Source: an optimization exercise on an open RTL-to-GDS flow (aim: small area). Production flows keep margins and buffers that such runs may drop. Where RTL was checked, it was by simulation tests only, not by an equivalence proof against the original. The series may have gaps, and a smaller design here may also do less where the tests do not look. Function not checked in run 5: the RTL went through the layout flow alone.

$ cat design/flow/run.sh
#!/bin/bash
# synth_recipe.tcl (not shown) runs the flow's synth.tcl, then flattens the netlist and writes it again
# the make line also repeats each setting of config.mk as NAME=value (left out here)
make -C /OpenROAD-flow-scripts/flow DESIGN_CONFIG=/design/flow/config.mk WORK_HOME=/design/flow/orfs CLKGATE_MAP_FILE= SYNTH_SCRIPT=/design/flow/synth_recipe.tcl finish
$ cat design/flow/config.mk
export PLATFORM = sky130hd
export DESIGN_NAME = top_coldstorage
export DESIGN_NICKNAME = top_coldstorage
export VERILOG_FILES = /design/flow/design.v
export SDC_FILE = /design/flow/constraint.sdc
export NUM_CORES = 4
export LEC_CHECK = 0
export CAP_MARGIN = 20
export CORE_MARGIN = 2
export CORE_UTILIZATION = 40
export SLEW_MARGIN = 20
$ cat design/flow/design.v
module dht11_reader (
  input rst_n,           
  input wire en,         
  input wire clk,        
  output reg [7:0] humidity,
  output reg [7:0] temperature,
  output wire data_ready
);
  reg [31:0] counter;    
  assign data_ready = 1'b0;
  always @(posedge clk or negedge rst_n) begin
    if (!rst_n) begin
      humidity <= 8'h28;
      temperature <= 8'h21;
      counter <= 0;
    end else if (en) begin
      counter <= counter + 1;
      if (counter >= 3_000_000) begin  
        counter <= 0;
        if (temperature < 35) begin
          temperature <= temperature + 1;
        end else begin
          temperature <= 30;
        end
        if (humidity < 45) begin
          humidity <= humidity + 1;
        end else begin
          humidity <= 40;
        end
      end
    end
  end
endmodule
module uart_tx(
  input  wire clk,               
  input  wire rst_n,             
  input  wire tx_start,          
  input  wire [7:0] tx_data,     
  output reg tx,                 
  output reg tx_done,            
  output reg tx_busy             
);
  parameter CLK_FREQ = 1_000_000;  
  parameter BAUD_RATE = 9600;
  localparam BIT_PERIOD = CLK_FREQ / BAUD_RATE;  
  reg [3:0] bit_index;      
  reg [15:0] clk_count;     
  reg [9:0] tx_shift_reg;   
  always @(posedge clk or negedge rst_n) begin
    if (!rst_n) begin
      tx <= 1;           
      tx_busy <= 0;
      bit_index <= 0;
      clk_count <= 0;
      tx_done <= 0;
    end else begin
      if (tx_start && !tx_busy) begin
        tx_shift_reg <= {1'b1, tx_data, 1'b0};  
        tx_busy <= 1'b1;
        bit_index <= 0;
        clk_count <= 0;
        tx_done <= 0;
      end
      if (tx_busy) begin
        if (clk_count < BIT_PERIOD - 1) begin
          clk_count <= clk_count + 1;
        end else begin
          clk_count <= 0;
          tx <= tx_shift_reg[bit_index];  
          bit_index <= bit_index + 1;
          if (bit_index == 9) begin
            tx_busy <= 1'b0;  
            tx_done <= 1;
          end
        end
      end
    end
  end
endmodule
module uart_rx (
  input wire clk,              
  input wire rst_n,            
  input wire rx,               
  output reg [7:0] data_out,   
  output reg rx_busy,          
  output reg done              
);
  parameter CLK_FREQ = 1_000_000;                  
  parameter BAUD_RATE = 9600;
  localparam BIT_PERIOD = CLK_FREQ / BAUD_RATE;    
  reg [9:0] rx_shift_reg;    
  reg [3:0] bit_index;       
  reg [15:0] clk_count;      
  always @(posedge clk or negedge rst_n) begin
    if (!rst_n) begin
      rx_busy <= 0;
      clk_count <= 0;
      bit_index <= 0;
      done <= 1'b0;  
    end else begin
      if (!rx_busy && !rx) begin
        rx_busy <= 1'b1;
        done <= 1'b0;
        clk_count <= BIT_PERIOD / 2;  
        bit_index <= 0;
      end
      if (rx_busy) begin
        if (clk_count < BIT_PERIOD - 1) begin
          clk_count <= clk_count + 1;
        end else begin
          clk_count <= 0;
          rx_shift_reg[bit_index] <= rx;  
          bit_index <= bit_index + 1;
          if (bit_index == 9) begin
            if (rx == 1'b1) begin  
              rx_busy <= 1'b0;
              done <= 1'b1;  
              data_out <= rx_shift_reg[8:1];  
            end else begin
              rx_busy <= 1'b0;  
              done <= 1'b0;
            end
          end
        end
      end else begin
        if (done) begin
          done <= 1'b0;  
        end
      end
    end
  end
endmodule
module uart_string(
  input wire clk_1Mhz,
  input wire rst_n,
  input wire [7: 0] temperature, 
  input wire [7: 0] humidity, 
  input wire rx,
  output wire tx,
  input wire en_tx,
  output reg tx_msg_done,
  input wire fan_state,
  input wire hum_state,
  output reg [7:0] chr_cmd,
  output reg [7:0] chr_val0,
  output reg [7:0] chr_val1,
  output reg       rx_msg_done   
);
  localparam SEND_INTERVAL = 1_000_000;  
  localparam IDLE = 2'b00, LOAD = 2'b01, TRANSMIT = 2'b10, DONE = 2'b11;
  wire tx_done, rx_done;
  reg [3:0] tx_index;   
  reg [7:0] tx_data;
  reg send_start;
  reg [31:0] timer_count;  
  wire tx_busy;
  reg [7:0] tx_msg [0:8];  
  reg [1:0] TX_STATE;
  always @(posedge clk_1Mhz or negedge rst_n) begin
    if (!rst_n) begin
      tx_msg[0] <= 8'h53;  
      tx_msg[1] <= 8'h3A;  
      tx_msg[2] <= 8'h30;  
      tx_msg[3] <= 8'h30;  
      tx_msg[4] <= 8'h30;  
      tx_msg[5] <= 8'h30;  
      tx_msg[6] <= 8'h30;  
      tx_msg[7] <= 8'h30;  
      tx_msg[8] <= 8'h2F;  
      tx_msg_done <= 1'b0;
      tx_index <= 0;
      send_start <= 1'b0;
      timer_count <= 0;
      TX_STATE <= IDLE;
    end else if (en_tx) begin
      case (TX_STATE)
        IDLE: begin
          tx_msg_done <= 1'b0;  
          if (!tx_busy) begin
            if (timer_count == SEND_INTERVAL) begin
              timer_count <= 0;
              TX_STATE <= LOAD;
            end else begin
              timer_count <= timer_count + 1;
            end
          end
        end
        LOAD: begin
          if (tx_index == 0) begin
            tx_msg[2] <= temperature / 10 + 8'h30;
            tx_msg[3] <= temperature % 10 + 8'h30;
            tx_msg[4] <= humidity / 10 + 8'h30;
            tx_msg[5] <= humidity % 10 + 8'h30;
            tx_msg[6] <= fan_state ? 8'h31 : 8'h30;  
            tx_msg[7] <= hum_state ? 8'h31 : 8'h30;  
          end
          tx_data <= tx_msg[tx_index];  
          send_start <= 1'b1;           
          TX_STATE <= TRANSMIT;
        end
        TRANSMIT: begin
          if (tx_done) begin
            send_start <= 1'b0;         
            if (tx_index < 8) begin
              tx_index <= tx_index + 1;
              TX_STATE <= LOAD;        
            end else begin
              tx_index <= 0;
              TX_STATE <= DONE;        
            end
          end
        end
        DONE: begin
          tx_msg_done <= 1'b1;          
          TX_STATE <= IDLE;            
        end
      endcase
    end
  end
  wire [7:0] rx_data;
  wire rx_busy;
  reg [5:0] RX_STATE;
  always @(posedge clk_1Mhz or negedge rst_n) begin
    if (!rst_n) begin
      RX_STATE <= 0;       
      rx_msg_done <= 1'b0;    
    end else if (!rx_busy && rx_done) begin
      case (RX_STATE)
        0: begin
          if (rx_data == 8'h41 || rx_data == 8'h42 || rx_data == 8'h43
              || rx_data == 8'h44 || rx_data == 8'h4C) begin
            RX_STATE <= 1;
            chr_cmd <= rx_data;
            rx_msg_done <= 1'b0;
          end else begin
            RX_STATE <= 0;  
          end
        end
        1: begin
          if ((rx_data >= 8'h30 && rx_data <= 8'h39) || rx_data == 8'h2D) begin  
            RX_STATE <= 2;
            chr_val0 <= rx_data;
          end
        end
        2: begin
          if (rx_data == 8'h3A) begin  
            RX_STATE <= 3;
          end
        end
        3: begin
          if (rx_data >= 8'h30 && rx_data <= 8'h39) begin  
            RX_STATE <= 4;
            chr_val1 <= rx_data;
          end
        end
        4: begin
          if (rx_data == 8'h0A || rx_data == 8'h2A || rx_data == 8'h2F) begin
            rx_msg_done <= 1'b1;
            RX_STATE <= 0;
          end
        end
      endcase
    end
    else if (rx_busy && !rx_done) begin
      rx_msg_done <= 1'b0;
    end
  end
  uart_tx uart_tx_inst(
    .clk(clk_1Mhz),
    .rst_n(rst_n),
    .tx_start(send_start),
    .tx_data(tx_data),
    .tx(tx),
    .tx_busy(tx_busy),
    .tx_done(tx_done)
  );
  uart_rx uart_rx_inst (
    .clk(clk_1Mhz),
    .rst_n(rst_n),
    .rx(rx),
    .data_out(rx_data),
    .rx_busy(rx_busy),
    .done(rx_done)
  );
endmodule
module i2c_writeframe(
    input       clk_1MHz,                
    input       rst_n,                   
    input       en_write,                
    input       start_frame,             
    input       stop_frame,              
    input [7:0] data,                    
    input       sda_in,                  
    output      sda_oe,                  
    output reg  scl,                     
    output      done,                    
    output reg  sda_en                   
);
    localparam  DELAY       = 10;        
    reg [20:0]  cnt;                     
    reg         cnt_clr;                 
    localparam  WaitEn      = 0,         
                PreStart    = 1,         
                Start       = 2,         
                AfterStart  = 3,         
                PreWrite    = 4,         
                WriteLow    = 5,         
                WriteHigh   = 6,         
                WriteDone   = 7,         
                WaitAck     = 8,         
                Ack1        = 9,         
                Ack2        = 10,        
                AckDone     = 11,        
                PreStop     = 12,        
                Stop        = 13,        
                Done        = 14;        
    reg [3:0]   state, next_state;
    reg [3:0]   bit_cnt;                 
    wire [2:0]  bit_idx = bit_cnt - 1'b1;    
    reg         sda_out;                 
    assign sda_oe = sda_en & ~sda_out;
    always @(posedge clk_1MHz, negedge rst_n) begin
        if (!rst_n)
            cnt <= 21'd0;
        else if (cnt_clr)
            cnt <= 21'd0;
        else
            cnt <= cnt + 1'b1;
    end
    always @(posedge clk_1MHz, negedge rst_n) begin
        if (!rst_n)
            state <= WaitEn;
        else
            state <= next_state;
    end
    always @(*) begin
        if (!rst_n)
            next_state = WaitEn;             
        else begin
            case (state)
                WaitEn:     next_state = en_write ? (start_frame ? PreStart : PreWrite) : WaitEn;
                PreStart:   next_state = (cnt == DELAY) ? Start : PreStart;
                Start:      next_state = (cnt == DELAY) ? AfterStart : Start;
                AfterStart: next_state = (cnt == DELAY) ? WriteLow : AfterStart;
                PreWrite:   next_state = (cnt == DELAY) ? WriteLow : PreWrite;
                WriteLow:   next_state = (cnt == DELAY) ? WriteHigh : WriteLow;
                WriteHigh:  next_state = (cnt == DELAY && bit_cnt == 4'd8) ? WriteDone : ((cnt == DELAY) ? WriteLow : WriteHigh);
                WriteDone:  next_state = (cnt == DELAY) ? WaitAck : WriteDone;
                WaitAck:    next_state = (sda_in == 1'b0) ? Ack1 : WaitAck;
                Ack1:       next_state = (cnt == DELAY) ? Ack2 : Ack1;
                Ack2:       next_state = (cnt == DELAY) ? AckDone : Ack2;
                AckDone:    next_state = (cnt == DELAY) ? (stop_frame ? PreStop : Done) : AckDone;
                PreStop:    next_state = (cnt == DELAY) ? Stop : PreStop;
                Stop:       next_state = (cnt == DELAY) ? Done : Stop;
                Done:       next_state = WaitEn;
                default:    next_state = WaitEn;
            endcase
        end
    end   
    always @(posedge clk_1MHz, negedge rst_n) begin
        if (!rst_n) begin                    
            sda_en  <= 1'b1;
            sda_out <= 1'b1;
            scl     <= 1'b1;
            cnt_clr <= 1'b1;
        end else begin
            case (state)
                WaitEn: begin
                    sda_en  <= 1'b1;         
                    cnt_clr <= 1'b1;         
                end
                PreStart: begin
                    sda_out <= 1'b1;                                 
                    scl     <= 1'b1;        
                    cnt_clr <= (cnt == DELAY-1) ? 1'b1 : 1'b0;       
                end
                Start: begin
                    sda_out <= 1'b0;                                 
                    cnt_clr <= (cnt == DELAY-1) ? 1'b1 : 1'b0;       
                end
                AfterStart: begin
                    scl     <= 1'b0;                                 
                    cnt_clr <= (cnt == DELAY-1) ? 1'b1 : 1'b0;       
                end
                PreWrite: begin
                    cnt_clr <= (cnt == DELAY-1) ? 1'b1 : 1'b0;       
                end
                WriteLow: begin
                    scl     <= 1'b0;                                 
                    sda_out <= data[3'd7-bit_idx];                   
                    cnt_clr <= (cnt == DELAY-1) ? 1'b1 : 1'b0;       
                end
                WriteHigh: begin
                    scl     <= 1'b1;                                 
                    cnt_clr <= (cnt == DELAY-1) ? 1'b1 : 1'b0;       
                end
                WriteDone: begin
                    scl     <= 1'b0;                                 
                    sda_en  <= 1'b0;                                 
                    cnt_clr <= (cnt == DELAY-1) ? 1'b1 : 1'b0;       
                end
                WaitAck: begin
                    cnt_clr <= 1'b1;                                 
                end
                Ack1: begin
                    scl     <= 1'b1;                                 
                    cnt_clr <= (cnt == DELAY-1) ? 1'b1 : 1'b0;       
                end
                Ack2: begin
                    scl     <= 1'b0;                                 
                    cnt_clr <= (cnt == DELAY-1) ? 1'b1 : 1'b0;       
                end
                AckDone: begin      
                    cnt_clr <= (cnt == DELAY-1) ? 1'b1 : 1'b0;       
                end
                PreStop: begin
                    scl     <= 1'b1;                                 
                    cnt_clr <= (cnt == DELAY-1) ? 1'b1 : 1'b0;       
                end   
                Stop: begin
                    sda_en  <= 1'b1;                                 
                    sda_out <= 1'b1;                                 
                    cnt_clr <= (cnt == DELAY-1) ? 1'b1 : 1'b0;       
                end
                Done: begin
                    cnt_clr <= 1'b1;                                 
                end
            endcase
        end
    end
    always @(posedge clk_1MHz, negedge rst_n) begin
        if (!rst_n)
            bit_cnt <= 4'd0;
        else begin
            case (state)
                WriteLow:   bit_cnt <= (cnt == 1'b0) ? bit_cnt + 1'b1 : bit_cnt;     
                WaitEn:     bit_cnt <= 4'd0;
                Done:       bit_cnt <= 4'd0;
                default:    bit_cnt <= bit_cnt;
            endcase
        end
    end
    assign done = (state == Done);
endmodule
module lcd_write_cmd_data(
    input       clk_1MHz,                    
    input       rst_n,                       
    input [7:0] data,                        
    input       cmd_data,                    
    input       ena,                         
    input [6:0] i2c_addr,                    
    input       sda_in,                      
    output      sda_oe,                      
    output      scl,                         
    output      done,                        
    output      sda_en
);
    localparam  DELAY               = 50;    
    reg [20:0]  cnt;                         
    reg         cnt_clr;                     
    localparam  WaitEn              = 0,     
                Write_Addr          = 1,     
                Wait_AddrDone       = 2,     
                Write_HighNibble1   = 3,     
                Wait_High1Done      = 4,     
                Delay_CMD1          = 5,     
                Write_HighNibble2   = 6,     
                Wait_High2Done      = 7,     
                Write_LowNibble1    = 8,     
                Wait_Low1Done       = 9,     
                Delay_CMD2          = 10,    
                Write_LowNibble2    = 11,    
                Wait_Low2Done       = 12,    
                Done                = 13;    
    reg [3:0]   state, next_state;
    reg         en_write;                    
    wire        en_i2cwrite = en_write;
    wire        i2c_done;                    
    reg [7:0]   i2c_data;                    
    reg         start_frame;                 
    reg         stop_frame;                  
    always @(posedge clk_1MHz, negedge rst_n) begin
        if (!rst_n)
            cnt <= 21'd0;
        else if (cnt_clr)
            cnt <= 21'd0;
        else
            cnt <= cnt + 1'b1;
    end
    always @(posedge clk_1MHz, negedge rst_n) begin
        if (!rst_n)
            state <= WaitEn;
        else
            state <= next_state;
    end
    always @(*) begin
        if (!rst_n)
            next_state = WaitEn;                 
        else begin
            case (state)
                WaitEn:             next_state = ena ? Write_Addr : WaitEn;
                Write_Addr:         next_state = Wait_AddrDone;
                Wait_AddrDone:      next_state = i2c_done ? Write_HighNibble1 : Wait_AddrDone;
                Write_HighNibble1:  next_state = Wait_High1Done;
                Wait_High1Done:     next_state = i2c_done ? Delay_CMD1 : Wait_High1Done;
                Delay_CMD1:         next_state = (cnt == DELAY) ? Write_HighNibble2 : Delay_CMD1;
                Write_HighNibble2:  next_state = Wait_High2Done;
                Wait_High2Done:     next_state = i2c_done ? Write_LowNibble1 : Wait_High2Done;
                Write_LowNibble1:   next_state = Wait_Low1Done;
                Wait_Low1Done:      next_state = i2c_done ? Delay_CMD2 : Wait_Low1Done;
                Delay_CMD2:         next_state = (cnt == DELAY) ? Write_LowNibble2 : Delay_CMD2;
                Write_LowNibble2:   next_state = Wait_Low2Done;
                Wait_Low2Done:      next_state = i2c_done ? Done : Wait_Low2Done;
                Done:               next_state = WaitEn;
                default:            next_state = WaitEn;
            endcase
        end
    end
    always @(posedge clk_1MHz, negedge rst_n) begin
        if (!rst_n) begin                    
            i2c_data <= 8'd0;
            en_write <= 1'b0;
            cnt_clr  <= 1'b1;
        end else begin
            case (state)
                WaitEn: begin
                    i2c_data    <= 8'd0;
                    en_write    <= 1'b0;
                    cnt_clr     <= 1'b1;
                end
                Write_Addr: begin
                    start_frame <= 1'b1;                 
                    stop_frame  <= 1'b0;
                    i2c_data    <= {i2c_addr, 1'b0};     
                    en_write    <= 1'b1;                 
                end
                Wait_AddrDone: begin
                    en_write    <= 1'b0;                 
                end
                Write_HighNibble1: begin
                    start_frame <= 1'b0;
                    stop_frame  <= 1'b0;
                    i2c_data    <= (data & 8'hF0) | 8'h0C | cmd_data;
                    en_write    <= 1'b1;                 
                end
                Wait_High1Done: begin
                    en_write    <= 1'b0;                 
                end
                Delay_CMD1: begin
                    cnt_clr     <= 1'b0;                 
                end
                Write_HighNibble2: begin
                    start_frame <= 1'b0;
                    stop_frame  <= 1'b0;
                    i2c_data    <= ((data & 8'hF0) | 8'h0C | cmd_data) & 8'hFB;
                    en_write    <= 1'b1;                 
                    cnt_clr     <= 1'b1;                 
                end
                Wait_High2Done: begin
                    en_write    <= 1'b0;                 
                end
                Write_LowNibble1: begin              
                    start_frame <= 1'b0;
                    stop_frame  <= 1'b0;
                    i2c_data    <= ((data & 8'h0F) << 4) | 8'h0C | cmd_data;
                    en_write    <= 1'b1;                
                end
                Wait_Low1Done: begin
                    en_write    <= 1'b0;                 
                end
                Delay_CMD2: begin
                    cnt_clr     <= 1'b0;                 
                end
                Write_LowNibble2: begin
                    start_frame <= 1'b0;
                    stop_frame  <= 1'b1;                 
                    i2c_data    <= (((data & 8'h0F) << 4) | 8'h0C | cmd_data) & 8'hFB;
                    en_write    <= 1'b1;                 
                    cnt_clr     <= 1'b1;                 
                end
                Wait_Low2Done: begin
                    en_write    <= 1'b0;                 
                end
            endcase
        end
    end
    assign done = (state == Done);
    i2c_writeframe i2c_writframe_inst(
        .clk_1MHz   (clk_1MHz),
        .rst_n      (rst_n),
        .en_write   (en_i2cwrite),
        .start_frame(start_frame),
        .stop_frame (stop_frame),
        .data       (i2c_data),
        .sda_in     (sda_in),
        .sda_oe     (sda_oe),
        .scl        (scl),
        .done       (i2c_done),
        .sda_en     (sda_en)
    );
endmodule
module lcd_display(
    input           clk_1MHz,                
    input           rst_n,                   
    input           ena,                     
    input           done_write,              
    input  [127:0]  row1,                    
    input  [127:0]  row2,                    
    output reg[7:0] data,                    
    output          cmd_data,                
    output reg      ena_write,               
    output          busy                     
);
    localparam  DELAY           = 50;        
    localparam  WaitEn          = 0,
                Write           = 1,
                WaitWrite       = 2,
                WaitDelay       = 3,
                Done            = 4;
    reg [2:0]   state, next_state;          
    reg [20:0]  cnt;                         
    reg         cnt_clr;                     
    wire [7:0]  cmd_data_array [0:39];
    assign cmd_data_array[0]    = 8'h02;     
    assign cmd_data_array[1]    = 8'h28;     
    assign cmd_data_array[2]    = 8'h0C;     
    assign cmd_data_array[3]    = 8'h06;     
    assign cmd_data_array[4]    = 8'h01;     
    assign cmd_data_array[5]    = 8'h80;     
    assign cmd_data_array[22]   = 8'hC0;     
    assign cmd_data_array[39]   = 8'h00;     
    generate
        genvar i;
        for (i = 1; i < 17; i=i+1) begin: for_name
            assign cmd_data_array[22-i] = row1[(i*8)-1:i*8-8];       
            assign cmd_data_array[39-i] = row2[(i*8)-1:i*8-8];       
        end
    endgenerate
    reg [5:0]   ptr;                         
    assign cmd_data = (ptr <= 6'd6 || ptr == 6'd23) ? 1'b0 : 1'b1;   
    assign busy = ~(state == WaitEn);
    always @(posedge clk_1MHz, negedge rst_n) begin
        if (!rst_n)
            cnt <= 21'd0;
        else if (cnt_clr)
            cnt <= 21'd0;
        else 
            cnt <= cnt + 1'b1;
    end
    always @(posedge clk_1MHz, negedge rst_n) begin
        if (!rst_n)
            state <= WaitEn;
        else
            state <= next_state;
    end
    always @(*) begin
        if (!rst_n)
            next_state = WaitEn;
        else begin
            case (state)
                WaitEn:     next_state = ena ? Write : WaitEn;
                Write:      next_state = WaitWrite;
                WaitWrite:  next_state = done_write ? WaitDelay : WaitWrite;
                WaitDelay:  next_state = (ptr == 6'd39) ? Done : ((cnt == DELAY) ? Write : WaitDelay);
                Done:       next_state = WaitEn;
                default:    next_state = WaitEn;
            endcase
        end
    end
    always @(posedge clk_1MHz, negedge rst_n) begin
        if (!rst_n) begin
            cnt_clr    <= 1'b1;
            ena_write  <= 1'b0;            
        end else begin
            case (state)
                WaitEn: begin
                    cnt_clr    <= 1'b1;                  
                    ena_write  <= 1'b0;                  
                end
                Write: begin
                    cnt_clr    <= 1'b1;                  
                    data       <= cmd_data_array[ptr];   
                    ena_write  <= 1'b1;                  
                end
                WaitWrite: begin
                    ena_write  <= 1'b0;                  
                end
                WaitDelay: begin
                    cnt_clr    <= 1'b0;
                end
            endcase
        end
    end
    always @(posedge clk_1MHz, negedge rst_n) begin
        if (!rst_n)
            ptr <= 6'd0;
        else if (state == WaitEn)
            ptr <= 6'd0;
        else if (state == Write)
            ptr <= ptr + 1'b1;
        else
            ptr <= ptr;
    end
endmodule
module lcd_16x2(
  input           clk_1MHz,
  input           rst_n,
  input           lcd_ena,
  input [127:0]   row1,
  input [127:0]   row2,
  output          busy,
  output          scl,
  input           sda_in,
  output          sda_oe,
  output          lcd_done
);
  localparam      i2c_addr = 7'h27;
  wire [7:0]      data;
  wire            cmd_data;
  wire            ena_write;
  lcd_display lcd_display_inst(
    .clk_1MHz           (clk_1MHz),
    .rst_n              (rst_n),
    .ena                (lcd_ena),
    .done_write         (lcd_done),
    .row1               (row1),
    .row2               (row2),
    .data               (data),
    .cmd_data           (cmd_data),
    .ena_write          (ena_write),
    .busy               (busy)
  );
  lcd_write_cmd_data lcd_write_cmd_data_inst(
    .clk_1MHz           (clk_1MHz),
    .rst_n              (rst_n),
    .data               (data),
    .cmd_data           (cmd_data),
    .ena                (ena_write),
    .i2c_addr           (i2c_addr),
    .sda_in             (sda_in),
    .sda_oe             (sda_oe),
    .scl                (scl),
    .done               (lcd_done)
  );
endmodule
module logic_controller(
  input   wire            clk,        
  input   wire            rst_n,
  input   wire  [7: 0]    temperature,
  input   wire  [7: 0]    humidity,
  output  reg             dht_en,
  input   wire            dht_data_ready,
  input   wire  [7:0]     chr_cmd,
  input   wire  [7:0]     chr_val0,
  input   wire  [7:0]     chr_val1,
  input   wire            rx_msg_done,
  input   wire            tx_msg_done,
  output  reg             en_tx,
  output  reg             lcd_en,    
  input   wire            lcd_done,  
  output  reg   [127:0]   lcd_row1,  
  output  reg   [127:0]   lcd_row2,  
  output  reg             led_fan,       
  output  reg             led_hum       
);
  localparam INTERVAL = 500_000;  
  integer interval_counter;
  reg [6:0] max_temp, min_temp, min_hum, max_hum;  
  reg [7:0] temp_tens, temp_units, humi_tens, humi_units;
  reg tick;  
  reg rx_msg_done_reg;
  always @(posedge clk or negedge rst_n) begin
    if (!rst_n) begin
      tick <= 1'b0;
      rx_msg_done_reg <= 1'b0;
      interval_counter <= 0;
      en_tx <= 1'b0;
      temp_tens <= 8'h00;
      temp_units <= 8'h00;
      humi_tens <= 8'h00;
      humi_units <= 8'h00;
      max_temp <= 34;  
      min_temp <= 1;  
      min_hum <= 42;  
      max_hum <= 63;  
      dht_en <= 1'b0;
      lcd_row1 <= "  Cold Storage  ";
      lcd_row2 <= "     Welcome    ";
      lcd_en <= 1'b1;
      led_fan <= 1'b0;
      led_hum <= 1'b0;
    end else begin
      if (lcd_done && lcd_en) begin
        lcd_en <= 1'b0;
      end
      if (interval_counter == INTERVAL) begin
        interval_counter <= 0;
        tick <= ~tick;
        if (tick) begin
          if (!dht_en) begin
            dht_en <= 1'b1;
          end
          en_tx <= 1'b1;
          update_leds();
          update_lcd();
        end else begin
          dht_en <= 1'b0;
        end
      end else begin
        interval_counter <= interval_counter + 1;
      end
      if (rx_msg_done && !rx_msg_done_reg) begin
        rx_msg_done_reg <= 1'b1;
        update_settings();
        if (chr_cmd != 8'h4C) begin  
          update_leds();
        end
      end else if (!rx_msg_done) begin
        rx_msg_done_reg <= 1'b0;
      end
      if (dht_en && dht_data_ready) begin
        dht_en <= 1'b0;
      end
      if (en_tx && tx_msg_done) begin
        en_tx <= 1'b0;
      end
    end
  end
  task update_settings;
    begin
      if (chr_cmd == 8'h4C) begin  
        led_fan <= (chr_val0 == 8'h31);  
        led_hum <= (chr_val1 == 8'h31);  
      end else if (chr_cmd == 8'h41) begin  
        if (chr_val0 == 8'h2D) begin  
          max_temp <= -1 * ((chr_val1 - 8'h30) * 10);
        end else begin
          max_temp <= ((chr_val0 - 8'h30) * 10) + (chr_val1 - 8'h30);
        end
      end else if (chr_cmd == 8'h42) begin  
        if (chr_val0 == 8'h2D) begin  
          min_temp <= -1 * ((chr_val1 - 8'h30) * 10);
        end else begin
          min_temp <= ((chr_val0 - 8'h30) * 10) + (chr_val1 - 8'h30);
        end
      end else if (chr_cmd == 8'h43) begin  
        if (chr_val0 == 8'h2D) begin  
          max_hum <= -1 * ((chr_val1 - 8'h30) * 10);
        end else begin
          max_hum <= ((chr_val0 - 8'h30) * 10) + (chr_val1 - 8'h30);
        end
      end else if (chr_cmd == 8'h44) begin  
        if (chr_val0 == 8'h2D) begin  
          min_hum <= -1 * ((chr_val1 - 8'h30) * 10);
        end else begin
          min_hum <= ((chr_val0 - 8'h30) * 10) + (chr_val1 - 8'h30);
        end
      end
      uart_rx_to_lcd();
    end
  endtask
  task update_leds;
    begin
      if (temperature > max_temp) begin
        led_fan <= 1'b1;  
      end else if (temperature < min_temp) begin
        led_fan <= 1'b0;  
      end else begin
        led_fan <= 1'b0;  
      end
      if (humidity < max_hum) begin
        led_hum <= 1'b1;  
      end else if (humidity > min_hum) begin
        led_hum <= 1'b0;  
      end else begin
        led_hum <= 1'b0;  
      end
    end
  endtask
  task update_lcd;
    begin
      temp_tens <= (temperature / 10) + 8'h30;   
      temp_units <= (temperature % 10) + 8'h30;  
      humi_tens <= (humidity / 10) + 8'h30;    
      humi_units <= (humidity % 10) + 8'h30;   
      if (temperature < 10) begin
        lcd_row1 <= { "Temp: 0", temp_units, " C      " };  
      end else begin
        lcd_row1 <= { "Temp: ", temp_tens, temp_units, " C      " };  
      end
      if (humidity < 10) begin
        lcd_row2 <= { "Humi: 0", humi_units, "%       " };   
      end else begin
        lcd_row2 <= { "Humi: ", humi_tens, humi_units, "%       " };   
      end
      lcd_en <= 1'b1;
    end
  endtask
  task uart_rx_to_lcd;
    begin
      lcd_row1 <= {"RX: ", chr_cmd, chr_val0, chr_val1, "         "};
      lcd_row2 <= {"Tem:", temp_tens, temp_units, "C Hum:", humi_tens, humi_units, "% "};
      interval_counter <= 0;  
      lcd_en <= 1'b1;
    end
  endtask
endmodule
module top_coldstorage(
  input         clk,           
  input         rst_n,         
  output        led_fan,       
  output        led_hum,       
  input         sda_lcd_in,
  output        sda_lcd_oe,
  output        scl_lcd,
  input         rx,
  output        tx
);
  wire clk_1MHz = clk;
  wire [127:0] lcd_row1, lcd_row2;
  wire lcd_en, lcd_done;
  wire [7:0] temperature, humidity;
  wire dht_en, dht_data_ready;
  wire [7:0] chr_cmd, chr_val0, chr_val1;
  wire rx_msg_done, en_tx, tx_msg_done;
  logic_controller logic_controller_inst(
    .clk(clk_1MHz),
    .rst_n(rst_n),
    .temperature(temperature),
    .humidity(humidity),
    .dht_en(dht_en),
    .dht_data_ready(dht_data_ready),
    .chr_cmd(chr_cmd),
    .chr_val0(chr_val0),
    .chr_val1(chr_val1),
    .en_tx(en_tx),
    .rx_msg_done(rx_msg_done),
    .tx_msg_done(tx_msg_done),
    .lcd_en(lcd_en),
    .lcd_done(lcd_done),
    .lcd_row1(lcd_row1),
    .lcd_row2(lcd_row2),
    .led_fan(led_fan),
    .led_hum(led_hum)
  );
  dht11_reader dht11_reader_inst(
    .clk(clk_1MHz),
    .rst_n(rst_n),
    .en(dht_en),
    .temperature(temperature),
    .humidity(humidity),
    .data_ready(dht_data_ready)
  );
  uart_string uart_string_inst(
    .clk_1Mhz(clk_1MHz),
    .rst_n(rst_n),
    .temperature(temperature),
    .humidity(humidity),
    .en_tx(en_tx),
    .tx_msg_done(tx_msg_done),
    .tx(tx),
    .rx(rx),
    .fan_state(led_fan),
    .hum_state(led_hum),
    .chr_cmd(chr_cmd),
    .chr_val0(chr_val0),
    .chr_val1(chr_val1),
    .rx_msg_done(rx_msg_done)
  );
  lcd_16x2 lcd_16x2_inst(
    .clk_1MHz(clk_1MHz),
    .rst_n(rst_n),
    .lcd_ena(lcd_en),
    .row1(lcd_row1),
    .row2(lcd_row2),
    .lcd_done(lcd_done),
    .sda_in(sda_lcd_in),
    .sda_oe(sda_lcd_oe),
    .scl(scl_lcd)
  );  
endmodule
$ cat design/flow/constraint.sdc
create_clock -name core_clock -period 10.0 [get_ports {clk}]
set_input_delay 2.0000 -clock core_clock [delete_from_list [all_inputs] [get_ports {clk}]]
set_output_delay 2.0000 -clock core_clock [all_outputs]
set_load 0.01 [all_outputs]
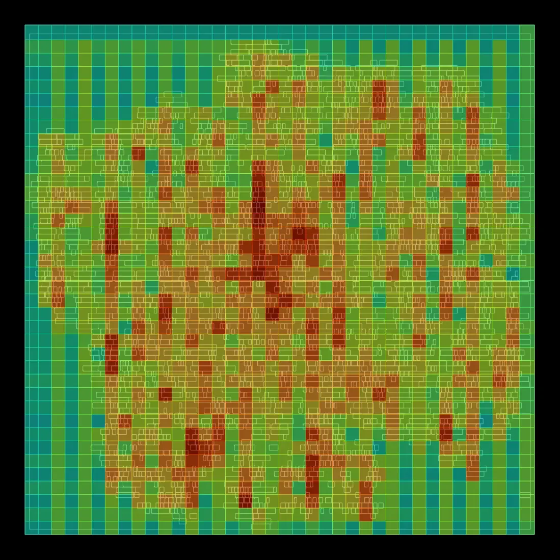
run_1/congestion.png
global routing met2 resource utilization: 30.1%
layer with the highest usage: met2

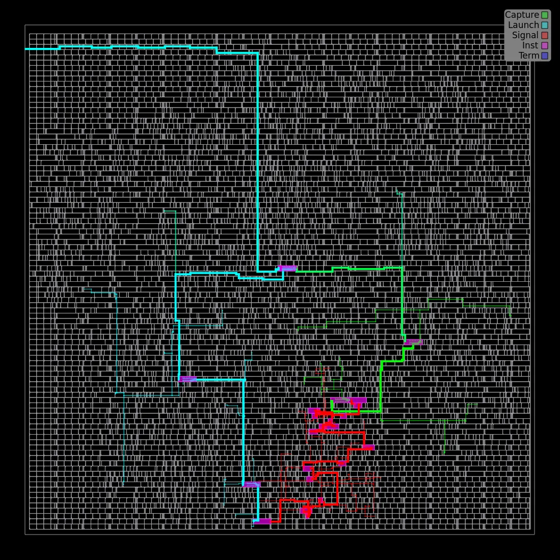
run_1/worst_path.png
final worst path period need: 5590 ps
final worst slack: 4410 ps
final non-filler cell total: 3,720

==> key figures, run 1 <==
Outcome
  – Outcome: no timing/DRC/antenna violations

Logic synthesis
  – Total standard cell area after synthesis: 0.0268 mm2
  – Most instantiated flip-flop cell in the synthesis netlist: dfrtp_1
  – Number of flops mapped to enable cells by yosys: 66
  – Synthesized Nets: 2,969
  – Total of warnings raised by yosys: 9
  – Main area contributors after synthesis: dfrtp_1 (35%), edfxtp_1 (7.4%), dfstp_2 (5.6%)
  – Share of flip-flops with an asynchronous set or reset: 86.7%
  – Number of instances in the synthesized netlist: around 2,900
  – Count of different cell masters after synthesis: 98
  – Average cell area after synthesis: around 9.3 um2
  – Share of the synthesized area in the top cell type: 34.9%
  – Seq cells post-synth: 497
  – Library cell with the largest summed area after synthesis: dfrtp_1
  – Portion of the post-synthesis area used by sequential elements: around 48%

Floorplan
  – Chip Width: 263 um
  – Die area: 0.0692 mm2
  – Die height: 263 um
  – Area of the core: between 0.06 and 0.07 mm2
  – Starting Density: 40.6%
  – Number of rows created at floorplan: 94
  – Boundary Pins: 9

Worst setup path
  – Maximum cell stage delay along the critical path: 910 ps
  – Critical-path cell list: nor2_1 -> inv_1 -> ha_1 -> nor2b_1 -> o21ai_2 -> a32o_2 -> a221o_1 -> a21oi_4 -> maj3_2 -> a2111oi_4 -> and2_1 -> a211oi_1 -> nor2_1 -> ha_1 -> xnor2_1 -> mux2_2
  – CP max-delay cell: dfrtp_1
  – Worst endpoint required time: 10,470 ps
  – Nature of the critical path endpoint: register
  – Buf/Inv on CP: 1
  – Gate family responsible for the most delay along the worst path: compound AO/OA/AOI/OAI gates
  – Nature of the critical path startpoint: register
  – Biggest fanout along the worst timing path: 26
  – Worst Path Arrival: 6060 ps
  – Critical path start-end classification: reg2reg

Global route
  – GRT Util Overall: 18.4%
  – Total overflow reported by the global router: 0
  – Wire length of the first global-routing pass: 106,000 um
  – Number of antenna violations at the first check in global routing: 0
  – Via count of the first global-routing pass: 20,400
  – Pin count of the biggest net entering global routing: 139

Routing
  – Length of the first detailed-routing pass in iterations: 6
  – Violation count after the first detailed-routing iteration: 1,815
  – ANT nets after route: 0
  – Remaining routing DRC violations: 0
  – Via density per instance: about 5.6
  – Wire length per cell: 17.1 um

Timing
  – Setup Viol. Count Final: 0
  – Relative slew margins: 30.4%
  – Timing-limited maximum frequency: about 0.18 GHz
  – Fin Setup TNS: 0 ps
  – Slew at the pin with the worst max-slew slack: 1040 ps
  – Unrepaired setup endpoints after global routing: no
  – Pins Over Slew Limit: 0
  – Hold WS: 416 ps
  – Worst clock skew on the final layout: 20.2 ps
  – Hold Vio Cnt, Final: 0
  – Share of the clock period used by the worst path: 55.9%

Clock tree
  – TritonCTS clock tree: built
  – Clock tree root driver cell: clkbuf_16
  – Post-CTS Setup Bufs: 0
  – Number of gates resized after cts: 0
  – Post-CTS Hold Buffers: 0
  – Number of buffers created by CTS: 54
  – Clock slew seen by the registers of the worst setup and hold paths: approximately 60 ps
  – Count of clock tree sinks: 497
  – Source-to-sink clock delay at the later pin of the worst-skew pair: approximately 600 ps
  – Maximum clock insertion buffer count: 3
  – CTS H-tree depth: 2

Placed design
  – Input/output buffers: 8
  – Final estimated routing congestion in global placement: ~0.9
  – Half-perimeter wire length after placement: 43,500 um
  – Post-placement cell area: 0.0275 mm2

Cells and area
  – Area Growth Syn to Fin: 9.15%
  – Max FFs per register: between 50 and 60
  – Final design area excluding fillers: 0.0293 mm2
  – Highest-count cells in the layout ignoring fill and taps: dfrtp_1 (374), nand2_1 (352), nor2_1 (305)
  – Biggest register: logic_controller_inst.lcd_row2
  – Nets: 2,906
  – Most common cell after layout, fill and taps aside: dfrtp_1
  – Number of diodes: 0
  – Fraction of final layout cells sized beyond drive strength 1: 8.19%

Min path
  – Worst min-delay path category: reg2reg

Job
  – Number of max-capacitance violations reported: 0
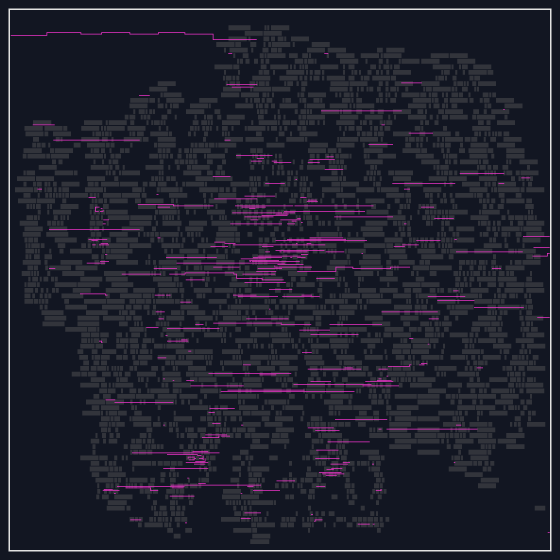
run_1/layer_met3.png
main direction = horizontal
share of all routed wire = 4.6%
wire length on this layer = 2,900 um
nets with wire on the layer = 160
drt total wl: 63,700 um
total via count after detailed routing: 20,900
global routing usage on met3: 2.61%

run 1: synth_stat cells (all sizes together), types with 11 or more instances:
library cell and number:
dfrtp 374, nand2 353, nor2 307, o21ai 235, a21oi 128, nand3 120, clkbuf 117, inv 100
xor2 95, ha 85, xnor2 73, edfxtp 66, nor3 65, dfstp 57, and3 53, nand4 50
a31oi 42, nor2b 38, and2 36, nand2b 35, a22oi 34, nor4 33, mux2 32, buf 29
a211oi 20, or3 20, a221oi 16, o22ai 15, o31ai 15, or2 15, mux2i 14, a21o 13
o21a 13, and4 11, nand3b 11
run 1: cell type report:
cell class	count	area (um2)
fillers	6242	36800
inverters	102	383
multi-input cells	2130	13000
clock inverters	30	260
flip-flops and latches	497	12800
clock buffers	70	1480
well taps	864	1080
repair buffers	27	253
run 1: logic make-up (layout without fill, tap and decap cells):
family / after synthesis / count (layout) / share of synthesized area, %
compound gates: 634 / 634 / 15.1
xor+xnor: 168 / 168 / 5.49
fa+ha+maj: 96 / 96 / 4.57
buf+inv: 248 / 229 / 3.82
flops: 497 / 497 / 47.9
mux: 49 / 49 / 2.12
simple gates: 1183 / 1183 / 21.1
run 1: final timing paths:
| path | slack [ps] | startpoint | depth (start not counted) | end |
|---|---|---|---|---|
| max | 4410 | dht11_reader_inst.humidity[6]$_DFFE_PN0P_ | 16 | logic_controller_inst.humi_units[6]$_DFFE_PN0P_ |
| min in group asynchronous | 1310 | rst_n | 1 | asynchronous set/reset pin |
| max reg2reg | 4410 | dht11_reader_inst.humidity[6]$_DFFE_PN0P_ | 16 | logic_controller_inst.humi_units[6]$_DFFE_PN0P_ |
| min reg2reg | 420 | uart_string_inst.tx_data[2]$_SDFFCE_PN0P_ | 0 | uart_string_inst.uart_tx_inst.tx_shift_reg[3]$_DFFE_PP_ |
| min | 420 | uart_string_inst.tx_data[2]$_SDFFCE_PN0P_ | 0 | uart_string_inst.uart_tx_inst.tx_shift_reg[3]$_DFFE_PP_ |
| max in group asynchronous | 7400 | rst_n | 2 | logic_controller_inst.lcd_row2[19]$_DFFE_PN0P_ |
run 1: metrics by stage:
stage	setup WS, ps	utilization, %	instances
2_1_floorplan	5490	-	2875
3_3_place_gp	4600	41.7	3620
3_5_place_dp	4450	41.7	3620
4_1_cts	4440	44.3	3720
5_1_grt	3920	44.3	3720
6_report	4410	44.3	3720
run 1: metal layers:
layer / routed length [um] / part of all wire [%] / GRT usage (%) / up-vias
met5: 0 / 0 / 0.277 / -
met4: 1540 / 2.4 / 5.20 / 0
met3: 2900 / 4.6 / 2.61 / 97
met2: 29800 / 47 / 30.1 / 452
met1: 29400 / 46 / 25.3 / 10200
li1: - / - / - / 10100
--- run 2 (changed files replaced; the others as in run 1) ---
==> design/flow/design.v <==
module top_coldstorage(
  input         clk,           
  input         rst_n,         
  output reg    led_fan,       
  output reg    led_hum,       
  input         sda_lcd_in,
  output        sda_lcd_oe,
  output reg    scl_lcd,
  input         rx,
  output reg    tx
);
  reg        dht_en;
  reg [21:0] dcnt;
  reg [2:0]  k;
  always @(posedge clk or negedge rst_n) begin
    if (!rst_n) begin
      dcnt <= 22'd0;
      k    <= 3'd0;
    end else if (dht_en) begin
      if (dcnt == 22'd3000000) begin
        dcnt <= 22'd0;
        k    <= (k == 3'd5) ? 3'd0 : k + 3'd1;
      end else begin
        dcnt <= dcnt + 22'd1;
      end
    end
  end
  function [2:0] t6;
    input [2:0] kk;
    t6 = (kk >= 3'd3) ? kk - 3'd3 : kk + 3'd3;
  endfunction
  reg        rx_busy, rx_done;
  reg [6:0]  rcc;
  reg [3:0]  rbi;
  reg [7:0]  rsr;                
  wire rx_sample = rx_busy && (rcc == 7'd103);
  always @(posedge clk or negedge rst_n) begin
    if (!rst_n) begin
      rx_busy <= 1'b0;
      rcc     <= 7'd0;
      rbi     <= 4'd0;
      rx_done <= 1'b0;
    end else begin
      if (!rx_busy && !rx) begin
        rx_busy <= 1'b1;
        rx_done <= 1'b0;
        rcc     <= 7'd52;
        rbi     <= 4'd0;
      end
      if (rx_busy) begin
        if (!rx_sample) begin
          rcc <= rcc + 7'd1;
        end else begin
          rcc <= 7'd0;
          rbi <= rbi + 4'd1;
          if (rbi == 4'd9) begin
            rx_busy <= 1'b0;
            rx_done <= rx;
          end
        end
      end else if (rx_done) begin
        rx_done <= 1'b0;
      end
    end
  end
  always @(posedge clk) begin
    if (rx_sample && rbi != 4'd0 && rbi != 4'd9)
      rsr <= {rx, rsr[7:1]};
  end
  reg [2:0] rs;
  reg       cmd_pulse;           
  reg [2:0] c_cmd;
  reg [3:0] c_v0, c_v1;
  wire rd_cmd   = (rsr == 8'h41) || (rsr == 8'h42) || (rsr == 8'h43) ||
                  (rsr == 8'h44) || (rsr == 8'h4C);
  wire rd_digit = (rsr >= 8'h30) && (rsr <= 8'h39);
  wire rd_v0    = rd_digit || (rsr == 8'h2D);
  wire rd_colon = (rsr == 8'h3A);
  wire rd_end   = (rsr == 8'h0A) || (rsr == 8'h2A) || (rsr == 8'h2F);
  always @(posedge clk or negedge rst_n) begin
    if (!rst_n) begin
      rs        <= 3'd0;
      cmd_pulse <= 1'b0;
    end else begin
      cmd_pulse <= 1'b0;
      if (rx_done) begin
        case (rs)
          3'd0: if (rd_cmd)   rs <= 3'd1;
          3'd1: if (rd_v0)    rs <= 3'd2;
          3'd2: if (rd_colon) rs <= 3'd3;
          3'd3: if (rd_digit) rs <= 3'd4;
          3'd4: if (rd_end) begin
                  rs        <= 3'd0;
                  cmd_pulse <= 1'b1;
                end
          default: ;
        endcase
      end
    end
  end
  always @(posedge clk) begin
    if (rx_done) begin
      if (rs == 3'd0 && rd_cmd)   c_cmd <= {rsr[3], rsr[1], rsr[0]};
      if (rs == 3'd1 && rd_v0)    c_v0  <= rsr[3:0];
      if (rs == 3'd3 && rd_digit) c_v1  <= rsr[3:0];
    end
  end
  localparam M_WELCOME = 2'd0, M_TEMP = 2'd1, M_RX = 2'd2;
  reg [18:0] ic;                 
  reg        tick;
  reg        en_tx;
  reg        lcd_en;
  reg [2:0]  cT;                 
  reg [2:0]  cH;                 
  reg [2:0]  dk;                 
  reg [1:0]  mode;               
  reg [2:0]  rk;                 
  reg [2:0]  s_cmd;              
  reg [3:0]  s_v0, s_v1;
  wire       tx_msg_done;
  wire       lcd_done;
  wire fan_c = ({1'b0, t6(k)} + 4'd1) > {1'b0, cT};
  wire hum_c = k < cH;
  wire is_L = (c_cmd == 3'b100);
  wire is_A = (c_cmd == 3'b001);
  wire is_C = (c_cmd == 3'b011);
  wire v0_minus = (c_v0 == 4'hD);
  reg [2:0] new_cT, new_cH;
  always @(*) begin
    if (v0_minus)
      new_cT = (c_v1 == 4'd0) ? 3'd0 : 3'd6;
    else if (c_v0 <= 4'd2)
      new_cT = 3'd0;
    else if (c_v0 == 4'd3)
      new_cT = (c_v1 <= 4'd4) ? c_v1[2:0] + 3'd1 : 3'd6;
    else
      new_cT = 3'd6;
    if (v0_minus)
      new_cH = (c_v1 == 4'd0 || c_v1 == 4'd9) ? 3'd0 : 3'd6;
    else if (c_v0 <= 4'd3)
      new_cH = 3'd0;
    else if (c_v0 == 4'd4)
      new_cH = (c_v1 <= 4'd5) ? c_v1[2:0] : 3'd6;
    else
      new_cH = 3'd6;
  end
  always @(posedge clk or negedge rst_n) begin
    if (!rst_n) begin
      ic      <= 19'd0;
      tick    <= 1'b0;
      dht_en  <= 1'b0;
      en_tx   <= 1'b0;
      lcd_en  <= 1'b1;
      cT      <= 3'd5;
      cH      <= 3'd6;
      dk      <= 3'd7;
      mode    <= M_WELCOME;
      led_fan <= 1'b0;
      led_hum <= 1'b0;
    end else begin
      if (lcd_done && lcd_en)
        lcd_en <= 1'b0;
      if (ic == 19'd500000) begin
        ic   <= 19'd0;
        tick <= ~tick;
        if (tick) begin
          dht_en  <= 1'b1;
          en_tx   <= 1'b1;
          led_fan <= fan_c;
          led_hum <= hum_c;
          dk      <= k;
          mode    <= M_TEMP;
          lcd_en  <= 1'b1;
        end else begin
          dht_en  <= 1'b0;
        end
      end else begin
        ic <= ic + 19'd1;
      end
      if (cmd_pulse) begin
        if (is_L) begin
          led_fan <= (c_v0 == 4'd1);
          led_hum <= (c_v1 == 4'd1);
        end else begin
          if (is_A) cT <= new_cT;
          if (is_C) cH <= new_cH;
          led_fan <= fan_c;
          led_hum <= hum_c;
        end
        mode   <= M_RX;
        ic     <= 19'd0;
        lcd_en <= 1'b1;
      end
      if (en_tx && tx_msg_done)
        en_tx <= 1'b0;
    end
  end
  wire refresh = (ic == 19'd500000) && tick;
  always @(posedge clk) begin
    if (refresh || cmd_pulse)
      rk <= dk;
    if (cmd_pulse) begin
      s_cmd <= c_cmd;
      s_v0  <= c_v0;
      s_v1  <= c_v1;
    end
  end
  localparam T_IDLE = 2'd0, T_LOAD = 2'd1, T_TRANSMIT = 2'd2, T_DONE = 2'd3;
  reg [1:0]  ts;
  reg [3:0]  tix;
  reg        tmd;
  reg [19:0] tmr;
  reg [2:0]  mk;                 
  reg        mf, mh;             
  reg        tx_busy, tx_done;
  reg [3:0]  tbi;
  reg [6:0]  tcc;
  assign tx_msg_done = tmd;
  always @(posedge clk or negedge rst_n) begin
    if (!rst_n) begin
      mk  <= 3'd7;
      mf  <= 1'b0;
      mh  <= 1'b0;
      tmd <= 1'b0;
      tix <= 4'd0;
      tmr <= 20'd0;
      ts  <= T_IDLE;
    end else if (en_tx) begin
      case (ts)
        T_IDLE: begin
          tmd <= 1'b0;
          if (!tx_busy) begin
            if (tmr == 20'd1000000) begin
              tmr <= 20'd0;
              ts  <= T_LOAD;
            end else begin
              tmr <= tmr + 20'd1;
            end
          end
        end
        T_LOAD: begin
          if (tix == 4'd0) begin
            mk <= k;
            mf <= led_fan;
            mh <= led_hum;
          end
          ts <= T_TRANSMIT;
        end
        T_TRANSMIT: begin
          if (tx_done) begin
            if (tix != 4'd8) begin
              tix <= tix + 4'd1;
              ts  <= T_LOAD;
            end else begin
              tix <= 4'd0;
              ts  <= T_DONE;
            end
          end
        end
        T_DONE: begin
          tmd <= 1'b1;
          ts  <= T_IDLE;
        end
      endcase
    end
  end
  wire [3:0] txi = (tix == 4'd0) ? ((ts == T_TRANSMIT) ? 4'd0 : 4'd8) : tix - 4'd1;
  wire       mz = mk[2] & mk[1];
  reg  [7:0] tbyte;
  always @(*) begin
    case (txi)
      4'd0: tbyte = 8'h53;                                   
      4'd1: tbyte = 8'h3A;                                   
      4'd2: tbyte = mz ? 8'h30 : 8'h33;
      4'd3: tbyte = mz ? 8'h30 : {5'b00110, t6(mk)};
      4'd4: tbyte = mz ? 8'h30 : 8'h34;
      4'd5: tbyte = mz ? 8'h30 : {5'b00110, mk};
      4'd6: tbyte = {7'b0011000, mf};
      4'd7: tbyte = {7'b0011000, mh};
      default: tbyte = 8'h2F;                                
    endcase
  end
  wire tbit = (tbi == 4'd0) ? 1'b0 : (tbi == 4'd9) ? 1'b1 : tbyte[tbi[2:0] - 3'd1];
  wire send_start = (ts == T_TRANSMIT);
  always @(posedge clk or negedge rst_n) begin
    if (!rst_n) begin
      tx      <= 1'b1;
      tx_busy <= 1'b0;
      tbi     <= 4'd0;
      tcc     <= 7'd0;
      tx_done <= 1'b0;
    end else begin
      if (send_start && !tx_busy) begin
        tx_busy <= 1'b1;
        tbi     <= 4'd0;
        tcc     <= 7'd0;
        tx_done <= 1'b0;
      end
      if (tx_busy) begin
        if (tcc != 7'd103) begin
          tcc <= tcc + 7'd1;
        end else begin
          tcc <= 7'd0;
          tx  <= tbit;
          tbi <= tbi + 4'd1;
          if (tbi == 4'd9) begin
            tx_busy <= 1'b0;
            tx_done <= 1'b1;
          end
        end
      end
    end
  end
  localparam D_WAITEN = 3'd0, D_WRITE = 3'd1, D_WAITWRITE = 3'd2,
             D_WAITDELAY = 3'd3, D_DONE = 3'd4;
  localparam W_WAITEN = 4'd0, W_ADDR = 4'd1, W_WADDR = 4'd2,
             W_H1 = 4'd3, W_WH1 = 4'd4, W_DLY1 = 4'd5,
             W_H2 = 4'd6, W_WH2 = 4'd7,
             W_L1 = 4'd8, W_WL1 = 4'd9, W_DLY2 = 4'd10,
             W_L2 = 4'd11, W_WL2 = 4'd12, W_DONE = 4'd13;
  localparam F_WAITEN = 4'd0, F_PRESTART = 4'd1, F_START = 4'd2,
             F_AFTERSTART = 4'd3, F_PREWRITE = 4'd4, F_WRITELOW = 4'd5,
             F_WRITEHIGH = 4'd6, F_WRITEDONE = 4'd7, F_WAITACK = 4'd8,
             F_ACK1 = 4'd9, F_ACK2 = 4'd10, F_ACKDONE = 4'd11,
             F_PRESTOP = 4'd12, F_STOP = 4'd13, F_DONE = 4'd14;
  reg [2:0] dst;
  reg [5:0] ptr;
  reg [7:0] data;
  reg [3:0] wst;
  reg [3:0] fst;
  reg [3:0] bit_cnt;
  reg       sda_out, sda_en;
  reg [5:0] c;                   
  reg       c_clr;
  wire c50 = (c == 6'd50);
  wire c10 = (c == 6'd10);
  assign lcd_done = (wst == W_DONE);
  wire   i2c_done = (fst == F_DONE);
  wire cmd_data  = !(ptr <= 6'd6 || ptr == 6'd23);
  wire ena_write = (dst == D_WAITWRITE) && (wst == W_WAITEN);
  wire w_wait    = (wst == W_WADDR) || (wst == W_WH1) || (wst == W_WH2) ||
                   (wst == W_WL1) || (wst == W_WL2);
  wire en_write  = w_wait && (fst == F_WAITEN);
  wire start_frame = (wst == W_WADDR);
  wire stop_frame  = (wst == W_WL2);
  reg [7:0] i2c_data;
  always @(*) begin
    case (wst)
      W_WADDR: i2c_data = 8'h4E;
      W_WH1:   i2c_data = {data[7:4], 3'b110, cmd_data};
      W_WH2:   i2c_data = {data[7:4], 3'b100, cmd_data};
      W_WL1:   i2c_data = {data[3:0], 3'b110, cmd_data};
      default: i2c_data = {data[3:0], 3'b100, cmd_data};
    endcase
  end
  wire       rz = rk[2] & rk[1];
  wire [7:0] tt = rz ? 8'h00 : 8'h33;
  wire [7:0] tu = rz ? 8'h00 : {5'b00110, t6(rk)};
  wire [7:0] ht = rz ? 8'h00 : 8'h34;
  wire [7:0] hu = rz ? 8'h00 : {5'b00110, rk};
  wire [7:0] cmd_ch = {4'b0100, s_cmd[2], s_cmd[2] | (s_cmd[1:0] == 2'b00), s_cmd[1:0]};
  wire [7:0] v0_ch  = {3'b001, (s_v0 != 4'hD), s_v0};
  wire [7:0] v1_ch  = {4'b0011, s_v1};
  reg [127:0] row1, row2;
  always @(*) begin
    case (mode)
      M_WELCOME: begin
        row1 = "  Cold Storage  ";
        row2 = "     Welcome    ";
      end
      M_TEMP: begin
        row1 = {"Temp: ", tt, tu, " C      "};
        row2 = {"Humi: ", ht, hu, "%       "};
      end
      default: begin
        row1 = {"RX: ", cmd_ch, v0_ch, v1_ch, "         "};
        row2 = {"Tem:", tt, tu, "C Hum:", ht, hu, "% "};
      end
    endcase
  end
  reg [7:0] arr;
  always @(*) begin
    case (ptr)
      6'd0:  arr = 8'h02;
      6'd1:  arr = 8'h28;
      6'd2:  arr = 8'h0C;
      6'd3:  arr = 8'h06;
      6'd4:  arr = 8'h01;
      6'd5:  arr = 8'h80;
      6'd22: arr = 8'hC0;
      default: begin
        if (ptr >= 6'd6 && ptr <= 6'd21)
          arr = row1[8*(21 - ptr) +: 8];
        else if (ptr >= 6'd23 && ptr <= 6'd38)
          arr = row2[8*(38 - ptr) +: 8];
        else
          arr = 8'h00;
      end
    endcase
  end
  always @(posedge clk or negedge rst_n) begin
    if (!rst_n) begin
      dst <= D_WAITEN;
      ptr <= 6'd0;
    end else begin
      case (dst)
        D_WAITEN: begin
          ptr <= 6'd0;
          if (lcd_en) dst <= D_WRITE;
        end
        D_WRITE: begin
          ptr <= ptr + 6'd1;
          dst <= D_WAITWRITE;
        end
        D_WAITWRITE: if (lcd_done) dst <= D_WAITDELAY;
        D_WAITDELAY: begin
          if (ptr == 6'd39) dst <= D_DONE;
          else if (c50)     dst <= D_WRITE;
        end
        default: dst <= D_WAITEN;
      endcase
    end
  end
  always @(posedge clk) begin
    if (dst == D_WRITE)
      data <= arr;
  end
  always @(posedge clk or negedge rst_n) begin
    if (!rst_n) begin
      wst <= W_WAITEN;
    end else begin
      case (wst)
        W_WAITEN: if (ena_write) wst <= W_ADDR;
        W_ADDR:   wst <= W_WADDR;
        W_WADDR:  if (i2c_done) wst <= W_H1;
        W_H1:     wst <= W_WH1;
        W_WH1:    if (i2c_done) wst <= W_DLY1;
        W_DLY1:   if (c50) wst <= W_H2;
        W_H2:     wst <= W_WH2;
        W_WH2:    if (i2c_done) wst <= W_L1;
        W_L1:     wst <= W_WL1;
        W_WL1:    if (i2c_done) wst <= W_DLY2;
        W_DLY2:   if (c50) wst <= W_L2;
        W_L2:     wst <= W_WL2;
        W_WL2:    if (i2c_done) wst <= W_DONE;
        default:  wst <= W_WAITEN;
      endcase
    end
  end
  wire [2:0] bit_idx = bit_cnt[2:0] - 3'd1;
  always @(posedge clk or negedge rst_n) begin
    if (!rst_n) begin
      fst <= F_WAITEN;
    end else begin
      case (fst)
        F_WAITEN:     if (en_write) fst <= start_frame ? F_PRESTART : F_PREWRITE;
        F_PRESTART:   if (c10) fst <= F_START;
        F_START:      if (c10) fst <= F_AFTERSTART;
        F_AFTERSTART: if (c10) fst <= F_WRITELOW;
        F_PREWRITE:   if (c10) fst <= F_WRITELOW;
        F_WRITELOW:   if (c10) fst <= F_WRITEHIGH;
        F_WRITEHIGH:  if (c10) fst <= (bit_cnt == 4'd8) ? F_WRITEDONE : F_WRITELOW;
        F_WRITEDONE:  if (c10) fst <= F_WAITACK;
        F_WAITACK:    if (!sda_lcd_in) fst <= F_ACK1;
        F_ACK1:       if (c10) fst <= F_ACK2;
        F_ACK2:       if (c10) fst <= F_ACKDONE;
        F_ACKDONE:    if (c10) fst <= stop_frame ? F_PRESTOP : F_DONE;
        F_PRESTOP:    if (c10) fst <= F_STOP;
        F_STOP:       if (c10) fst <= F_DONE;
        default:      fst <= F_WAITEN;
      endcase
    end
  end
  always @(posedge clk or negedge rst_n) begin
    if (!rst_n) begin
      sda_en  <= 1'b1;
      sda_out <= 1'b1;
      scl_lcd <= 1'b1;
      bit_cnt <= 4'd0;
    end else begin
      case (fst)
        F_WAITEN: begin
          sda_en  <= 1'b1;
          bit_cnt <= 4'd0;
        end
        F_PRESTART: begin
          sda_out <= 1'b1;
          scl_lcd <= 1'b1;
        end
        F_START:      sda_out <= 1'b0;
        F_AFTERSTART: scl_lcd <= 1'b0;
        F_WRITELOW: begin
          scl_lcd <= 1'b0;
          sda_out <= i2c_data[3'd7 - bit_idx];
          if (c == 6'd0) bit_cnt <= bit_cnt + 4'd1;
        end
        F_WRITEHIGH:  scl_lcd <= 1'b1;
        F_WRITEDONE: begin
          scl_lcd <= 1'b0;
          sda_en  <= 1'b0;
        end
        F_ACK1:       scl_lcd <= 1'b1;
        F_ACK2:       scl_lcd <= 1'b0;
        F_PRESTOP:    scl_lcd <= 1'b1;
        F_STOP: begin
          sda_en  <= 1'b1;
          sda_out <= 1'b1;
        end
        F_DONE:       bit_cnt <= 4'd0;
        default: ;
      endcase
    end
  end
  assign sda_lcd_oe = sda_en & ~sda_out;
  wire f_delay = (fst != F_WAITEN) && (fst != F_WAITACK) && (fst != F_DONE);
  always @(posedge clk or negedge rst_n) begin
    if (!rst_n) begin
      c     <= 6'd0;
      c_clr <= 1'b1;
    end else begin
      c <= c_clr ? 6'd0 : c + 6'd1;
      if (f_delay)
        c_clr <= (c == 6'd9);
      else if (wst == W_DLY1 || wst == W_DLY2 || dst == D_WAITDELAY)
        c_clr <= 1'b0;
      else
        c_clr <= 1'b1;
    end
  end
endmodule
==> design/flow/config.mk <==
export PLATFORM = sky130hd
export DESIGN_NAME = top_coldstorage
export DESIGN_NICKNAME = top_coldstorage
export VERILOG_FILES = /design/flow/design.v
export SDC_FILE = /design/flow/constraint.sdc
export NUM_CORES = 4
export LEC_CHECK = 0
export ABC_AREA = 1
export CAP_MARGIN = 20
export CORE_MARGIN = 2
export CORE_UTILIZATION = 40
export SLEW_MARGIN = 20
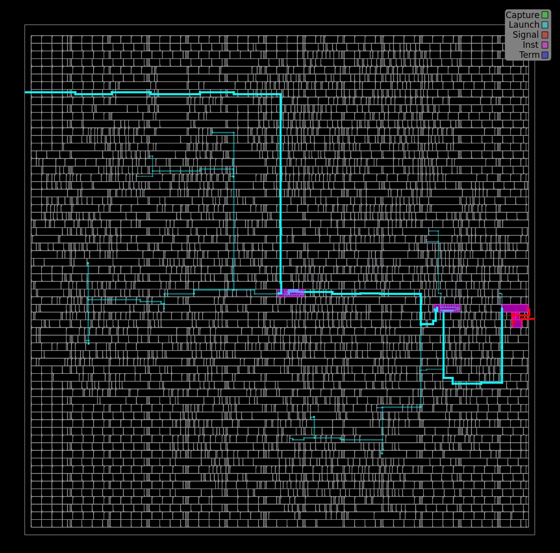
run_2/worst_path.png
Fin Setup TNS: 0 ps
final cell utilization of the core: 44.1%
final worst slack: 6390 ps
final non-filler cell total: 2,049

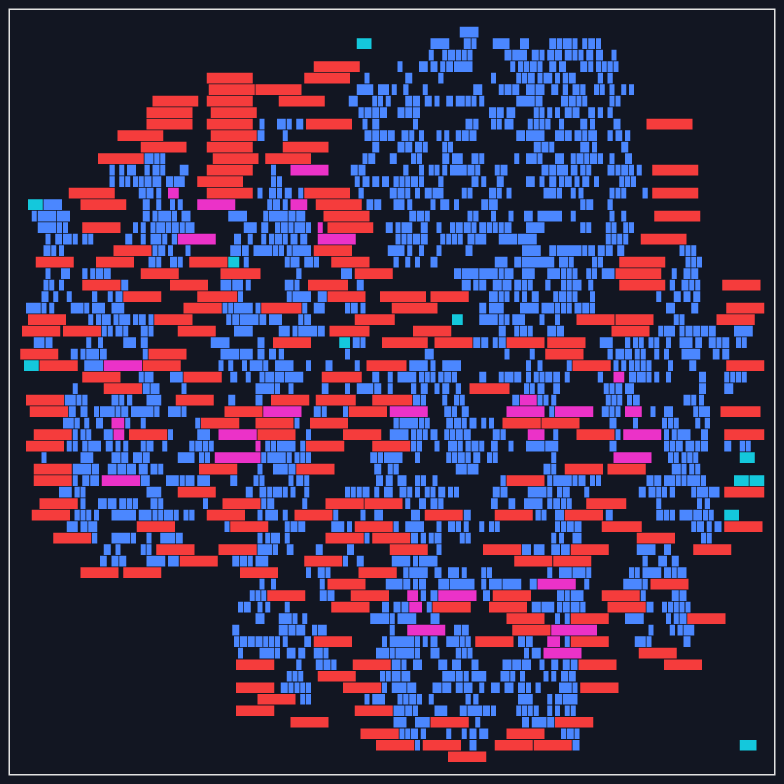
run_2/placement_by_type.png
flops -> red  # cells 196, share of their area 39%
combinational and other logic -> blue  # cells 1,414, share of their area 55%
other buffers and delay cells -> cyan  # cells 11, share of their area 0.80%
clock drivers and dummy loads -> magenta  # cells 32, share of their area 4.6%

==> key figures, run 2 <==
Logic synthesis
  – Most instantiated flip-flop cell in the synthesis netlist: dfrtp_1 (unchanged)
  – Portion of the post-synthesis area used by sequential elements: 41.1% (was 47.9%)
  – Seq cells post-synth: 196 (was 497)
  – Total standard cell area after synthesis: 0.0125 mm2 (was 0.0268 mm2)
  – Synthesized Nets: 1,696 (was 2,969)
  – Cell with the most instances after synthesis: nand2_1 (was dfrtp_1)
  – Count of different cell masters after synthesis: 66 (was 98)
  – Library cell with the largest summed area after synthesis: dfrtp_1 (unchanged)
  – Share of flip-flops with an asynchronous set or reset: 79.1% (was 86.7%)
  – Share of the synthesized area in the top cell type: 27.9% (was 34.9%)
  – Number of instances in the synthesized netlist: 1,636 (was 2,875)
  – Total of warnings raised by yosys: 1 (was 9)
  – Main area contributors after synthesis: dfrtp_1 (28%), edfxtp_1 (9.9%), nand2_1 (9.6%) (was dfrtp_1 (35%), edfxtp_1 (7.4%), dfstp_2 (5.6%))
  – Number of flops mapped to enable cells by yosys: 41 (was 66)
  – Average cell area after synthesis: 7.63 um2 (was 9.33 um2)
  – Leading cell types by count after synthesis: nand2_1 (318), inv_1 (235), nor2_1 (190) (was dfrtp_1 (374), nand2_1 (353), nor2_1 (306))

Floorplan
  – Number of rows created at floorplan: 64 (was 94)
  – Chip Width: 181 um (was 263 um)
  – Die height: 181 um (was 263 um)
  – Boundary Pins: 9 (unchanged)
  – Area of the core: 0.0307 mm2 (was 0.0661 mm2)
  – Starting Density: 40.7% (was 40.6%)
  – Die area: 0.0326 mm2 (was 0.0692 mm2)

Clock tree
  – TritonCTS clock tree: built (unchanged)
  – Number of gates resized after cts: 0 (unchanged)
  – Clock tree root driver cell: clkbuf_16 (unchanged)
  – Clock slew seen by the registers of the worst setup and hold paths: 80 ps (was 60 ps)
  – Count of clock tree sinks: 196 (was 497)
  – Number of buffers created by CTS: 17 (was 54)
  – Maximum clock insertion buffer count: 2 (was 3)
  – Source-to-sink clock delay at the later pin of the worst-skew pair: 440 ps (was 600 ps)
  – Post-CTS Setup Bufs: 0 (unchanged)
  – CTS H-tree depth: 4 (was 2)
  – Post-CTS Hold Buffers: 0 (unchanged)

Cells and area
  – Filler cell count: 3,051 (was 6,242)
  – Most common cell after layout, fill and taps aside: nand2_1 (was dfrtp_1)
  – Area Growth Syn to Fin: 8.40% (was 9.15%)
  – Nets: 1,700 (was 2,906)
  – Number of diodes: 0 (unchanged)
  – Highest-count cells in the layout ignoring fill and taps: nand2_1 (318), inv_1 (235), nor2_1 (190) (was dfrtp_1 (374), nand2_1 (352), nor2_1 (305))
  – Max FFs per register: 22 (was 51)
  – Fraction of final layout cells sized beyond drive strength 1: 7.20% (was 8.19%)
  – Biggest register: dcnt (was logic_controller_inst.lcd_row2)
  – Largest registers: dcnt (22), tmr (20), ic (19)

Routing
  – Total via count after detailed routing: 10,600 (was 20,900)
  – Drt total wl: 26,900 um (was 63,700 um)
  – Remaining routing DRC violations: 0 (unchanged)
  – Violation count after the first detailed-routing iteration: 666 (was 1,815)
  – Length of the first detailed-routing pass in iterations: 5 (was 6)
  – Via density per instance: 5.17 (was 5.61)
  – Wire length per cell: 13.1 um (was 17.1 um)
  – ANT nets after route: 0 (unchanged)

Timing
  – Timing-limited maximum frequency: 0.277 GHz (was 0.179 GHz)
  – Slew at the pin with the worst max-slew slack: 934 ps (was 1040 ps)
  – Relative slew margins: 37.7% (was 30.4%)
  – Final worst path period need: 3610 ps (was 5590 ps)
  – Pins Over Slew Limit: 0 (unchanged)
  – Hold Vio Cnt, Final: 0 (unchanged)
  – Setup Viol. Count Final: 0 (unchanged)
  – Worst clock skew on the final layout: 13.1 ps (was 20.2 ps)
  – Unrepaired setup endpoints after global routing: no (unchanged)
  – Share of the clock period used by the worst path: 36.1% (was 55.9%)

Worst setup path
  – Maximum cell stage delay along the critical path: 530 ps (was 910 ps)
  – Critical path start-end classification: reg2out (was reg2reg)
  – Gate family responsible for the most delay along the worst path: buffers and inverters (was compound AO/OA/AOI/OAI gates)
  – Critical-path cell list: inv_1 -> nor2_1 -> clkdlybuf4s50_1 (was nor2_1 -> inv_1 -> ha_1 -> nor2b_1 -> o21ai_2 -> a32o_2 -> a221o_1 -> a21oi_4 -> maj3_2 -> a2111oi_4 -> and2_1 -> a211oi_1 -> nor2_1 -> ha_1 -> xnor2_1 -> mux2_2)
  – Biggest fanout along the worst timing path: 2 (was 26)
  – Nature of the critical path startpoint: register (unchanged)
  – Nature of the critical path endpoint: output pin (was register)
  – Worst Path Arrival: 1610 ps (was 6060 ps)
  – CP max-delay cell: clkdlybuf4s50_1 (was dfrtp_1)
  – Worst endpoint required time: 8000 ps (was 10,470 ps)
  – Buf/Inv on CP: 2 (was 1)

Min path
  – Worst min-delay path category: reg2reg (unchanged)

Job
  – Number of max-capacitance violations reported: 0 (unchanged)

Placed design
  – Final estimated routing congestion in global placement: 0.915 (was 0.897)
  – Input/output buffers: 8 (unchanged)
  – Number of cells in the design after placement: 2,017 (was 3,620)
  – Half-perimeter wire length after placement: 19,800 um (was 43,500 um)

Global route
  – Wire length of the first global-routing pass: 46,100 um (was 106,000 um)
  – Total overflow reported by the global router: 0 (unchanged)
  – Pin count of the biggest net entering global routing: 80 (was 139)
  – GRT Util Overall: 16.7% (was 18.4%)
  – Via count of the first global-routing pass: 9,758 (was 20,400)
  – Number of antenna violations at the first check in global routing: 0 (unchanged)

Outcome
  – Outcome: no timing/DRC/antenna violations (unchanged)
-- run 2: cell count changes after synthesis, sizes merged, moves of 47 or more --
| cell | before | now |
|---|---|---|
| xnor2 | 73 | 10 |
| dfrtp | 374 | 139 |
| a21oi | 128 | 81 |
| inv | 100 | 250 |
| o21ai | 235 | 134 |
| clkbuf | 117 | 11 |
| nor2 | 307 | 206 |
| xor2 | 95 | 27 |
| and3 | 53 | 2 |
-- run 2: cell families (layout without fill, tap and decap cells) --
kind of cell	count (synthesis)	in the layout	share of synthesized area (%)
AND/OR/NAND/NOR	781	781	28.7
AO/OA/AOI/OAI	287	287	12.8
buffers and inverters	276	293	8.74
flip-flops	196	196	41.1
adder cells (fa/ha/maj)	56	56	5.61
XOR/XNOR	37	37	2.72
multiplexers	3	3	0.261
-- run 2: layer usage --
metal	up-vias	part of all wire (%)	wire, um	track usage [%]
li1	5452	-	-	-
met1	4916	48	13000	22.5
met2	188	47	12600	27.4
met3	32	3.3	895	3.07
met4	0	1.6	423	4.87
met5	-	0	0	0
-- run 2: worst paths after layout --
check                                       start                     end  slack, ps  cells past startpoint
max                            sda_en$_DFFE_PN1P_              sda_lcd_oe       6390                      3
min                        bit_cnt[3]$_DFFE_PN0P_  bit_cnt[3]$_DFFE_PN0P_        450                      1
max reg2reg                    ptr[1]$_DFFE_PN0N_       data[0]$_DFFE_PP_       6520                     13
min reg2reg                bit_cnt[3]$_DFFE_PN0P_  bit_cnt[3]$_DFFE_PN0P_        450                      1
max in group asynchronous                   rst_n      rcc[2]$_DFFE_PN0P_       6960                      2
min in group asynchronous                   rst_n          c[3]$_DFF_PN0_       1590                      1
-- run 2: final cells by class --
cell class / instances / area [um2] / area share (%)
clock buffer: 17 / 425 / 3.14
clock inverter: 15 / 169 / 1.25
inverter: 250 / 946 / 6.99
multi-input combinational: 1164 / 6260 / 46.3
sequential: 196 / 5130 / 37.9
tap: 396 / 495 / 3.66
timing repair buffer: 11 / 104 / 0.767
-- run 2: metrics by stage --
stage	hold WS (ps)	cell area [um2]	setup slack, ps	utilization, %
floorplan	423	12500	7310	-
global placement	436	12900	6370	42.2
detailed placement	454	12900	6370	42.2
CTS	464	13500	6370	44.1
global route	476	13500	6160	44.1
finish	454	13500	6390	44.1
## Run 3: what changed since run 2
--- a/design/flow/config.mk
+++ b/design/flow/config.mk
@@ -5,7 +5,6 @@
 export SDC_FILE = /design/flow/constraint.sdc
 export NUM_CORES = 4
 export LEC_CHECK = 0
-export ABC_AREA = 1
 export CAP_MARGIN = 20
 export CORE_MARGIN = 2
 export CORE_UTILIZATION = 40
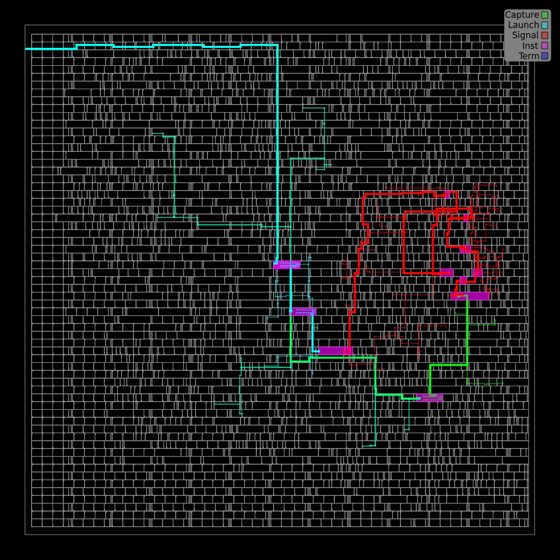
run_3/worst_path.png
final cell utilization of the core: 43.9%
final worst path period need: 3710 ps
final non-filler cell total: 1,694
final worst slack: 6290 ps

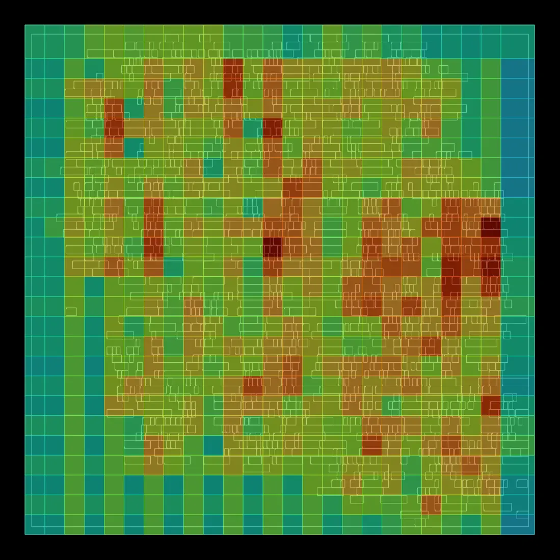
run_3/congestion.png
global routing met1 resource utilization: 24.7%
wire length per cell: 15.0 um
global routing usage on met3: 2.27%
GRT Util Overall: 17.0%
global routing met2 resource utilization: 26.5%

==> key figures, run 3 <==
Routing
  – Remaining routing DRC violations: 0 (unchanged)
  – Violation count after the first detailed-routing iteration: 852 (was 666)
  – Total via count after detailed routing: 9,468 (was 10,600)
  – Via density per instance: 5.59 (was 5.17)
  – ANT nets after route: 0 (unchanged)
  – Length of the first detailed-routing pass in iterations: 5 (unchanged)
  – Drt total wl: 25,400 um (was 26,900 um)

Logic synthesis
  – Synthesized Nets: 1,386 (was 1,696)
  – Main area contributors after synthesis: dfrtp_1 (29%), edfxtp_1 (10%), ha_1 (5.8%) (was dfrtp_1 (28%), edfxtp_1 (9.9%), nand2_1 (9.6%))
  – Leading cell types by count after synthesis: dfrtp_1 (139), nand2_1 (130), nor2_1 (120) (was nand2_1 (318), inv_1 (235), nor2_1 (190))
  – Portion of the post-synthesis area used by sequential elements: 42.7% (was 41.1%)
  – Total of warnings raised by yosys: 1 (unchanged)
  – Total standard cell area after synthesis: 0.0120 mm2 (was 0.0125 mm2)
  – Number of instances in the synthesized netlist: 1,326 (was 1,636)
  – Share of flip-flops with an asynchronous set or reset: 79.1% (unchanged)
  – Seq cells post-synth: 196 (unchanged)
  – Count of different cell masters after synthesis: 78 (was 66)
  – Library cell with the largest summed area after synthesis: dfrtp_1 (unchanged)
  – Share of the synthesized area in the top cell type: 29.0% (was 27.9%)
  – Number of flops mapped to enable cells by yosys: 41 (unchanged)
  – Most instantiated flip-flop cell in the synthesis netlist: dfrtp_1 (unchanged)
  – Average cell area after synthesis: 9.06 um2 (was 7.63 um2)
  – Cell with the most instances after synthesis: dfrtp_1 (was nand2_1)

Clock tree
  – Post-CTS Hold Buffers: 0 (unchanged)
  – Clock slew seen by the registers of the worst setup and hold paths: 80 ps (about the same)
  – Maximum clock insertion buffer count: 2 (unchanged)
  – Source-to-sink clock delay at the later pin of the worst-skew pair: 440 ps (about the same)
  – TritonCTS clock tree: built (unchanged)
  – Clock tree root driver cell: clkbuf_16 (unchanged)
  – Number of gates resized after cts: 0 (unchanged)
  – Number of buffers created by CTS: 17 (unchanged)
  – CTS H-tree depth: 4 (unchanged)
  – Post-CTS Setup Bufs: 0 (unchanged)
  – Count of clock tree sinks: 196 (unchanged)

Cells and area
  – Biggest register: dcnt (unchanged)
  – Nets: 1,351 (was 1,700)
  – Highest-count cells in the layout ignoring fill and taps: dfrtp_1 (139), nand2_1 (130), nor2_1 (120) (was nand2_1 (318), inv_1 (235), nor2_1 (190))
  – Number of diodes: 0 (unchanged)
  – Fraction of final layout cells sized beyond drive strength 1: 6.21% (was 7.20%)
  – Area Growth Syn to Fin: 8.28% (was 8.40%)
  – Largest registers: dcnt (22), tmr (20), ic (19) (unchanged)
  – Max FFs per register: 22 (unchanged)
  – Most common cell after layout, fill and taps aside: dfrtp_1 (was nand2_1)

Timing
  – Worst clock skew on the final layout: 13.9 ps (was 13.1 ps)
  – Timing-limited maximum frequency: 0.269 GHz (was 0.277 GHz)
  – Share of the clock period used by the worst path: 37.1% (was 36.1%)
  – Slew at the pin with the worst max-slew slack: 923 ps (was 934 ps)
  – Relative slew margins: 38.5% (was 37.7%)
  – Pins Over Slew Limit: 0 (unchanged)
  – Hold Vio Cnt, Final: 0 (unchanged)
  – Fin Setup TNS: 0 ps (unchanged)
  – Setup Viol. Count Final: 0 (unchanged)
  – Unrepaired setup endpoints after global routing: no (unchanged)

Floorplan
  – Chip Width: 177 um (was 181 um)
  – Die height: 177 um (was 181 um)
  – Starting Density: 40.5% (was 40.7%)
  – Area of the core: 0.0296 mm2 (was 0.0307 mm2)
  – Number of rows created at floorplan: 63 (was 64)
  – Die area: 0.0314 mm2 (was 0.0326 mm2)
  – Boundary Pins: 9 (unchanged)

Global route
  – Wire length of the first global-routing pass: 44,400 um (was 46,100 um)
  – Pin count of the biggest net entering global routing: 99 (was 80)
  – Via count of the first global-routing pass: 8,935 (was 9,758)
  – Number of antenna violations at the first check in global routing: 0 (unchanged)
  – Total overflow reported by the global router: 0 (unchanged)

Job
  – Number of max-capacitance violations reported: 0 (unchanged)

Min path
  – Worst min-delay path category: reg2reg (unchanged)

Worst setup path
  – Nature of the critical path endpoint: register (was output pin)
  – Nature of the critical path startpoint: register (unchanged)
  – Worst endpoint required time: 10,180 ps (was 8000 ps)
  – Biggest fanout along the worst timing path: 54 (was 2)
  – Critical path start-end classification: reg2reg (was reg2out)
  – Worst Path Arrival: 3890 ps (was 1610 ps)

Placed design
  – Number of cells in the design after placement: 1,662 (was 2,017)
  – Final estimated routing congestion in global placement: 0.886 (was 0.915)
  – Input/output buffers: 8 (unchanged)
  – Half-perimeter wire length after placement: 17,400 um (was 19,800 um)

Outcome
  – Outcome: no timing/DRC/antenna violations (unchanged)
## run 3: cell count changes in the layout (fill, tap and decap cells not counted), sizes merged, moves of 21 or more
| cell | previous run | this run |
|---|---|---|
| nand3 | 122 | 70 |
| o21ai | 134 | 98 |
| a21oi | 81 | 58 |
| nand2b | 0 | 21 |
| nor2 | 206 | 120 |
| xnor2 | 10 | 43 |
| nand2 | 325 | 131 |
| inv | 257 | 67 |
## run 3: stage by stage
| step | cell area [um2] | setup WS [ps] | hold slack (ps) |
|---|---|---|---|
| 2_1_floorplan | 12000 | 7270 | 422 |
| 3_3_place_gp | 12400 | 6420 | 436 |
| 3_5_place_dp | 12400 | 6340 | 458 |
| 4_1_cts | 13000 | 6320 | 469 |
| 5_1_grt | 13000 | 5970 | 480 |
| 6_report | 13000 | 6290 | 455 |
## run 3: cell families (layout without fill, tap and decap cells)
group	count (synthesis)	count (layout)	share of synthesized area [%]
DFF	196	196	42.7
buffers and inverters	131	109	4.29
xor gates and xnor gates	82	82	5.98
AOI/OAI and AO/OA	319	319	17.5
muxes	19	19	1.65
adders and majority gates	56	56	5.83
and+or+nand+nor	523	523	22.0
## run 3: path summary, 6_finish.rpt
kind	to	slack (ps)	startpoint	cells past startpoint
hold / removal	en_tx$_DFFE_PN0P_	460	tmd$_DFFE_PN0P_	1
max in group asynchronous	tbi[0]$_DFF_PN0_	7060	rst_n	2
setup / recovery	data[0]$_DFFE_PP_	6290	ptr[0]$_DFFE_PN0N_	9
hold reg to reg	en_tx$_DFFE_PN0P_	460	tmd$_DFFE_PN0P_	1
setup reg to reg	data[0]$_DFFE_PP_	6290	ptr[0]$_DFFE_PN0N_	9
min in group asynchronous	fst[1]$_DFFE_PN0P_	1640	rst_n	1
## run 3: cell type report
class / instances / area [um2]
inverter: 62 / 233
fill: 2872 / 16600
sequential: 196 / 5130
clock buffer: 17 / 425
clock inverter: 15 / 230
multi-input combinational: 999 / 6370
tap: 390 / 488
timing repair buffer: 15 / 134
## run 3: worst max-delay path: stages (launching register included)
cell       delay (ps)
dfrtp_1           320
buf_4             430
inv_1             380
ha_1              840
clkinv_1          450
nand2_1           140
a21oi_1            50
a2111oi_0         410
nor4_1            100
or3_1             310
## run 3: per-layer routing
layer  vias to the layer above  wire, um  GRT usage, %
li1                       4745         -             -
met1                      4531     12700          24.7
met2                       159     11600          26.5
met3                        33       705          2.27
met4                         0       376          4.88
met5                         -         0             0
## Run 4: what changed since run 3
--- a/design/flow/config.mk
+++ b/design/flow/config.mk
@@ -7,5 +7,6 @@
 export LEC_CHECK = 0
 export CAP_MARGIN = 20
 export CORE_MARGIN = 2
-export CORE_UTILIZATION = 40
+export CORE_UTILIZATION = 75
+export CTS_BUF_LIST = sky130_fd_sc_hd__clkbuf_8
 export SLEW_MARGIN = 20
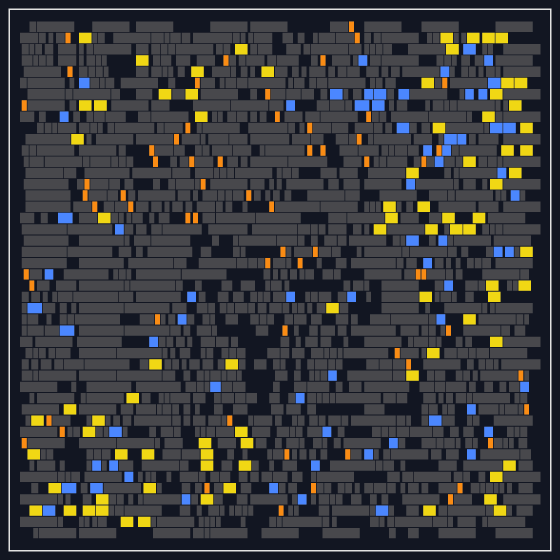
run_4/logic_types.png
AND and OR gates -> blue  # cells 67, where all over the die
XOR/XNOR gates -> yellow  # cells 82, where all over the die
inverters -> orange  # cells 62, where all over the die

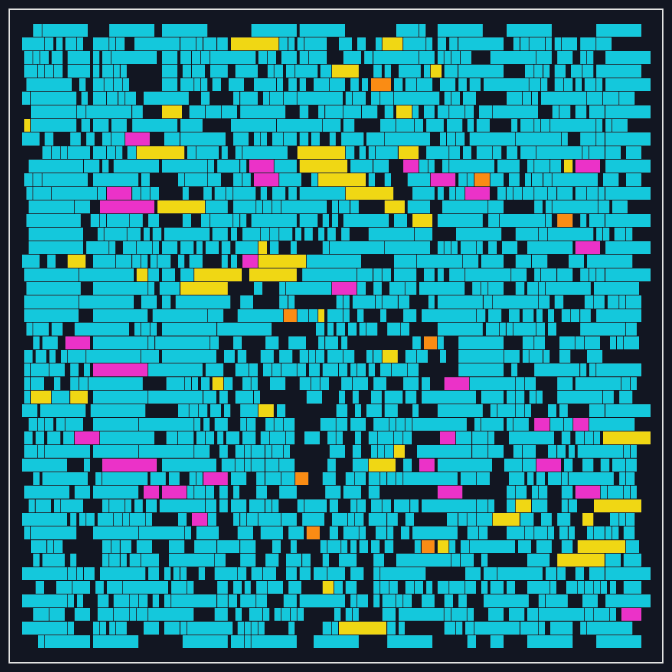
run_4/sizes.png
_3 and _4 cells -> orange  # cells 8, most used buf_4
_6 and larger -> magenta  # cells 29, most used clkbuf_8
_0 and _1 cells -> cyan  # cells 1,223, most used dfrtp_1
_2 cells -> yellow  # cells 42, most used dfstp_2

==> key figures, run 4 <==
Timing
  – Final worst path period need: 3850 ps (was 3710 ps)
  – Relative slew margins: 28.7% (was 38.5%)
  – Share of the clock period used by the worst path: 38.5% (was 37.1%)
  – Fin Setup TNS: 0 ps (unchanged)
  – Worst clock skew on the final layout: 16.5 ps (was 13.9 ps)
  – Pins Over Slew Limit: 0 (unchanged)
  – Setup Viol. Count Final: 0 (unchanged)
  – Slew at the pin with the worst max-slew slack: 1060 ps (was 923 ps)
  – Hold Vio Cnt, Final: 0 (unchanged)
  – Timing-limited maximum frequency: 0.260 GHz (was 0.269 GHz)

Clock tree
  – Clock tree root driver cell: clkbuf_8 (was clkbuf_16)
  – Post-CTS Setup Bufs: 0 (unchanged)
  – Clock slew seen by the registers of the worst setup and hold paths: 100 ps (was 80 ps)
  – Count of clock tree sinks: 196 (unchanged)
  – Number of buffers created by CTS: 17 (unchanged)
  – TritonCTS clock tree: built (unchanged)
  – Post-CTS Hold Buffers: 0 (unchanged)
  – Number of gates resized after cts: 0 (unchanged)
  – Maximum clock insertion buffer count: 2 (unchanged)

Logic synthesis
  – Main area contributors after synthesis: dfrtp_1 (29%), edfxtp_1 (10%), ha_1 (5.8%) (unchanged)
  – Leading cell types by count after synthesis: dfrtp_1 (139), nand2_1 (130), nor2_1 (120) (unchanged)
  – Most instantiated flip-flop cell in the synthesis netlist: dfrtp_1 (unchanged)
  – Total standard cell area after synthesis: 0.0120 mm2 (unchanged)
  – Number of instances in the synthesized netlist: 1,326 (unchanged)
  – Multiplexer share of the synthesized area: 1.65% (unchanged)
  – Post-Synth Adder-Cell Area: 5.83% (unchanged)
  – Compound-Gate Fraction of Synth Area: 17.5% (unchanged)
  – Xor-xnor portion of the synthesized cell area: 5.98% (unchanged)
  – Share of the synthesized area in the top cell type: 29.0% (unchanged)
  – Library cell with the largest summed area after synthesis: dfrtp_1 (unchanged)
  – Area fraction in and, or, nand and nor cells after synthesis: 22.0% (unchanged)
  – Portion of the post-synthesis area used by sequential elements: 42.7% (unchanged)
  – Share of flip-flops with an asynchronous set or reset: 79.1% (unchanged)
  – Seq cells post-synth: 196 (unchanged)
  – Synthesized Nets: 1,386 (unchanged)
  – Combinational family with the most area after synthesis: simple AND/OR/NAND/NOR gates (unchanged)
  – Cell with the most instances after synthesis: dfrtp_1 (unchanged)

Routing
  – Wire length per cell: 16.1 um (was 15.0 um)
  – Violation count after the first detailed-routing iteration: 982 (was 852)
  – ANT nets after route: 0 (unchanged)
  – Length of the first detailed-routing pass in iterations: 5 (unchanged)
  – Remaining routing DRC violations: 0 (unchanged)
  – Drt total wl: 24,400 um (was 25,400 um)
  – Total via count after detailed routing: 9,727 (was 9,468)
  – Via density per instance: 6.41 (was 5.59)

Worst setup path
  – Nature of the critical path endpoint: register (unchanged)
  – Worst endpoint required time: 10,230 ps (was 10,180 ps)
  – Worst Path Arrival: 4080 ps (was 3890 ps)
  – Critical path start-end classification: reg2reg (unchanged)
  – Nature of the critical path startpoint: register (unchanged)
  – Biggest fanout along the worst timing path: 33 (was 54)

Placed design
  – Half-perimeter wire length after placement: 16,700 um (was 17,400 um)
  – Number of cells in the design after placement: 1,486 (was 1,662)
  – Input/output buffers: 8 (unchanged)

Floorplan
  – Die area: 0.0170 mm2 (was 0.0314 mm2)
  – Boundary Pins: 9 (unchanged)
  – Chip Width: 131 um (was 177 um)
  – Area of the core: 0.0158 mm2 (was 0.0296 mm2)
  – Starting Density: 76.2% (was 40.5%)
  – Number of rows created at floorplan: 46 (was 63)
  – Die height: 131 um (was 177 um)

Cells and area
  – Final non-filler cell total: 1,518 (was 1,694)
  – Filler cell count: 1,113 (was 2,872)
  – Fraction of final layout cells sized beyond drive strength 1: 6.07% (was 6.21%)
  – FF/Latch Area: 0.00513 mm2 (unchanged)
  – Multi-input logic area: 0.00637 mm2 (unchanged)
  – Area Growth Syn to Fin: 4.40% (was 8.28%)
  – Number of diodes: 0 (unchanged)
  – Max FFs per register: 22 (unchanged)
  – Biggest register: dcnt (unchanged)
  – Most common cell after layout, fill and taps aside: dfrtp_1 (unchanged)
  – Highest-count cells in the layout ignoring fill and taps: dfrtp_1 (139), nand2_1 (130), nor2_1 (120) (unchanged)
  – Nets: 1,349 (was 1,351)

Min path
  – Worst min-delay path category: reg2reg (unchanged)

Global route
  – Global routing met2 resource utilization: 46.5% (was 26.5%)
  – Pin count of the biggest net entering global routing: 98 (was 99)
  – Via count of the first global-routing pass: 8,591 (was 8,935)
  – Global routing met1 resource utilization: 40.6% (was 24.7%)
  – Number of antenna violations at the first check in global routing: 0 (unchanged)
  – Wire length of the first global-routing pass: 40,100 um (was 44,400 um)
  – Layer with the highest usage: met2 (unchanged)

Outcome
  – Outcome: no timing/DRC/antenna violations (unchanged)

Job
  – Number of max-capacitance violations reported: 0 (unchanged)
==> run 4: cell counts after synthesis <==
Identical to the previous run, type by type.
==> run 4: worst max-delay path, cell delays in order, from the launching register on <==
cell       delay, ps
dfrtp_1         1000
inv_1            300
ha_1             800
clkinv_1         450
nand2_1          140
a21oi_1           40
a2111oi_0        440
nor4_1           100
or3_1            320
==> run 4: layer usage <==
metal,up-vias,wire [um]
li1,4744,-
met3,34,1340
met4,0,443
met5,-,0
met2,271,11700
met1,4678,10900
==> run 4: kinds of logic (layout without fill, tap and decap cells) <==
family                     after synthesis  after routing
and+or+nand+nor                        523            523
AOI/OAI and AO/OA                      319            319
DFF                                    196            196
buffers and inverters                  131            107
xor gates and xnor gates                82             82
adders and majority gates               56             56
muxes                                   19             19
==> run 4: cell type report <==
cell class	count	area share (%)
Tap cell	216	2.16
Multi-Input combinational cell	999	50.8
Clock buffer	17	1.87
Inverter	62	1.86
Clock inverter	15	1.50
Sequential cell	196	40.9
Timing Repair Buffer	13	0.948
==> run 4: worst paths after layout <==
kind / start / end / slack, ps / cells after the start
worst min-delay path: tmd$_DFFE_PN0P_ / en_tx$_DFFE_PN0P_ / 460 / 1
max in group asynchronous: rst_n / mf$_DFFE_PN0P_ / 7110 / 2
worst max-delay path: ptr[1]$_DFFE_PN0N_ / data[0]$_DFFE_PP_ / 6150 / 8
worst min register to register: tmd$_DFFE_PN0P_ / en_tx$_DFFE_PN0P_ / 460 / 1
worst max register to register: ptr[1]$_DFFE_PN0N_ / data[0]$_DFFE_PP_ / 6150 / 8
min in group asynchronous: rst_n / c[5]$_DFF_PN0_ / 1610 / 1
==> run 4: per-stage QoR <==
step	hold slack (ps)	instance area, um2	worst slack [ps]	utilization, %
2_1_floorplan	422	12000	7270	-
3_3_place_gp	427	12100	6400	76.8
4_1_cts	460	12500	6210	79.5
6_report	459	12500	6150	79.5
5_1_grt	500	12500	6040	79.5
3_5_place_dp	442	12100	6270	76.8
## Run 5: files that changed since run 4, shown whole
==> design/flow/design.v <==
module top_coldstorage(
  input         clk,           
  input         rst_n,         
  output reg    led_fan,       
  output reg    led_hum,       
  input         sda_lcd_in,
  output        sda_lcd_oe,
  output reg    scl_lcd,
  input         rx,
  output reg    tx
);
  reg        dht_en;
  reg [21:0] dcnt;
  reg [2:0]  k;
  always @(posedge clk or negedge rst_n) begin
    if (!rst_n) begin
      dcnt <= 22'd0;
      k    <= 3'd0;
    end else if (dht_en) begin
      if (dcnt == DCNT_3M) begin
        dcnt <= 22'd0;
        k    <= (k == 3'd5) ? 3'd0 : k + 3'd1;
      end else begin
        dcnt <= l22(dcnt);
      end
    end
  end
  function [21:0] l22; input [21:0] q; l22 = {q[20:0], ~(q[21] ^ q[20])}; endfunction
  function [19:0] l20; input [19:0] q; l20 = {q[18:0], ~(q[19] ^ q[16])}; endfunction
  function [18:0] l19; input [18:0] q; l19 = {q[17:0], ~(q[18] ^ q[17] ^ q[16] ^ q[13])}; endfunction
  function [6:0]  l7;  input [6:0]  q; l7  = {q[5:0],  ~(q[6] ^ q[5])}; endfunction
  function [5:0]  l6;  input [5:0]  q; l6  = {q[4:0],  ~(q[5] ^ q[4])}; endfunction
  localparam [21:0] DCNT_3M   = 22'h1341a8;   
  localparam [19:0] TMR_1M    = 20'h875ea;    
  localparam [18:0] IC_500K   = 19'h56897;    
  localparam [6:0]  BAUD_52   = 7'h58;        
  localparam [6:0]  BAUD_103  = 7'h34;        
  localparam [5:0]  C_50      = 6'h13;        
  localparam [5:0]  C_10      = 6'h2f;        
  localparam [5:0]  C_9       = 6'h37;        
  function [2:0] t6;
    input [2:0] kk;
    case (kk)
      3'd0: t6 = 3'd3;
      3'd1: t6 = 3'd4;
      3'd2: t6 = 3'd5;
      3'd3: t6 = 3'd0;
      3'd4: t6 = 3'd1;
      default: t6 = 3'd2;
    endcase
  endfunction
  reg        rx_busy, rx_done;
  reg [6:0]  rcc;
  reg [3:0]  rbi;
  reg [7:0]  rsr;                
  wire rx_sample = rx_busy && (rcc == BAUD_103);
  always @(posedge clk or negedge rst_n) begin
    if (!rst_n) begin
      rx_busy <= 1'b0;
      rx_done <= 1'b0;
    end else begin
      if (!rx_busy && !rx) begin
        rx_busy <= 1'b1;
        rx_done <= 1'b0;
      end
      if (rx_busy) begin
        if (rx_sample && rbi == 4'd9) begin
          rx_busy <= 1'b0;
          rx_done <= rx;
        end
      end else if (rx_done) begin
        rx_done <= 1'b0;
      end
    end
  end
  always @(posedge clk) begin
    if (!rx_busy) begin
      rcc <= BAUD_52;
      rbi <= 4'd0;
    end else if (!rx_sample) begin
      rcc <= l7(rcc);
    end else begin
      rcc <= 7'd0;
      rbi <= rbi + 4'd1;
    end
  end
  always @(posedge clk) begin
    if (rx_sample && rbi != 4'd0 && rbi != 4'd9)
      rsr <= {rx, rsr[7:1]};
  end
  reg [2:0] rs;
  reg       cmd_pulse;           
  reg [2:0] c_cmd;
  reg [3:0] c_v0, c_v1;
  wire rd_cmd   = (rsr == 8'h41) || (rsr == 8'h42) || (rsr == 8'h43) ||
                  (rsr == 8'h44) || (rsr == 8'h4C);
  wire rd_digit = (rsr[7:4] == 4'h3) && (!rsr[3] || rsr[2:1] == 2'b00);
  wire rd_v0    = rd_digit || (rsr == 8'h2D);
  wire rd_colon = (rsr == 8'h3A);
  wire rd_end   = (rsr == 8'h0A) || (rsr == 8'h2A) || (rsr == 8'h2F);
  always @(posedge clk or negedge rst_n) begin
    if (!rst_n) begin
      rs        <= 3'd0;
      cmd_pulse <= 1'b0;
    end else begin
      cmd_pulse <= 1'b0;
      if (rx_done) begin
        case (rs)
          3'd0: if (rd_cmd)   rs <= 3'd1;
          3'd1: if (rd_v0)    rs <= 3'd2;
          3'd2: if (rd_colon) rs <= 3'd3;
          3'd3: if (rd_digit) rs <= 3'd4;
          3'd4: if (rd_end) begin
                  rs        <= 3'd0;
                  cmd_pulse <= 1'b1;
                end
          default: ;
        endcase
      end
    end
  end
  always @(posedge clk) begin
    if (rx_done) begin
      if (rs == 3'd0 && rd_cmd)   c_cmd <= {rsr[3], rsr[1], rsr[0]};
      if (rs == 3'd1 && rd_v0)    c_v0  <= rsr[3:0];
      if (rs == 3'd3 && rd_digit) c_v1  <= rsr[3:0];
    end
  end
  localparam M_WELCOME = 2'd0, M_TEMP = 2'd1, M_RX = 2'd2;
  reg [18:0] ic;                 
  reg        tick;
  reg        en_tx;
  reg        lcd_en;
  reg [2:0]  cT;                 
  reg [2:0]  cH;                 
  reg [2:0]  dk;                 
  reg [1:0]  mode;               
  reg [2:0]  rk;                 
  reg [2:0]  s_cmd;              
  reg [3:0]  s_v0, s_v1;
  wire       tx_msg_done;
  wire       lcd_done;
  wire fan_c = ({1'b0, t6(k)} + 4'd1) > {1'b0, cT};
  wire hum_c = k < cH;
  wire is_L = (c_cmd == 3'b100);
  wire is_A = (c_cmd == 3'b001);
  wire is_C = (c_cmd == 3'b011);
  wire v0_minus = (c_v0 == 4'hD);
  reg [2:0] new_cT, new_cH;
  always @(*) begin
    if (v0_minus)
      new_cT = (c_v1 == 4'd0) ? 3'd0 : 3'd6;
    else if (c_v0 <= 4'd2)
      new_cT = 3'd0;
    else if (c_v0 == 4'd3)
      new_cT = (c_v1 <= 4'd4) ? c_v1[2:0] + 3'd1 : 3'd6;
    else
      new_cT = 3'd6;
    if (v0_minus)
      new_cH = (c_v1 == 4'd0 || c_v1 == 4'd9) ? 3'd0 : 3'd6;
    else if (c_v0 <= 4'd3)
      new_cH = 3'd0;
    else if (c_v0 == 4'd4)
      new_cH = (c_v1 <= 4'd5) ? c_v1[2:0] : 3'd6;
    else
      new_cH = 3'd6;
  end
  always @(posedge clk or negedge rst_n) begin
    if (!rst_n) begin
      ic      <= 19'd0;
      tick    <= 1'b0;
      dht_en  <= 1'b0;
      en_tx   <= 1'b0;
      lcd_en  <= 1'b1;
      cT      <= 3'd5;
      cH      <= 3'd6;
      dk      <= 3'd7;
      mode    <= M_WELCOME;
      led_fan <= 1'b0;
      led_hum <= 1'b0;
    end else begin
      if (lcd_done && lcd_en)
        lcd_en <= 1'b0;
      if (ic == IC_500K) begin
        ic   <= 19'd0;
        tick <= ~tick;
        if (tick) begin
          dht_en  <= 1'b1;
          en_tx   <= 1'b1;
          led_fan <= fan_c;
          led_hum <= hum_c;
          dk      <= k;
          mode    <= M_TEMP;
          lcd_en  <= 1'b1;
        end else begin
          dht_en  <= 1'b0;
        end
      end else begin
        ic <= l19(ic);
      end
      if (cmd_pulse) begin
        if (is_L) begin
          led_fan <= (c_v0 == 4'd1);
          led_hum <= (c_v1 == 4'd1);
        end else begin
          if (is_A) cT <= new_cT;
          if (is_C) cH <= new_cH;
          led_fan <= fan_c;
          led_hum <= hum_c;
        end
        mode   <= M_RX;
        ic     <= 19'd0;
        lcd_en <= 1'b1;
      end
      if (en_tx && tx_msg_done)
        en_tx <= 1'b0;
    end
  end
  wire refresh = (ic == IC_500K) && tick;
  always @(posedge clk) begin
    if (refresh || cmd_pulse)
      rk <= dk;
    if (cmd_pulse) begin
      s_cmd <= c_cmd;
      s_v0  <= c_v0;
      s_v1  <= c_v1;
    end
  end
  localparam T_IDLE = 2'd0, T_LOAD = 2'd1, T_TRANSMIT = 2'd2, T_DONE = 2'd3;
  reg [1:0]  ts;
  reg [3:0]  tix;
  reg        tmd;
  reg [19:0] tmr;
  reg [2:0]  mk;                 
  reg        mf, mh;             
  reg        tx_busy, tx_done;
  reg [3:0]  tbi;
  reg [6:0]  tcc;
  assign tx_msg_done = tmd;
  always @(posedge clk or negedge rst_n) begin
    if (!rst_n) begin
      mk  <= 3'd7;
      mf  <= 1'b0;
      mh  <= 1'b0;
      tmd <= 1'b0;
      tix <= 4'd0;
      tmr <= 20'd0;
      ts  <= T_IDLE;
    end else if (en_tx) begin
      case (ts)
        T_IDLE: begin
          tmd <= 1'b0;
          if (!tx_busy) begin
            if (tmr == TMR_1M) begin
              tmr <= 20'd0;
              ts  <= T_LOAD;
            end else begin
              tmr <= l20(tmr);
            end
          end
        end
        T_LOAD: begin
          if (tix == 4'd0) begin
            mk <= k;
            mf <= led_fan;
            mh <= led_hum;
          end
          ts <= T_TRANSMIT;
        end
        T_TRANSMIT: begin
          if (tx_done) begin
            if (tix != 4'd8) begin
              tix <= tix + 4'd1;
              ts  <= T_LOAD;
            end else begin
              tix <= 4'd0;
              ts  <= T_DONE;
            end
          end
        end
        T_DONE: begin
          tmd <= 1'b1;
          ts  <= T_IDLE;
        end
      endcase
    end
  end
  wire [3:0] txi = (tix == 4'd0) ? ((ts == T_TRANSMIT) ? 4'd0 : 4'd8) : tix - 4'd1;
  wire       mz = mk[2] & mk[1];
  reg  [7:0] tbyte;
  always @(*) begin
    case (txi)
      4'd0: tbyte = 8'h53;                                   
      4'd1: tbyte = 8'h3A;                                   
      4'd2: tbyte = mz ? 8'h30 : 8'h33;
      4'd3: tbyte = mz ? 8'h30 : {5'b00110, t6(mk)};
      4'd4: tbyte = mz ? 8'h30 : 8'h34;
      4'd5: tbyte = mz ? 8'h30 : {5'b00110, mk};
      4'd6: tbyte = {7'b0011000, mf};
      4'd7: tbyte = {7'b0011000, mh};
      default: tbyte = 8'h2F;                                
    endcase
  end
  reg tbit;
  always @(*) begin
    case (tbi)
      4'd0: tbit = 1'b0;
      4'd1: tbit = tbyte[0];
      4'd2: tbit = tbyte[1];
      4'd3: tbit = tbyte[2];
      4'd4: tbit = tbyte[3];
      4'd5: tbit = tbyte[4];
      4'd6: tbit = tbyte[5];
      4'd7: tbit = tbyte[6];
      4'd8: tbit = tbyte[7];
      default: tbit = 1'b1;
    endcase
  end
  wire send_start = (ts == T_TRANSMIT);
  wire tx_step = tx_busy && (tcc == BAUD_103);
  always @(posedge clk or negedge rst_n) begin
    if (!rst_n) begin
      tx      <= 1'b1;
      tx_busy <= 1'b0;
      tx_done <= 1'b0;
    end else begin
      if (send_start && !tx_busy) begin
        tx_busy <= 1'b1;
        tx_done <= 1'b0;
      end
      if (tx_step) begin
        tx <= tbit;
        if (tbi == 4'd9) begin
          tx_busy <= 1'b0;
          tx_done <= 1'b1;
        end
      end
    end
  end
  always @(posedge clk) begin
    if (!tx_busy) begin
      tbi <= 4'd0;
      tcc <= 7'd0;
    end else if (!tx_step) begin
      tcc <= l7(tcc);
    end else begin
      tcc <= 7'd0;
      tbi <= tbi + 4'd1;
    end
  end
  localparam D_WAITEN = 3'd0, D_WRITE = 3'd1, D_WAITWRITE = 3'd2,
             D_WAITDELAY = 3'd3, D_DONE = 3'd4;
  localparam W_WAITEN = 4'd0, W_ADDR = 4'd1, W_WADDR = 4'd2,
             W_H1 = 4'd3, W_WH1 = 4'd4, W_DLY1 = 4'd5,
             W_H2 = 4'd6, W_WH2 = 4'd7,
             W_L1 = 4'd8, W_WL1 = 4'd9, W_DLY2 = 4'd10,
             W_L2 = 4'd11, W_WL2 = 4'd12, W_DONE = 4'd13;
  localparam F_WAITEN = 4'd0, F_PRESTART = 4'd1, F_START = 4'd2,
             F_AFTERSTART = 4'd3, F_PREWRITE = 4'd4, F_WRITELOW = 4'd5,
             F_WRITEHIGH = 4'd6, F_WRITEDONE = 4'd7, F_WAITACK = 4'd8,
             F_ACK1 = 4'd9, F_ACK2 = 4'd10, F_ACKDONE = 4'd11,
             F_PRESTOP = 4'd12, F_STOP = 4'd13, F_DONE = 4'd14;
  reg [2:0] dst;
  reg [5:0] ptr;
  reg [7:0] data;
  reg [3:0] wst;
  reg [3:0] fst;
  reg [3:0] bit_cnt;
  reg       sda_out, sda_en;
  reg [5:0] c;                   
  reg       c_clr;
  wire c50 = (c == C_50);
  wire c10 = (c == C_10);
  assign lcd_done = (wst == W_DONE);
  wire   i2c_done = (fst == F_DONE);
  wire cmd_data  = !(ptr <= 6'd6 || ptr == 6'd23);
  wire ena_write = (dst == D_WAITWRITE) && (wst == W_WAITEN);
  wire w_wait    = (wst == W_WADDR) || (wst == W_WH1) || (wst == W_WH2) ||
                   (wst == W_WL1) || (wst == W_WL2);
  wire en_write  = w_wait && (fst == F_WAITEN);
  wire start_frame = (wst == W_WADDR);
  wire stop_frame  = (wst == W_WL2);
  reg [7:0] i2c_data;
  always @(*) begin
    case (wst)
      W_WADDR: i2c_data = 8'h4E;
      W_WH1:   i2c_data = {data[7:4], 3'b110, cmd_data};
      W_WH2:   i2c_data = {data[7:4], 3'b100, cmd_data};
      W_WL1:   i2c_data = {data[3:0], 3'b110, cmd_data};
      default: i2c_data = {data[3:0], 3'b100, cmd_data};
    endcase
  end
  wire       rz = rk[2] & rk[1];
  wire [7:0] tt = rz ? 8'h00 : 8'h33;
  wire [7:0] tu = rz ? 8'h00 : {5'b00110, t6(rk)};
  wire [7:0] ht = rz ? 8'h00 : 8'h34;
  wire [7:0] hu = rz ? 8'h00 : {5'b00110, rk};
  wire [7:0] cmd_ch = {4'b0100, s_cmd[2], s_cmd[2] | (s_cmd[1:0] == 2'b00), s_cmd[1:0]};
  wire [7:0] v0_ch  = {3'b001, (s_v0 != 4'hD), s_v0};
  wire [7:0] v1_ch  = {4'b0011, s_v1};
  reg [7:0] arr;
  always @(*) begin
    case (ptr)
      6'd0: arr = 8'h02;
      6'd1: arr = 8'h28;
      6'd2: arr = 8'h0C;
      6'd3: arr = 8'h06;
      6'd4: arr = 8'h01;
      6'd5: arr = 8'h80;
      6'd6: arr = mode[1] ? 8'h52 : mode[0] ? 8'h54 : 8'h20;
      6'd7: arr = mode[1] ? 8'h58 : mode[0] ? 8'h65 : 8'h20;
      6'd8: arr = mode[1] ? 8'h3A : mode[0] ? 8'h6D : 8'h43;
      6'd9: arr = mode[1] ? 8'h20 : mode[0] ? 8'h70 : 8'h6F;
      6'd10: arr = mode[1] ? cmd_ch : mode[0] ? 8'h3A : 8'h6C;
      6'd11: arr = mode[1] ? v0_ch : mode[0] ? 8'h20 : 8'h64;
      6'd12: arr = mode[1] ? v1_ch : mode[0] ? tt : 8'h20;
      6'd13: arr = mode[1] ? 8'h20 : mode[0] ? tu : 8'h53;
      6'd14: arr = mode[0] | mode[1] ? 8'h20 : 8'h74;
      6'd15: arr = mode[1] ? 8'h20 : mode[0] ? 8'h43 : 8'h6F;
      6'd16: arr = mode[0] | mode[1] ? 8'h20 : 8'h72;
      6'd17: arr = mode[0] | mode[1] ? 8'h20 : 8'h61;
      6'd18: arr = mode[0] | mode[1] ? 8'h20 : 8'h67;
      6'd19: arr = mode[0] | mode[1] ? 8'h20 : 8'h65;
      6'd20: arr = 8'h20;
      6'd21: arr = 8'h20;
      6'd22: arr = 8'hC0;
      6'd23: arr = mode[1] ? 8'h54 : mode[0] ? 8'h48 : 8'h20;
      6'd24: arr = mode[1] ? 8'h65 : mode[0] ? 8'h75 : 8'h20;
      6'd25: arr = mode[0] | mode[1] ? 8'h6D : 8'h20;
      6'd26: arr = mode[1] ? 8'h3A : mode[0] ? 8'h69 : 8'h20;
      6'd27: arr = mode[1] ? tt : mode[0] ? 8'h3A : 8'h20;
      6'd28: arr = mode[1] ? tu : mode[0] ? 8'h20 : 8'h57;
      6'd29: arr = mode[1] ? 8'h43 : mode[0] ? ht : 8'h65;
      6'd30: arr = mode[1] ? 8'h20 : mode[0] ? hu : 8'h6C;
      6'd31: arr = mode[1] ? 8'h48 : mode[0] ? 8'h25 : 8'h63;
      6'd32: arr = mode[1] ? 8'h75 : mode[0] ? 8'h20 : 8'h6F;
      6'd33: arr = mode[1] ? 8'h6D : mode[0] ? 8'h20 : 8'h6D;
      6'd34: arr = mode[1] ? 8'h3A : mode[0] ? 8'h20 : 8'h65;
      6'd35: arr = mode[1] ? ht : mode[0] ? 8'h20 : 8'h20;
      6'd36: arr = mode[1] ? hu : mode[0] ? 8'h20 : 8'h20;
      6'd37: arr = mode[1] ? 8'h25 : mode[0] ? 8'h20 : 8'h20;
      6'd38: arr = 8'h20;
      default: arr = 8'h00;       
    endcase
  end
  always @(posedge clk) begin
    if (dst == D_WAITEN)
      ptr <= 6'd0;
    else if (dst == D_WRITE)
      ptr <= ptr + 6'd1;
  end
  always @(posedge clk or negedge rst_n) begin
    if (!rst_n) begin
      dst <= D_WAITEN;
    end else begin
      case (dst)
        D_WAITEN: if (lcd_en) dst <= D_WRITE;
        D_WRITE:  dst <= D_WAITWRITE;
        D_WAITWRITE: if (lcd_done) dst <= D_WAITDELAY;
        D_WAITDELAY: begin
          if (ptr == 6'd39) dst <= D_DONE;
          else if (c50)     dst <= D_WRITE;
        end
        default: dst <= D_WAITEN;
      endcase
    end
  end
  always @(posedge clk) begin
    if (dst == D_WRITE)
      data <= arr;
  end
  always @(posedge clk or negedge rst_n) begin
    if (!rst_n) begin
      wst <= W_WAITEN;
    end else begin
      case (wst)
        W_WAITEN: if (ena_write) wst <= W_ADDR;
        W_ADDR:   wst <= W_WADDR;
        W_WADDR:  if (i2c_done) wst <= W_H1;
        W_H1:     wst <= W_WH1;
        W_WH1:    if (i2c_done) wst <= W_DLY1;
        W_DLY1:   if (c50) wst <= W_H2;
        W_H2:     wst <= W_WH2;
        W_WH2:    if (i2c_done) wst <= W_L1;
        W_L1:     wst <= W_WL1;
        W_WL1:    if (i2c_done) wst <= W_DLY2;
        W_DLY2:   if (c50) wst <= W_L2;
        W_L2:     wst <= W_WL2;
        W_WL2:    if (i2c_done) wst <= W_DONE;
        default:  wst <= W_WAITEN;
      endcase
    end
  end
  reg i2c_bit;
  always @(*) begin
    case (bit_cnt[2:0])
      3'd0: i2c_bit = i2c_data[0];
      3'd1: i2c_bit = i2c_data[7];
      3'd2: i2c_bit = i2c_data[6];
      3'd3: i2c_bit = i2c_data[5];
      3'd4: i2c_bit = i2c_data[4];
      3'd5: i2c_bit = i2c_data[3];
      3'd6: i2c_bit = i2c_data[2];
      default: i2c_bit = i2c_data[1];
    endcase
  end
  always @(posedge clk or negedge rst_n) begin
    if (!rst_n) begin
      fst <= F_WAITEN;
    end else begin
      case (fst)
        F_WAITEN:     if (en_write) fst <= start_frame ? F_PRESTART : F_PREWRITE;
        F_PRESTART:   if (c10) fst <= F_START;
        F_START:      if (c10) fst <= F_AFTERSTART;
        F_AFTERSTART: if (c10) fst <= F_WRITELOW;
        F_PREWRITE:   if (c10) fst <= F_WRITELOW;
        F_WRITELOW:   if (c10) fst <= F_WRITEHIGH;
        F_WRITEHIGH:  if (c10) fst <= (bit_cnt == 4'd8) ? F_WRITEDONE : F_WRITELOW;
        F_WRITEDONE:  if (c10) fst <= F_WAITACK;
        F_WAITACK:    if (!sda_lcd_in) fst <= F_ACK1;
        F_ACK1:       if (c10) fst <= F_ACK2;
        F_ACK2:       if (c10) fst <= F_ACKDONE;
        F_ACKDONE:    if (c10) fst <= stop_frame ? F_PRESTOP : F_DONE;
        F_PRESTOP:    if (c10) fst <= F_STOP;
        F_STOP:       if (c10) fst <= F_DONE;
        default:      fst <= F_WAITEN;
      endcase
    end
  end
  always @(posedge clk or negedge rst_n) begin
    if (!rst_n) begin
      sda_en  <= 1'b1;
      sda_out <= 1'b1;
      scl_lcd <= 1'b1;
    end else begin
      case (fst)
        F_WAITEN:     sda_en  <= 1'b1;
        F_PRESTART: begin
          sda_out <= 1'b1;
          scl_lcd <= 1'b1;
        end
        F_START:      sda_out <= 1'b0;
        F_AFTERSTART: scl_lcd <= 1'b0;
        F_WRITELOW: begin
          scl_lcd <= 1'b0;
          sda_out <= i2c_bit;
        end
        F_WRITEHIGH:  scl_lcd <= 1'b1;
        F_WRITEDONE: begin
          scl_lcd <= 1'b0;
          sda_en  <= 1'b0;
        end
        F_ACK1:       scl_lcd <= 1'b1;
        F_ACK2:       scl_lcd <= 1'b0;
        F_PRESTOP:    scl_lcd <= 1'b1;
        F_STOP: begin
          sda_en  <= 1'b1;
          sda_out <= 1'b1;
        end
        default: ;
      endcase
    end
  end
  always @(posedge clk) begin
    if (fst == F_WAITEN || fst == F_DONE)
      bit_cnt <= 4'd0;
    else if (fst == F_WRITELOW && c == 6'd0)
      bit_cnt <= bit_cnt + 4'd1;
  end
  assign sda_lcd_oe = sda_en & ~sda_out;
  wire f_delay = (fst != F_WAITEN) && (fst != F_WAITACK) && (fst != F_DONE);
  always @(posedge clk) begin
    c <= c_clr ? 6'd0 : l6(c);
    if (f_delay)
      c_clr <= (c == C_9);
    else if (wst == W_DLY1 || wst == W_DLY2 || dst == D_WAITDELAY)
      c_clr <= 1'b0;
    else
      c_clr <= 1'b1;
  end
endmodule
==> design/flow/config.mk <==
export PLATFORM = sky130hd
export DESIGN_NAME = top_coldstorage
export DESIGN_NICKNAME = top_coldstorage
export VERILOG_FILES = /design/flow/design.v
export SDC_FILE = /design/flow/constraint.sdc
export NUM_CORES = 4
export LEC_CHECK = 0
export CAP_MARGIN = 20
export CORE_MARGIN = 2
export CORE_UTILIZATION = 80
export CTS_BUF_LIST = sky130_fd_sc_hd__clkbuf_8
export PLACE_DENSITY = 0.85
export SLEW_MARGIN = 20
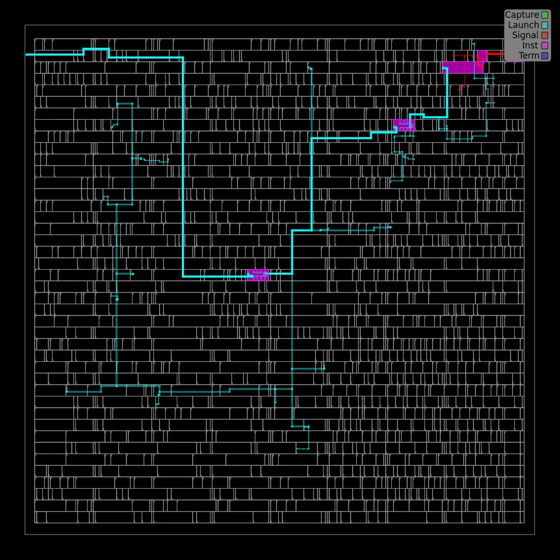
run_5/worst_path.png
final worst path period need: 3690 ps
final non-filler cell total: 1,305
final worst slack: 6310 ps

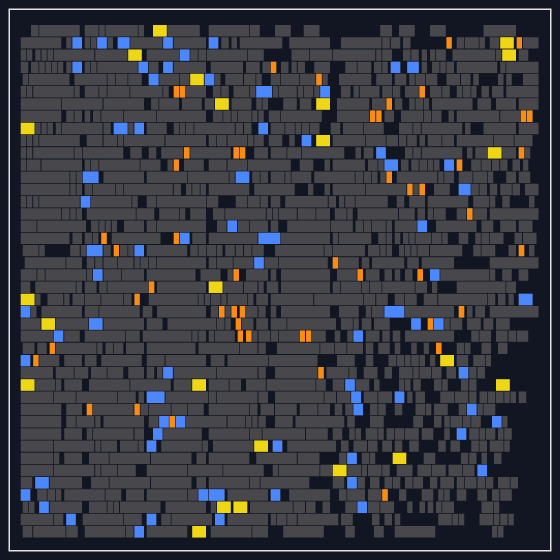
run_5/logic_types.png
AND and OR gates -> blue  # cells 73, where all over the die
inverters -> orange  # cells 50
XOR/XNOR gates -> yellow  # cells 23, where all over the die
most common cell after layout, fill and taps aside: nand2_1
fraction of area in multi-input gates: 48.1%

==> key figures, run 5 <==
Routing
  – Met1 Wirelength: 10,100 um (was 10,900 um)
  – Highest routed layer: met4 (unchanged)
  – ANT nets after route: 0 (unchanged)
  – Total via count after detailed routing: 9,048 (was 9,727)
  – Remaining routing DRC violations: 0 (unchanged)
  – Met3 WL post-DR: 1740 um (was 1340 um)
  – Drt total wl: 25,900 um (was 24,400 um)
  – Routed wl met2: 12,900 um (was 11,700 um)

Clock tree
  – Maximum clock insertion buffer count: 2 (unchanged)
  – Post-CTS Hold Buffers: 0 (unchanged)
  – Source-to-sink clock delay at the later pin of the worst-skew pair: 470 ps (about the same)
  – CTS H-tree depth: 4 (unchanged)
  – Clock slew seen by the registers of the worst setup and hold paths: 100 ps (about the same)
  – Number of gates resized after cts: 0 (unchanged)
  – Clock tree root driver cell: clkbuf_8 (unchanged)
  – TritonCTS clock tree: built (unchanged)

Floorplan
  – Die area: 0.0144 mm2 (was 0.0170 mm2)
  – Number of rows created at floorplan: 42 (was 46)
  – Boundary Pins: 9 (unchanged)
  – Starting Density: 81.9% (was 76.2%)
  – Die height: 120 um (was 131 um)
  – Area of the core: 0.0132 mm2 (was 0.0158 mm2)

Outcome
  – Outcome: no timing/DRC/antenna violations (unchanged)

Timing
  – Slew at the pin with the worst max-slew slack: 1140 ps (was 1060 ps)
  – Worst clock skew on the final layout: 9.87 ps (was 16.5 ps)
  – Setup Viol. Count Final: 0 (unchanged)
  – Timing-limited maximum frequency: 0.271 GHz (was 0.260 GHz)
  – Unrepaired setup endpoints after global routing: no (unchanged)
  – Hold Vio Cnt, Final: 0 (unchanged)
  – Pins Over Slew Limit: 0 (unchanged)

Global route
  – Pin count of the biggest net entering global routing: 75 (was 98)
  – GRT Util Overall: 37.1% (was 29.0%)
  – Total overflow reported by the global router: 0 (unchanged)

Cells and area
  – Nets: 1,158 (was 1,349)
  – Area Growth Syn to Fin: 3.66% (was 4.40%)
  – Highest-count cells in the layout ignoring fill and taps: nand2_1 (154), dfrtp_1 (101), nor2_1 (77) (was dfrtp_1 (139), nand2_1 (130), nor2_1 (120))
  – Final cell utilization of the core: 84.9% (was 79.5%)
  – Biggest register: dcnt (unchanged)
  – Fraction of final layout cells sized beyond drive strength 1: 8.33% (was 6.07%)
  – Max FFs per register: 22 (unchanged)

Worst setup path
  – Worst Path Arrival: 1690 ps (was 4080 ps)
  – Nature of the critical path endpoint: output pin (was register)
  – Worst endpoint required time: 8000 ps (was 10,230 ps)
  – Critical path start-end classification: reg2out (was reg2reg)
  – Biggest fanout along the worst timing path: 4 (was 33)
  – Maximum cell stage delay along the critical path: 560 ps (was 1000 ps)
  – Critical-path cell list: nor2b_1 -> clkdlybuf4s50_1 (was inv_1 -> ha_1 -> clkinv_1 -> nand2_1 -> a21oi_1 -> a2111oi_0 -> nor4_1 -> or3_1)
  – Buf/Inv on CP: 1 (was 2)

Logic synthesis
  – Main area contributors after synthesis: dfrtp_1 (23%), edfxtp_1 (11%), dfxtp_1 (7.2%) (was dfrtp_1 (29%), edfxtp_1 (10%), ha_1 (5.8%))
  – Most instantiated flip-flop cell in the synthesis netlist: dfrtp_1 (unchanged)
  – Average cell area after synthesis: 9.35 um2 (was 9.06 um2)
  – Seq cells post-synth: 196 (unchanged)
  – Total of warnings raised by yosys: 1 (unchanged)
  – Share of flip-flops with an asynchronous set or reset: 59.2% (was 79.1%)
  – Share of the synthesized area in the top cell type: 23.4% (was 29.0%)
  – Synthesized Nets: 1,198 (was 1,386)
  – Library cell with the largest summed area after synthesis: dfrtp_1 (unchanged)
  – Combinational family with the most area after synthesis: simple AND/OR/NAND/NOR gates (unchanged)
  – Number of flops mapped to enable cells by yosys: 41 (unchanged)

Job
  – Number of max-capacitance violations reported: 0 (unchanged)

Placed design
  – Final estimated routing congestion in global placement: 0.993 (was 1.01)
  – Worst slack at placement: 6610 ps (was 6270 ps)

Min path
  – Worst min-delay path category: reg2reg (unchanged)
-- run 5: cell count changes in the layout (fill, tap and decap cells not counted), moves of 15 or more --
cell,previous run,this run
and2_1,6,31
dfrtp_1,139,101
dfxtp_1,0,39
ha_1,56,38
mux2_2,6,26
nand2_1,130,154
nand3_1,70,30
nor2_1,120,77
nor2b_1,15,30
o21ai_0,94,68
xnor2_1,43,17
xor2_1,39,6
-- run 5: kinds of logic after synthesis --
family / Yosys count
AOI/OAI and AO/OA: 266
xor gates and xnor gates: 23
adders and majority gates: 39
buffers and inverters: 123
DFF: 196
muxes: 44
and+or+nand+nor: 465
-- run 5: through the flow --
step | hold WS, ps | std cells | area, um2
3_5_place_dp | 440 | 1273 | 10800
2_1_floorplan | 412 | 1156 | 10800
5_1_grt | 494 | 1305 | 11200
6_report | 457 | 1305 | 11200
3_3_place_gp | 429 | 1273 | 10800
4_1_cts | 457 | 1305 | 11200
-- run 5: worst reg2reg max path: stages, from the launching register on --
cell,delay (ps)
dfxtp_1,440
inv_1,90
ha_1,480
nor2b_1,300
o21ai_0,390
o21ai_0,160
a221o_1,340
nor3_1,230
nand3_1,140
-- run 5: layer usage --
metal / GRT usage (%) / vias to the layer above
met1: 47.8 / 4329
met5: 0 / -
li1: - / 4091
met3: 5.80 / 120
met2: 61.1 / 508
met4: 19.5 / 0
-- run 5: layout make-up --
cell class | count | area, um2
Multi-Input combinational cell | 837 | 5380
Sequential cell | 196 | 4930
Fill cell | 708 | 1990
Clock buffer | 17 | 234
Tap cell | 176 | 220
Inverter | 50 | 188
Timing Repair Buffer | 14 | 123
Clock inverter | 15 | 119
-- run 5: path summary, 6_finish.rpt --
path                                             end  depth (start not counted)                 from  slack, ps
worst max-delay path                      sda_lcd_oe                          2   sda_en$_DFFE_PN1P_       6310
worst min-delay path               rcc[4]$_SDFF_PN1_                          1    rcc[3]$_SDFF_PN1_        460
worst max register to register     data[0]$_DFFE_PP_                          8  ptr[0]$_SDFFE_PP0P_       7190
max in group asynchronous             mh$_DFFE_PN0P_                          2                rst_n       7150
min in group asynchronous       dcnt[16]$_DFFE_PN0P_                          1                rst_n       1500
worst min register to register     rcc[4]$_SDFF_PN1_                          1    rcc[3]$_SDFF_PN1_        460
## Run 6: what changed since run 5
--- a/design/flow/design.v
+++ b/design/flow/design.v
@@ -14,30 +14,30 @@
   reg [2:0]  k;
   always @(posedge clk or negedge rst_n) begin
     if (!rst_n) begin
-      dcnt <= 22'd0;
+      dcnt <= S_DCNT;
       k    <= 3'd0;
     end else if (dht_en) begin
-      if (dcnt == DCNT_3M) begin
-        dcnt <= 22'd0;
-        k    <= (k == 3'd5) ? 3'd0 : k + 3'd1;
-      end else begin
-        dcnt <= l22(dcnt);
-      end
+      dcnt <= l22(dcnt, dcnt == H_DCNT);
+      if (dcnt == H_DCNT)
+        k <= (k == 3'd5) ? 3'd0 : k + 3'd1;
     end
   end
-  function [21:0] l22; input [21:0] q; l22 = {q[20:0], ~(q[21] ^ q[20])}; endfunction
-  function [19:0] l20; input [19:0] q; l20 = {q[18:0], ~(q[19] ^ q[16])}; endfunction
+  function [21:0] l22; input [21:0] q; input j; l22 = {q[20:0], ~(q[21] ^ q[20]) ^ j}; endfunction
+  function [19:0] l20; input [19:0] q; input j; l20 = {q[18:0], ~(q[19] ^ q[16]) ^ j}; endfunction
   function [18:0] l19; input [18:0] q; l19 = {q[17:0], ~(q[18] ^ q[17] ^ q[16] ^ q[13])}; endfunction
-  function [6:0]  l7;  input [6:0]  q; l7  = {q[5:0],  ~(q[6] ^ q[5])}; endfunction
+  function [6:0]  l7;  input [6:0]  q; input j; l7  = {q[5:0],  ~(q[6] ^ q[5]) ^ j}; endfunction
   function [5:0]  l6;  input [5:0]  q; l6  = {q[4:0],  ~(q[5] ^ q[4])}; endfunction
-  localparam [21:0] DCNT_3M   = 22'h1341a8;   
-  localparam [19:0] TMR_1M    = 20'h875ea;    
+  localparam [21:0] S_DCNT    = 22'h1f10af;   
+  localparam [21:0] H_DCNT    = 22'h2f8857;   
+  localparam [19:0] S_TMR     = 20'h389ad;    
+  localparam [19:0] H_TMR     = 20'h1c4d6;    
+  localparam [6:0]  S_BAUD    = 7'h59;        
+  localparam [6:0]  H_BAUD    = 7'h2c;        
+  localparam [6:0]  M_BAUD    = 7'h00;        
   localparam [18:0] IC_500K   = 19'h56897;    
-  localparam [6:0]  BAUD_52   = 7'h58;        
-  localparam [6:0]  BAUD_103  = 7'h34;        
   localparam [5:0]  C_50      = 6'h13;        
   localparam [5:0]  C_10      = 6'h2f;        
-  localparam [5:0]  C_9       = 6'h37;        
+  localparam [5:0]  C_PRE     = 6'h20;        
   function [2:0] t6;
     input [2:0] kk;
     case (kk)
@@ -53,7 +53,7 @@
   reg [6:0]  rcc;
   reg [3:0]  rbi;
   reg [7:0]  rsr;                
-  wire rx_sample = rx_busy && (rcc == BAUD_103);
+  wire rx_sample = rx_busy && (rcc == H_BAUD);
   always @(posedge clk or negedge rst_n) begin
     if (!rst_n) begin
       rx_busy <= 1'b0;
@@ -75,13 +75,12 @@
   end
   always @(posedge clk) begin
     if (!rx_busy) begin
-      rcc <= BAUD_52;
+      rcc <= M_BAUD;
       rbi <= 4'd0;
-    end else if (!rx_sample) begin
-      rcc <= l7(rcc);
     end else begin
-      rcc <= 7'd0;
-      rbi <= rbi + 4'd1;
+      rcc <= l7(rcc, rx_sample);
+      if (rx_sample)
+        rbi <= rbi + 4'd1;
     end
   end
   always @(posedge clk) begin
@@ -244,19 +243,16 @@
       mh  <= 1'b0;
       tmd <= 1'b0;
       tix <= 4'd0;
-      tmr <= 20'd0;
+      tmr <= S_TMR;
       ts  <= T_IDLE;
     end else if (en_tx) begin
       case (ts)
         T_IDLE: begin
           tmd <= 1'b0;
           if (!tx_busy) begin
-            if (tmr == TMR_1M) begin
-              tmr <= 20'd0;
-              ts  <= T_LOAD;
-            end else begin
-              tmr <= l20(tmr);
-            end
+            tmr <= l20(tmr, tmr == H_TMR);
+            if (tmr == H_TMR)
+              ts <= T_LOAD;
           end
         end
         T_LOAD: begin
@@ -317,7 +313,7 @@
     endcase
   end
   wire send_start = (ts == T_TRANSMIT);
-  wire tx_step = tx_busy && (tcc == BAUD_103);
+  wire tx_step = tx_busy && (tcc == H_BAUD);
   always @(posedge clk or negedge rst_n) begin
     if (!rst_n) begin
       tx      <= 1'b1;
@@ -340,12 +336,11 @@
   always @(posedge clk) begin
     if (!tx_busy) begin
       tbi <= 4'd0;
-      tcc <= 7'd0;
-    end else if (!tx_step) begin
-      tcc <= l7(tcc);
+      tcc <= S_BAUD;
     end else begin
-      tcc <= 7'd0;
-      tbi <= tbi + 4'd1;
+      tcc <= l7(tcc, tx_step);
+      if (tx_step)
+        tbi <= tbi + 4'd1;
     end
   end
   localparam D_WAITEN = 3'd0, D_WRITE = 3'd1, D_WAITWRITE = 3'd2,
@@ -368,7 +363,6 @@
   reg [3:0] bit_cnt;
   reg       sda_out, sda_en;
   reg [5:0] c;                   
-  reg       c_clr;
   wire c50 = (c == C_50);
   wire c10 = (c == C_10);
   assign lcd_done = (wst == W_DONE);
@@ -570,12 +564,11 @@
   assign sda_lcd_oe = sda_en & ~sda_out;
   wire f_delay = (fst != F_WAITEN) && (fst != F_WAITACK) && (fst != F_DONE);
   always @(posedge clk) begin
-    c <= c_clr ? 6'd0 : l6(c);
     if (f_delay)
-      c_clr <= (c == C_9);
+      c <= c10 ? 6'd0 : l6(c);
     else if (wst == W_DLY1 || wst == W_DLY2 || dst == D_WAITDELAY)
-      c_clr <= 1'b0;
+      c <= l6(c);
     else
-      c_clr <= 1'b1;
+      c <= C_PRE;
   end
 endmodule
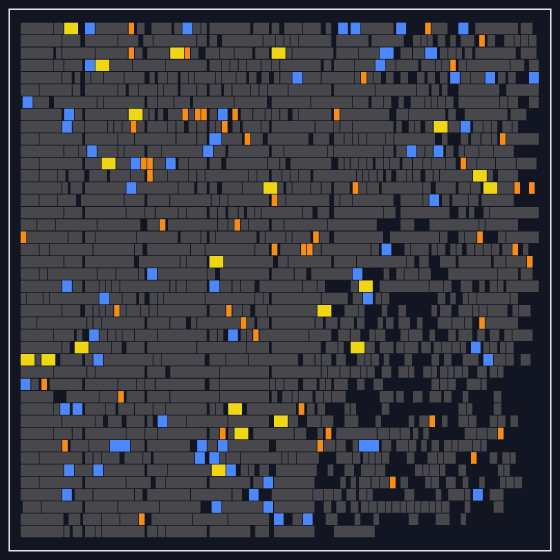
run_6/logic_types.png
AND and OR gates -> blue  # cells 61, where all over the die
XOR/XNOR gates -> yellow  # cells 21, where all over the die
inverters -> orange  # cells 51, where all over the die

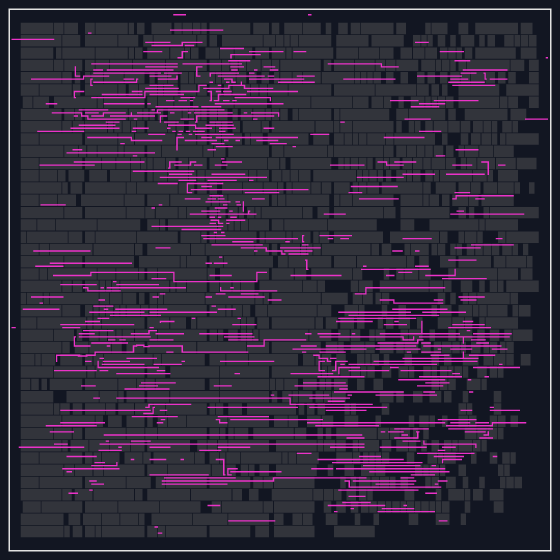
run_6/layer_met3.png
main direction = horizontal
nets with wire on the layer = 303
share of all routed wire = 11%
wire length on this layer = 3,430 um
longest straight run = 58.4 um
drt total wl: 31,500 um
total via count after detailed routing: 9,667
global routing usage on met3: 8.32%

==> key figures, run 6 <==
Worst setup path
  – Register-to-Register Path Depth: 9 (was 8)
  – Critical path start-end classification: reg2out (unchanged)
  – Nature of the critical path endpoint: output pin (unchanged)
  – Gate family responsible for the most delay along the worst path: flip-flops (unchanged)
  – Critical-path cell list: nor2b_1 -> clkdlybuf4s50_1 (unchanged)
  – CP max-delay cell: dfstp_2 (unchanged)
  – Launch point of the worst path: sda_en$_DFFE_PN1P_ (unchanged)

Timing
  – Timing-limited maximum frequency: 0.271 GHz (about the same)
  – Fin Setup TNS: 0 ps (unchanged)
  – Unrepaired setup endpoints after global routing: no (unchanged)
  – Share of the clock period used by the worst path: 36.9% (about the same)

Global route
  – Pin count of the biggest net entering global routing: 85 (was 75)
  – Number of antenna violations at the first check in global routing: 1 (was 0)
  – Wire length of the first global-routing pass: 50,400 um (was 42,700 um)
  – Total overflow reported by the global router: 0 (unchanged)

Min path
  – Worst min-delay path category: reg2reg (unchanged)

Clock tree
  – TritonCTS clock tree: built (unchanged)
  – Post-CTS Hold Buffers: 0 (unchanged)
  – Count of clock tree sinks: 195 (was 196)

Logic synthesis
  – Leading cell types by count after synthesis: nand2_1 (104), nor2_1 (82), dfrtp_1 (79) (was nand2_1 (154), dfrtp_1 (101), nor2_1 (77))
  – Cell with the most instances after synthesis: nand2_1 (unchanged)
  – Most instantiated flip-flop cell in the synthesis netlist: dfrtp_1 (unchanged)
  – Seq cells post-synth: 195 (was 196)
  – Total of warnings raised by yosys: 1 (unchanged)

Placed design
  – Number of cells in the design after placement: 1,255 (was 1,273)

Cells and area
  – Nets: 1,140 (was 1,158)
  – Filler cell count: 588 (was 708)
  – Multi-input logic area: 0.00532 mm2 (was 0.00538 mm2)
  – Final design area excluding fillers: 0.0112 mm2 (about the same)

Routing
  – Remaining routing DRC violations: 0 (unchanged)

Outcome
  – Outcome: no timing/DRC/antenna violations (unchanged)

Floorplan
  – Die height: 120 um (about the same)

Job
  – Number of max-capacitance violations reported: 0 (unchanged)
==> run 6: metal layers <==
metal	part of all wire, %	track usage, %	up-vias
met5	0	0	-
met4	6.0	22.2	0
met3	11	8.32	227
met2	48	74.5	902
met1	35	57.5	4504
li1	-	-	4034
==> run 6: worst min path at each step <==
| stage | from | endpoint | depth (start not counted) |
|---|---|---|---|
| 6_report | lcd_en$_DFF_PN1_ | lcd_en$_DFF_PN1_ | 2 |
| 5_1_grt | tcc[3]$_SDFF_PN1_ | tcc[4]$_SDFF_PN1_ | 1 |
| 4_1_cts | tcc[3]$_SDFF_PN1_ | tcc[4]$_SDFF_PN1_ | 1 |
| 3_5_place_dp | tcc[3]$_SDFF_PN1_ | tcc[4]$_SDFF_PN1_ | 1 |
| 3_3_place_gp | tcc[3]$_SDFF_PN1_ | tcc[4]$_SDFF_PN1_ | 1 |
| 2_1_floorplan | tcc[3]$_SDFF_PN1_ | tcc[4]$_SDFF_PN1_ | 1 |
==> run 6: logic make-up (layout without fill, tap and decap cells) <==
| group | count (synthesis) | in the layout | share of synthesized area [%] |
|---|---|---|---|
| mux | 58 | 58 | 6.14 |
| fa+ha+maj | 39 | 39 | 4.53 |
| xor+xnor | 21 | 21 | 1.72 |
| simple gates | 430 | 430 | 21.2 |
| flops | 195 | 195 | 46.1 |
| buf+inv | 112 | 97 | 4.26 |
| compound gates | 271 | 271 | 16.1 |
| other cells | 0 | 1 | 0 |
==> run 6: layout make-up <==
| cell class | instances | area share [%] |
|---|---|---|
| Multi-Input combinational cell | 819 | 47.3 |
| Antenna cell | 1 | 0.0223 |
| Sequential cell | 195 | 43.9 |
| Tap cell | 176 | 1.96 |
| Timing Repair Buffer | 14 | 1.12 |
| Clock buffer | 20 | 2.45 |
| Clock inverter | 12 | 1.54 |
| Inverter | 51 | 1.70 |
==> run 6: worst reg2reg max path, cell delays in order, from the launching register on <==
cell,delay (ps)
dfrtp_1,630
inv_1,150
ha_1,400
nor3b_2,270
nor3_1,490
o32ai_1,220
o211ai_1,230
a21oi_1,140
nor4_1,350
a31oi_1,130

## static timing again, ports no longer ideal
In the flow no input, the clock included, has a driving cell. The finished layouts below were timed again as built, in two steps.
Step 1 (the two cells are an assumption about what drives the block):
set clk [get_ports {clk}]
set_driving_cell -lib_cell sky130_fd_sc_hd__clkbuf_16 $clk
set_driving_cell -lib_cell sky130_fd_sc_hd__buf_2 [delete_from_list [all_inputs] $clk]
Step 2 also shifts input and output timing later by t, the mid clock arrival at the registers, as if the neighbouring blocks saw the same clock.
a / b / c = ideal ports / drivers / drivers and shift; a / b = the first two.
| run | shift t [ns] | slack for setup (ns) | worst setup path after step 2 | latest minus earliest clock arrival (ns) |
|---|---|---|---|---|
| run 1 | 0.649 | 4.409 / 4.409 / 4.409 | register to register | 0.021 / 0.022 |
| run 2 | 0.485 | 6.394 / 6.345 / 6.487 | input, reset recovery | 0.013 / 0.013 |
| run 3 | 0.480 | 6.286 / 6.286 / 6.286 | register to register | 0.016 / 0.016 |
| run 4 | 0.506 | 6.147 / 6.147 / 6.147 | register to register | 0.018 / 0.017 |
| run 5 | 0.506 | 6.312 / 6.271 / 6.661 | input, reset recovery | 0.011 / 0.010 |
| run 6 | 0.510 | 6.306 / 6.264 / 6.775 | register to output | 0.014 / 0.015 |
After both steps every run listed still meets setup and hold. Setup slack includes reset recovery checks.
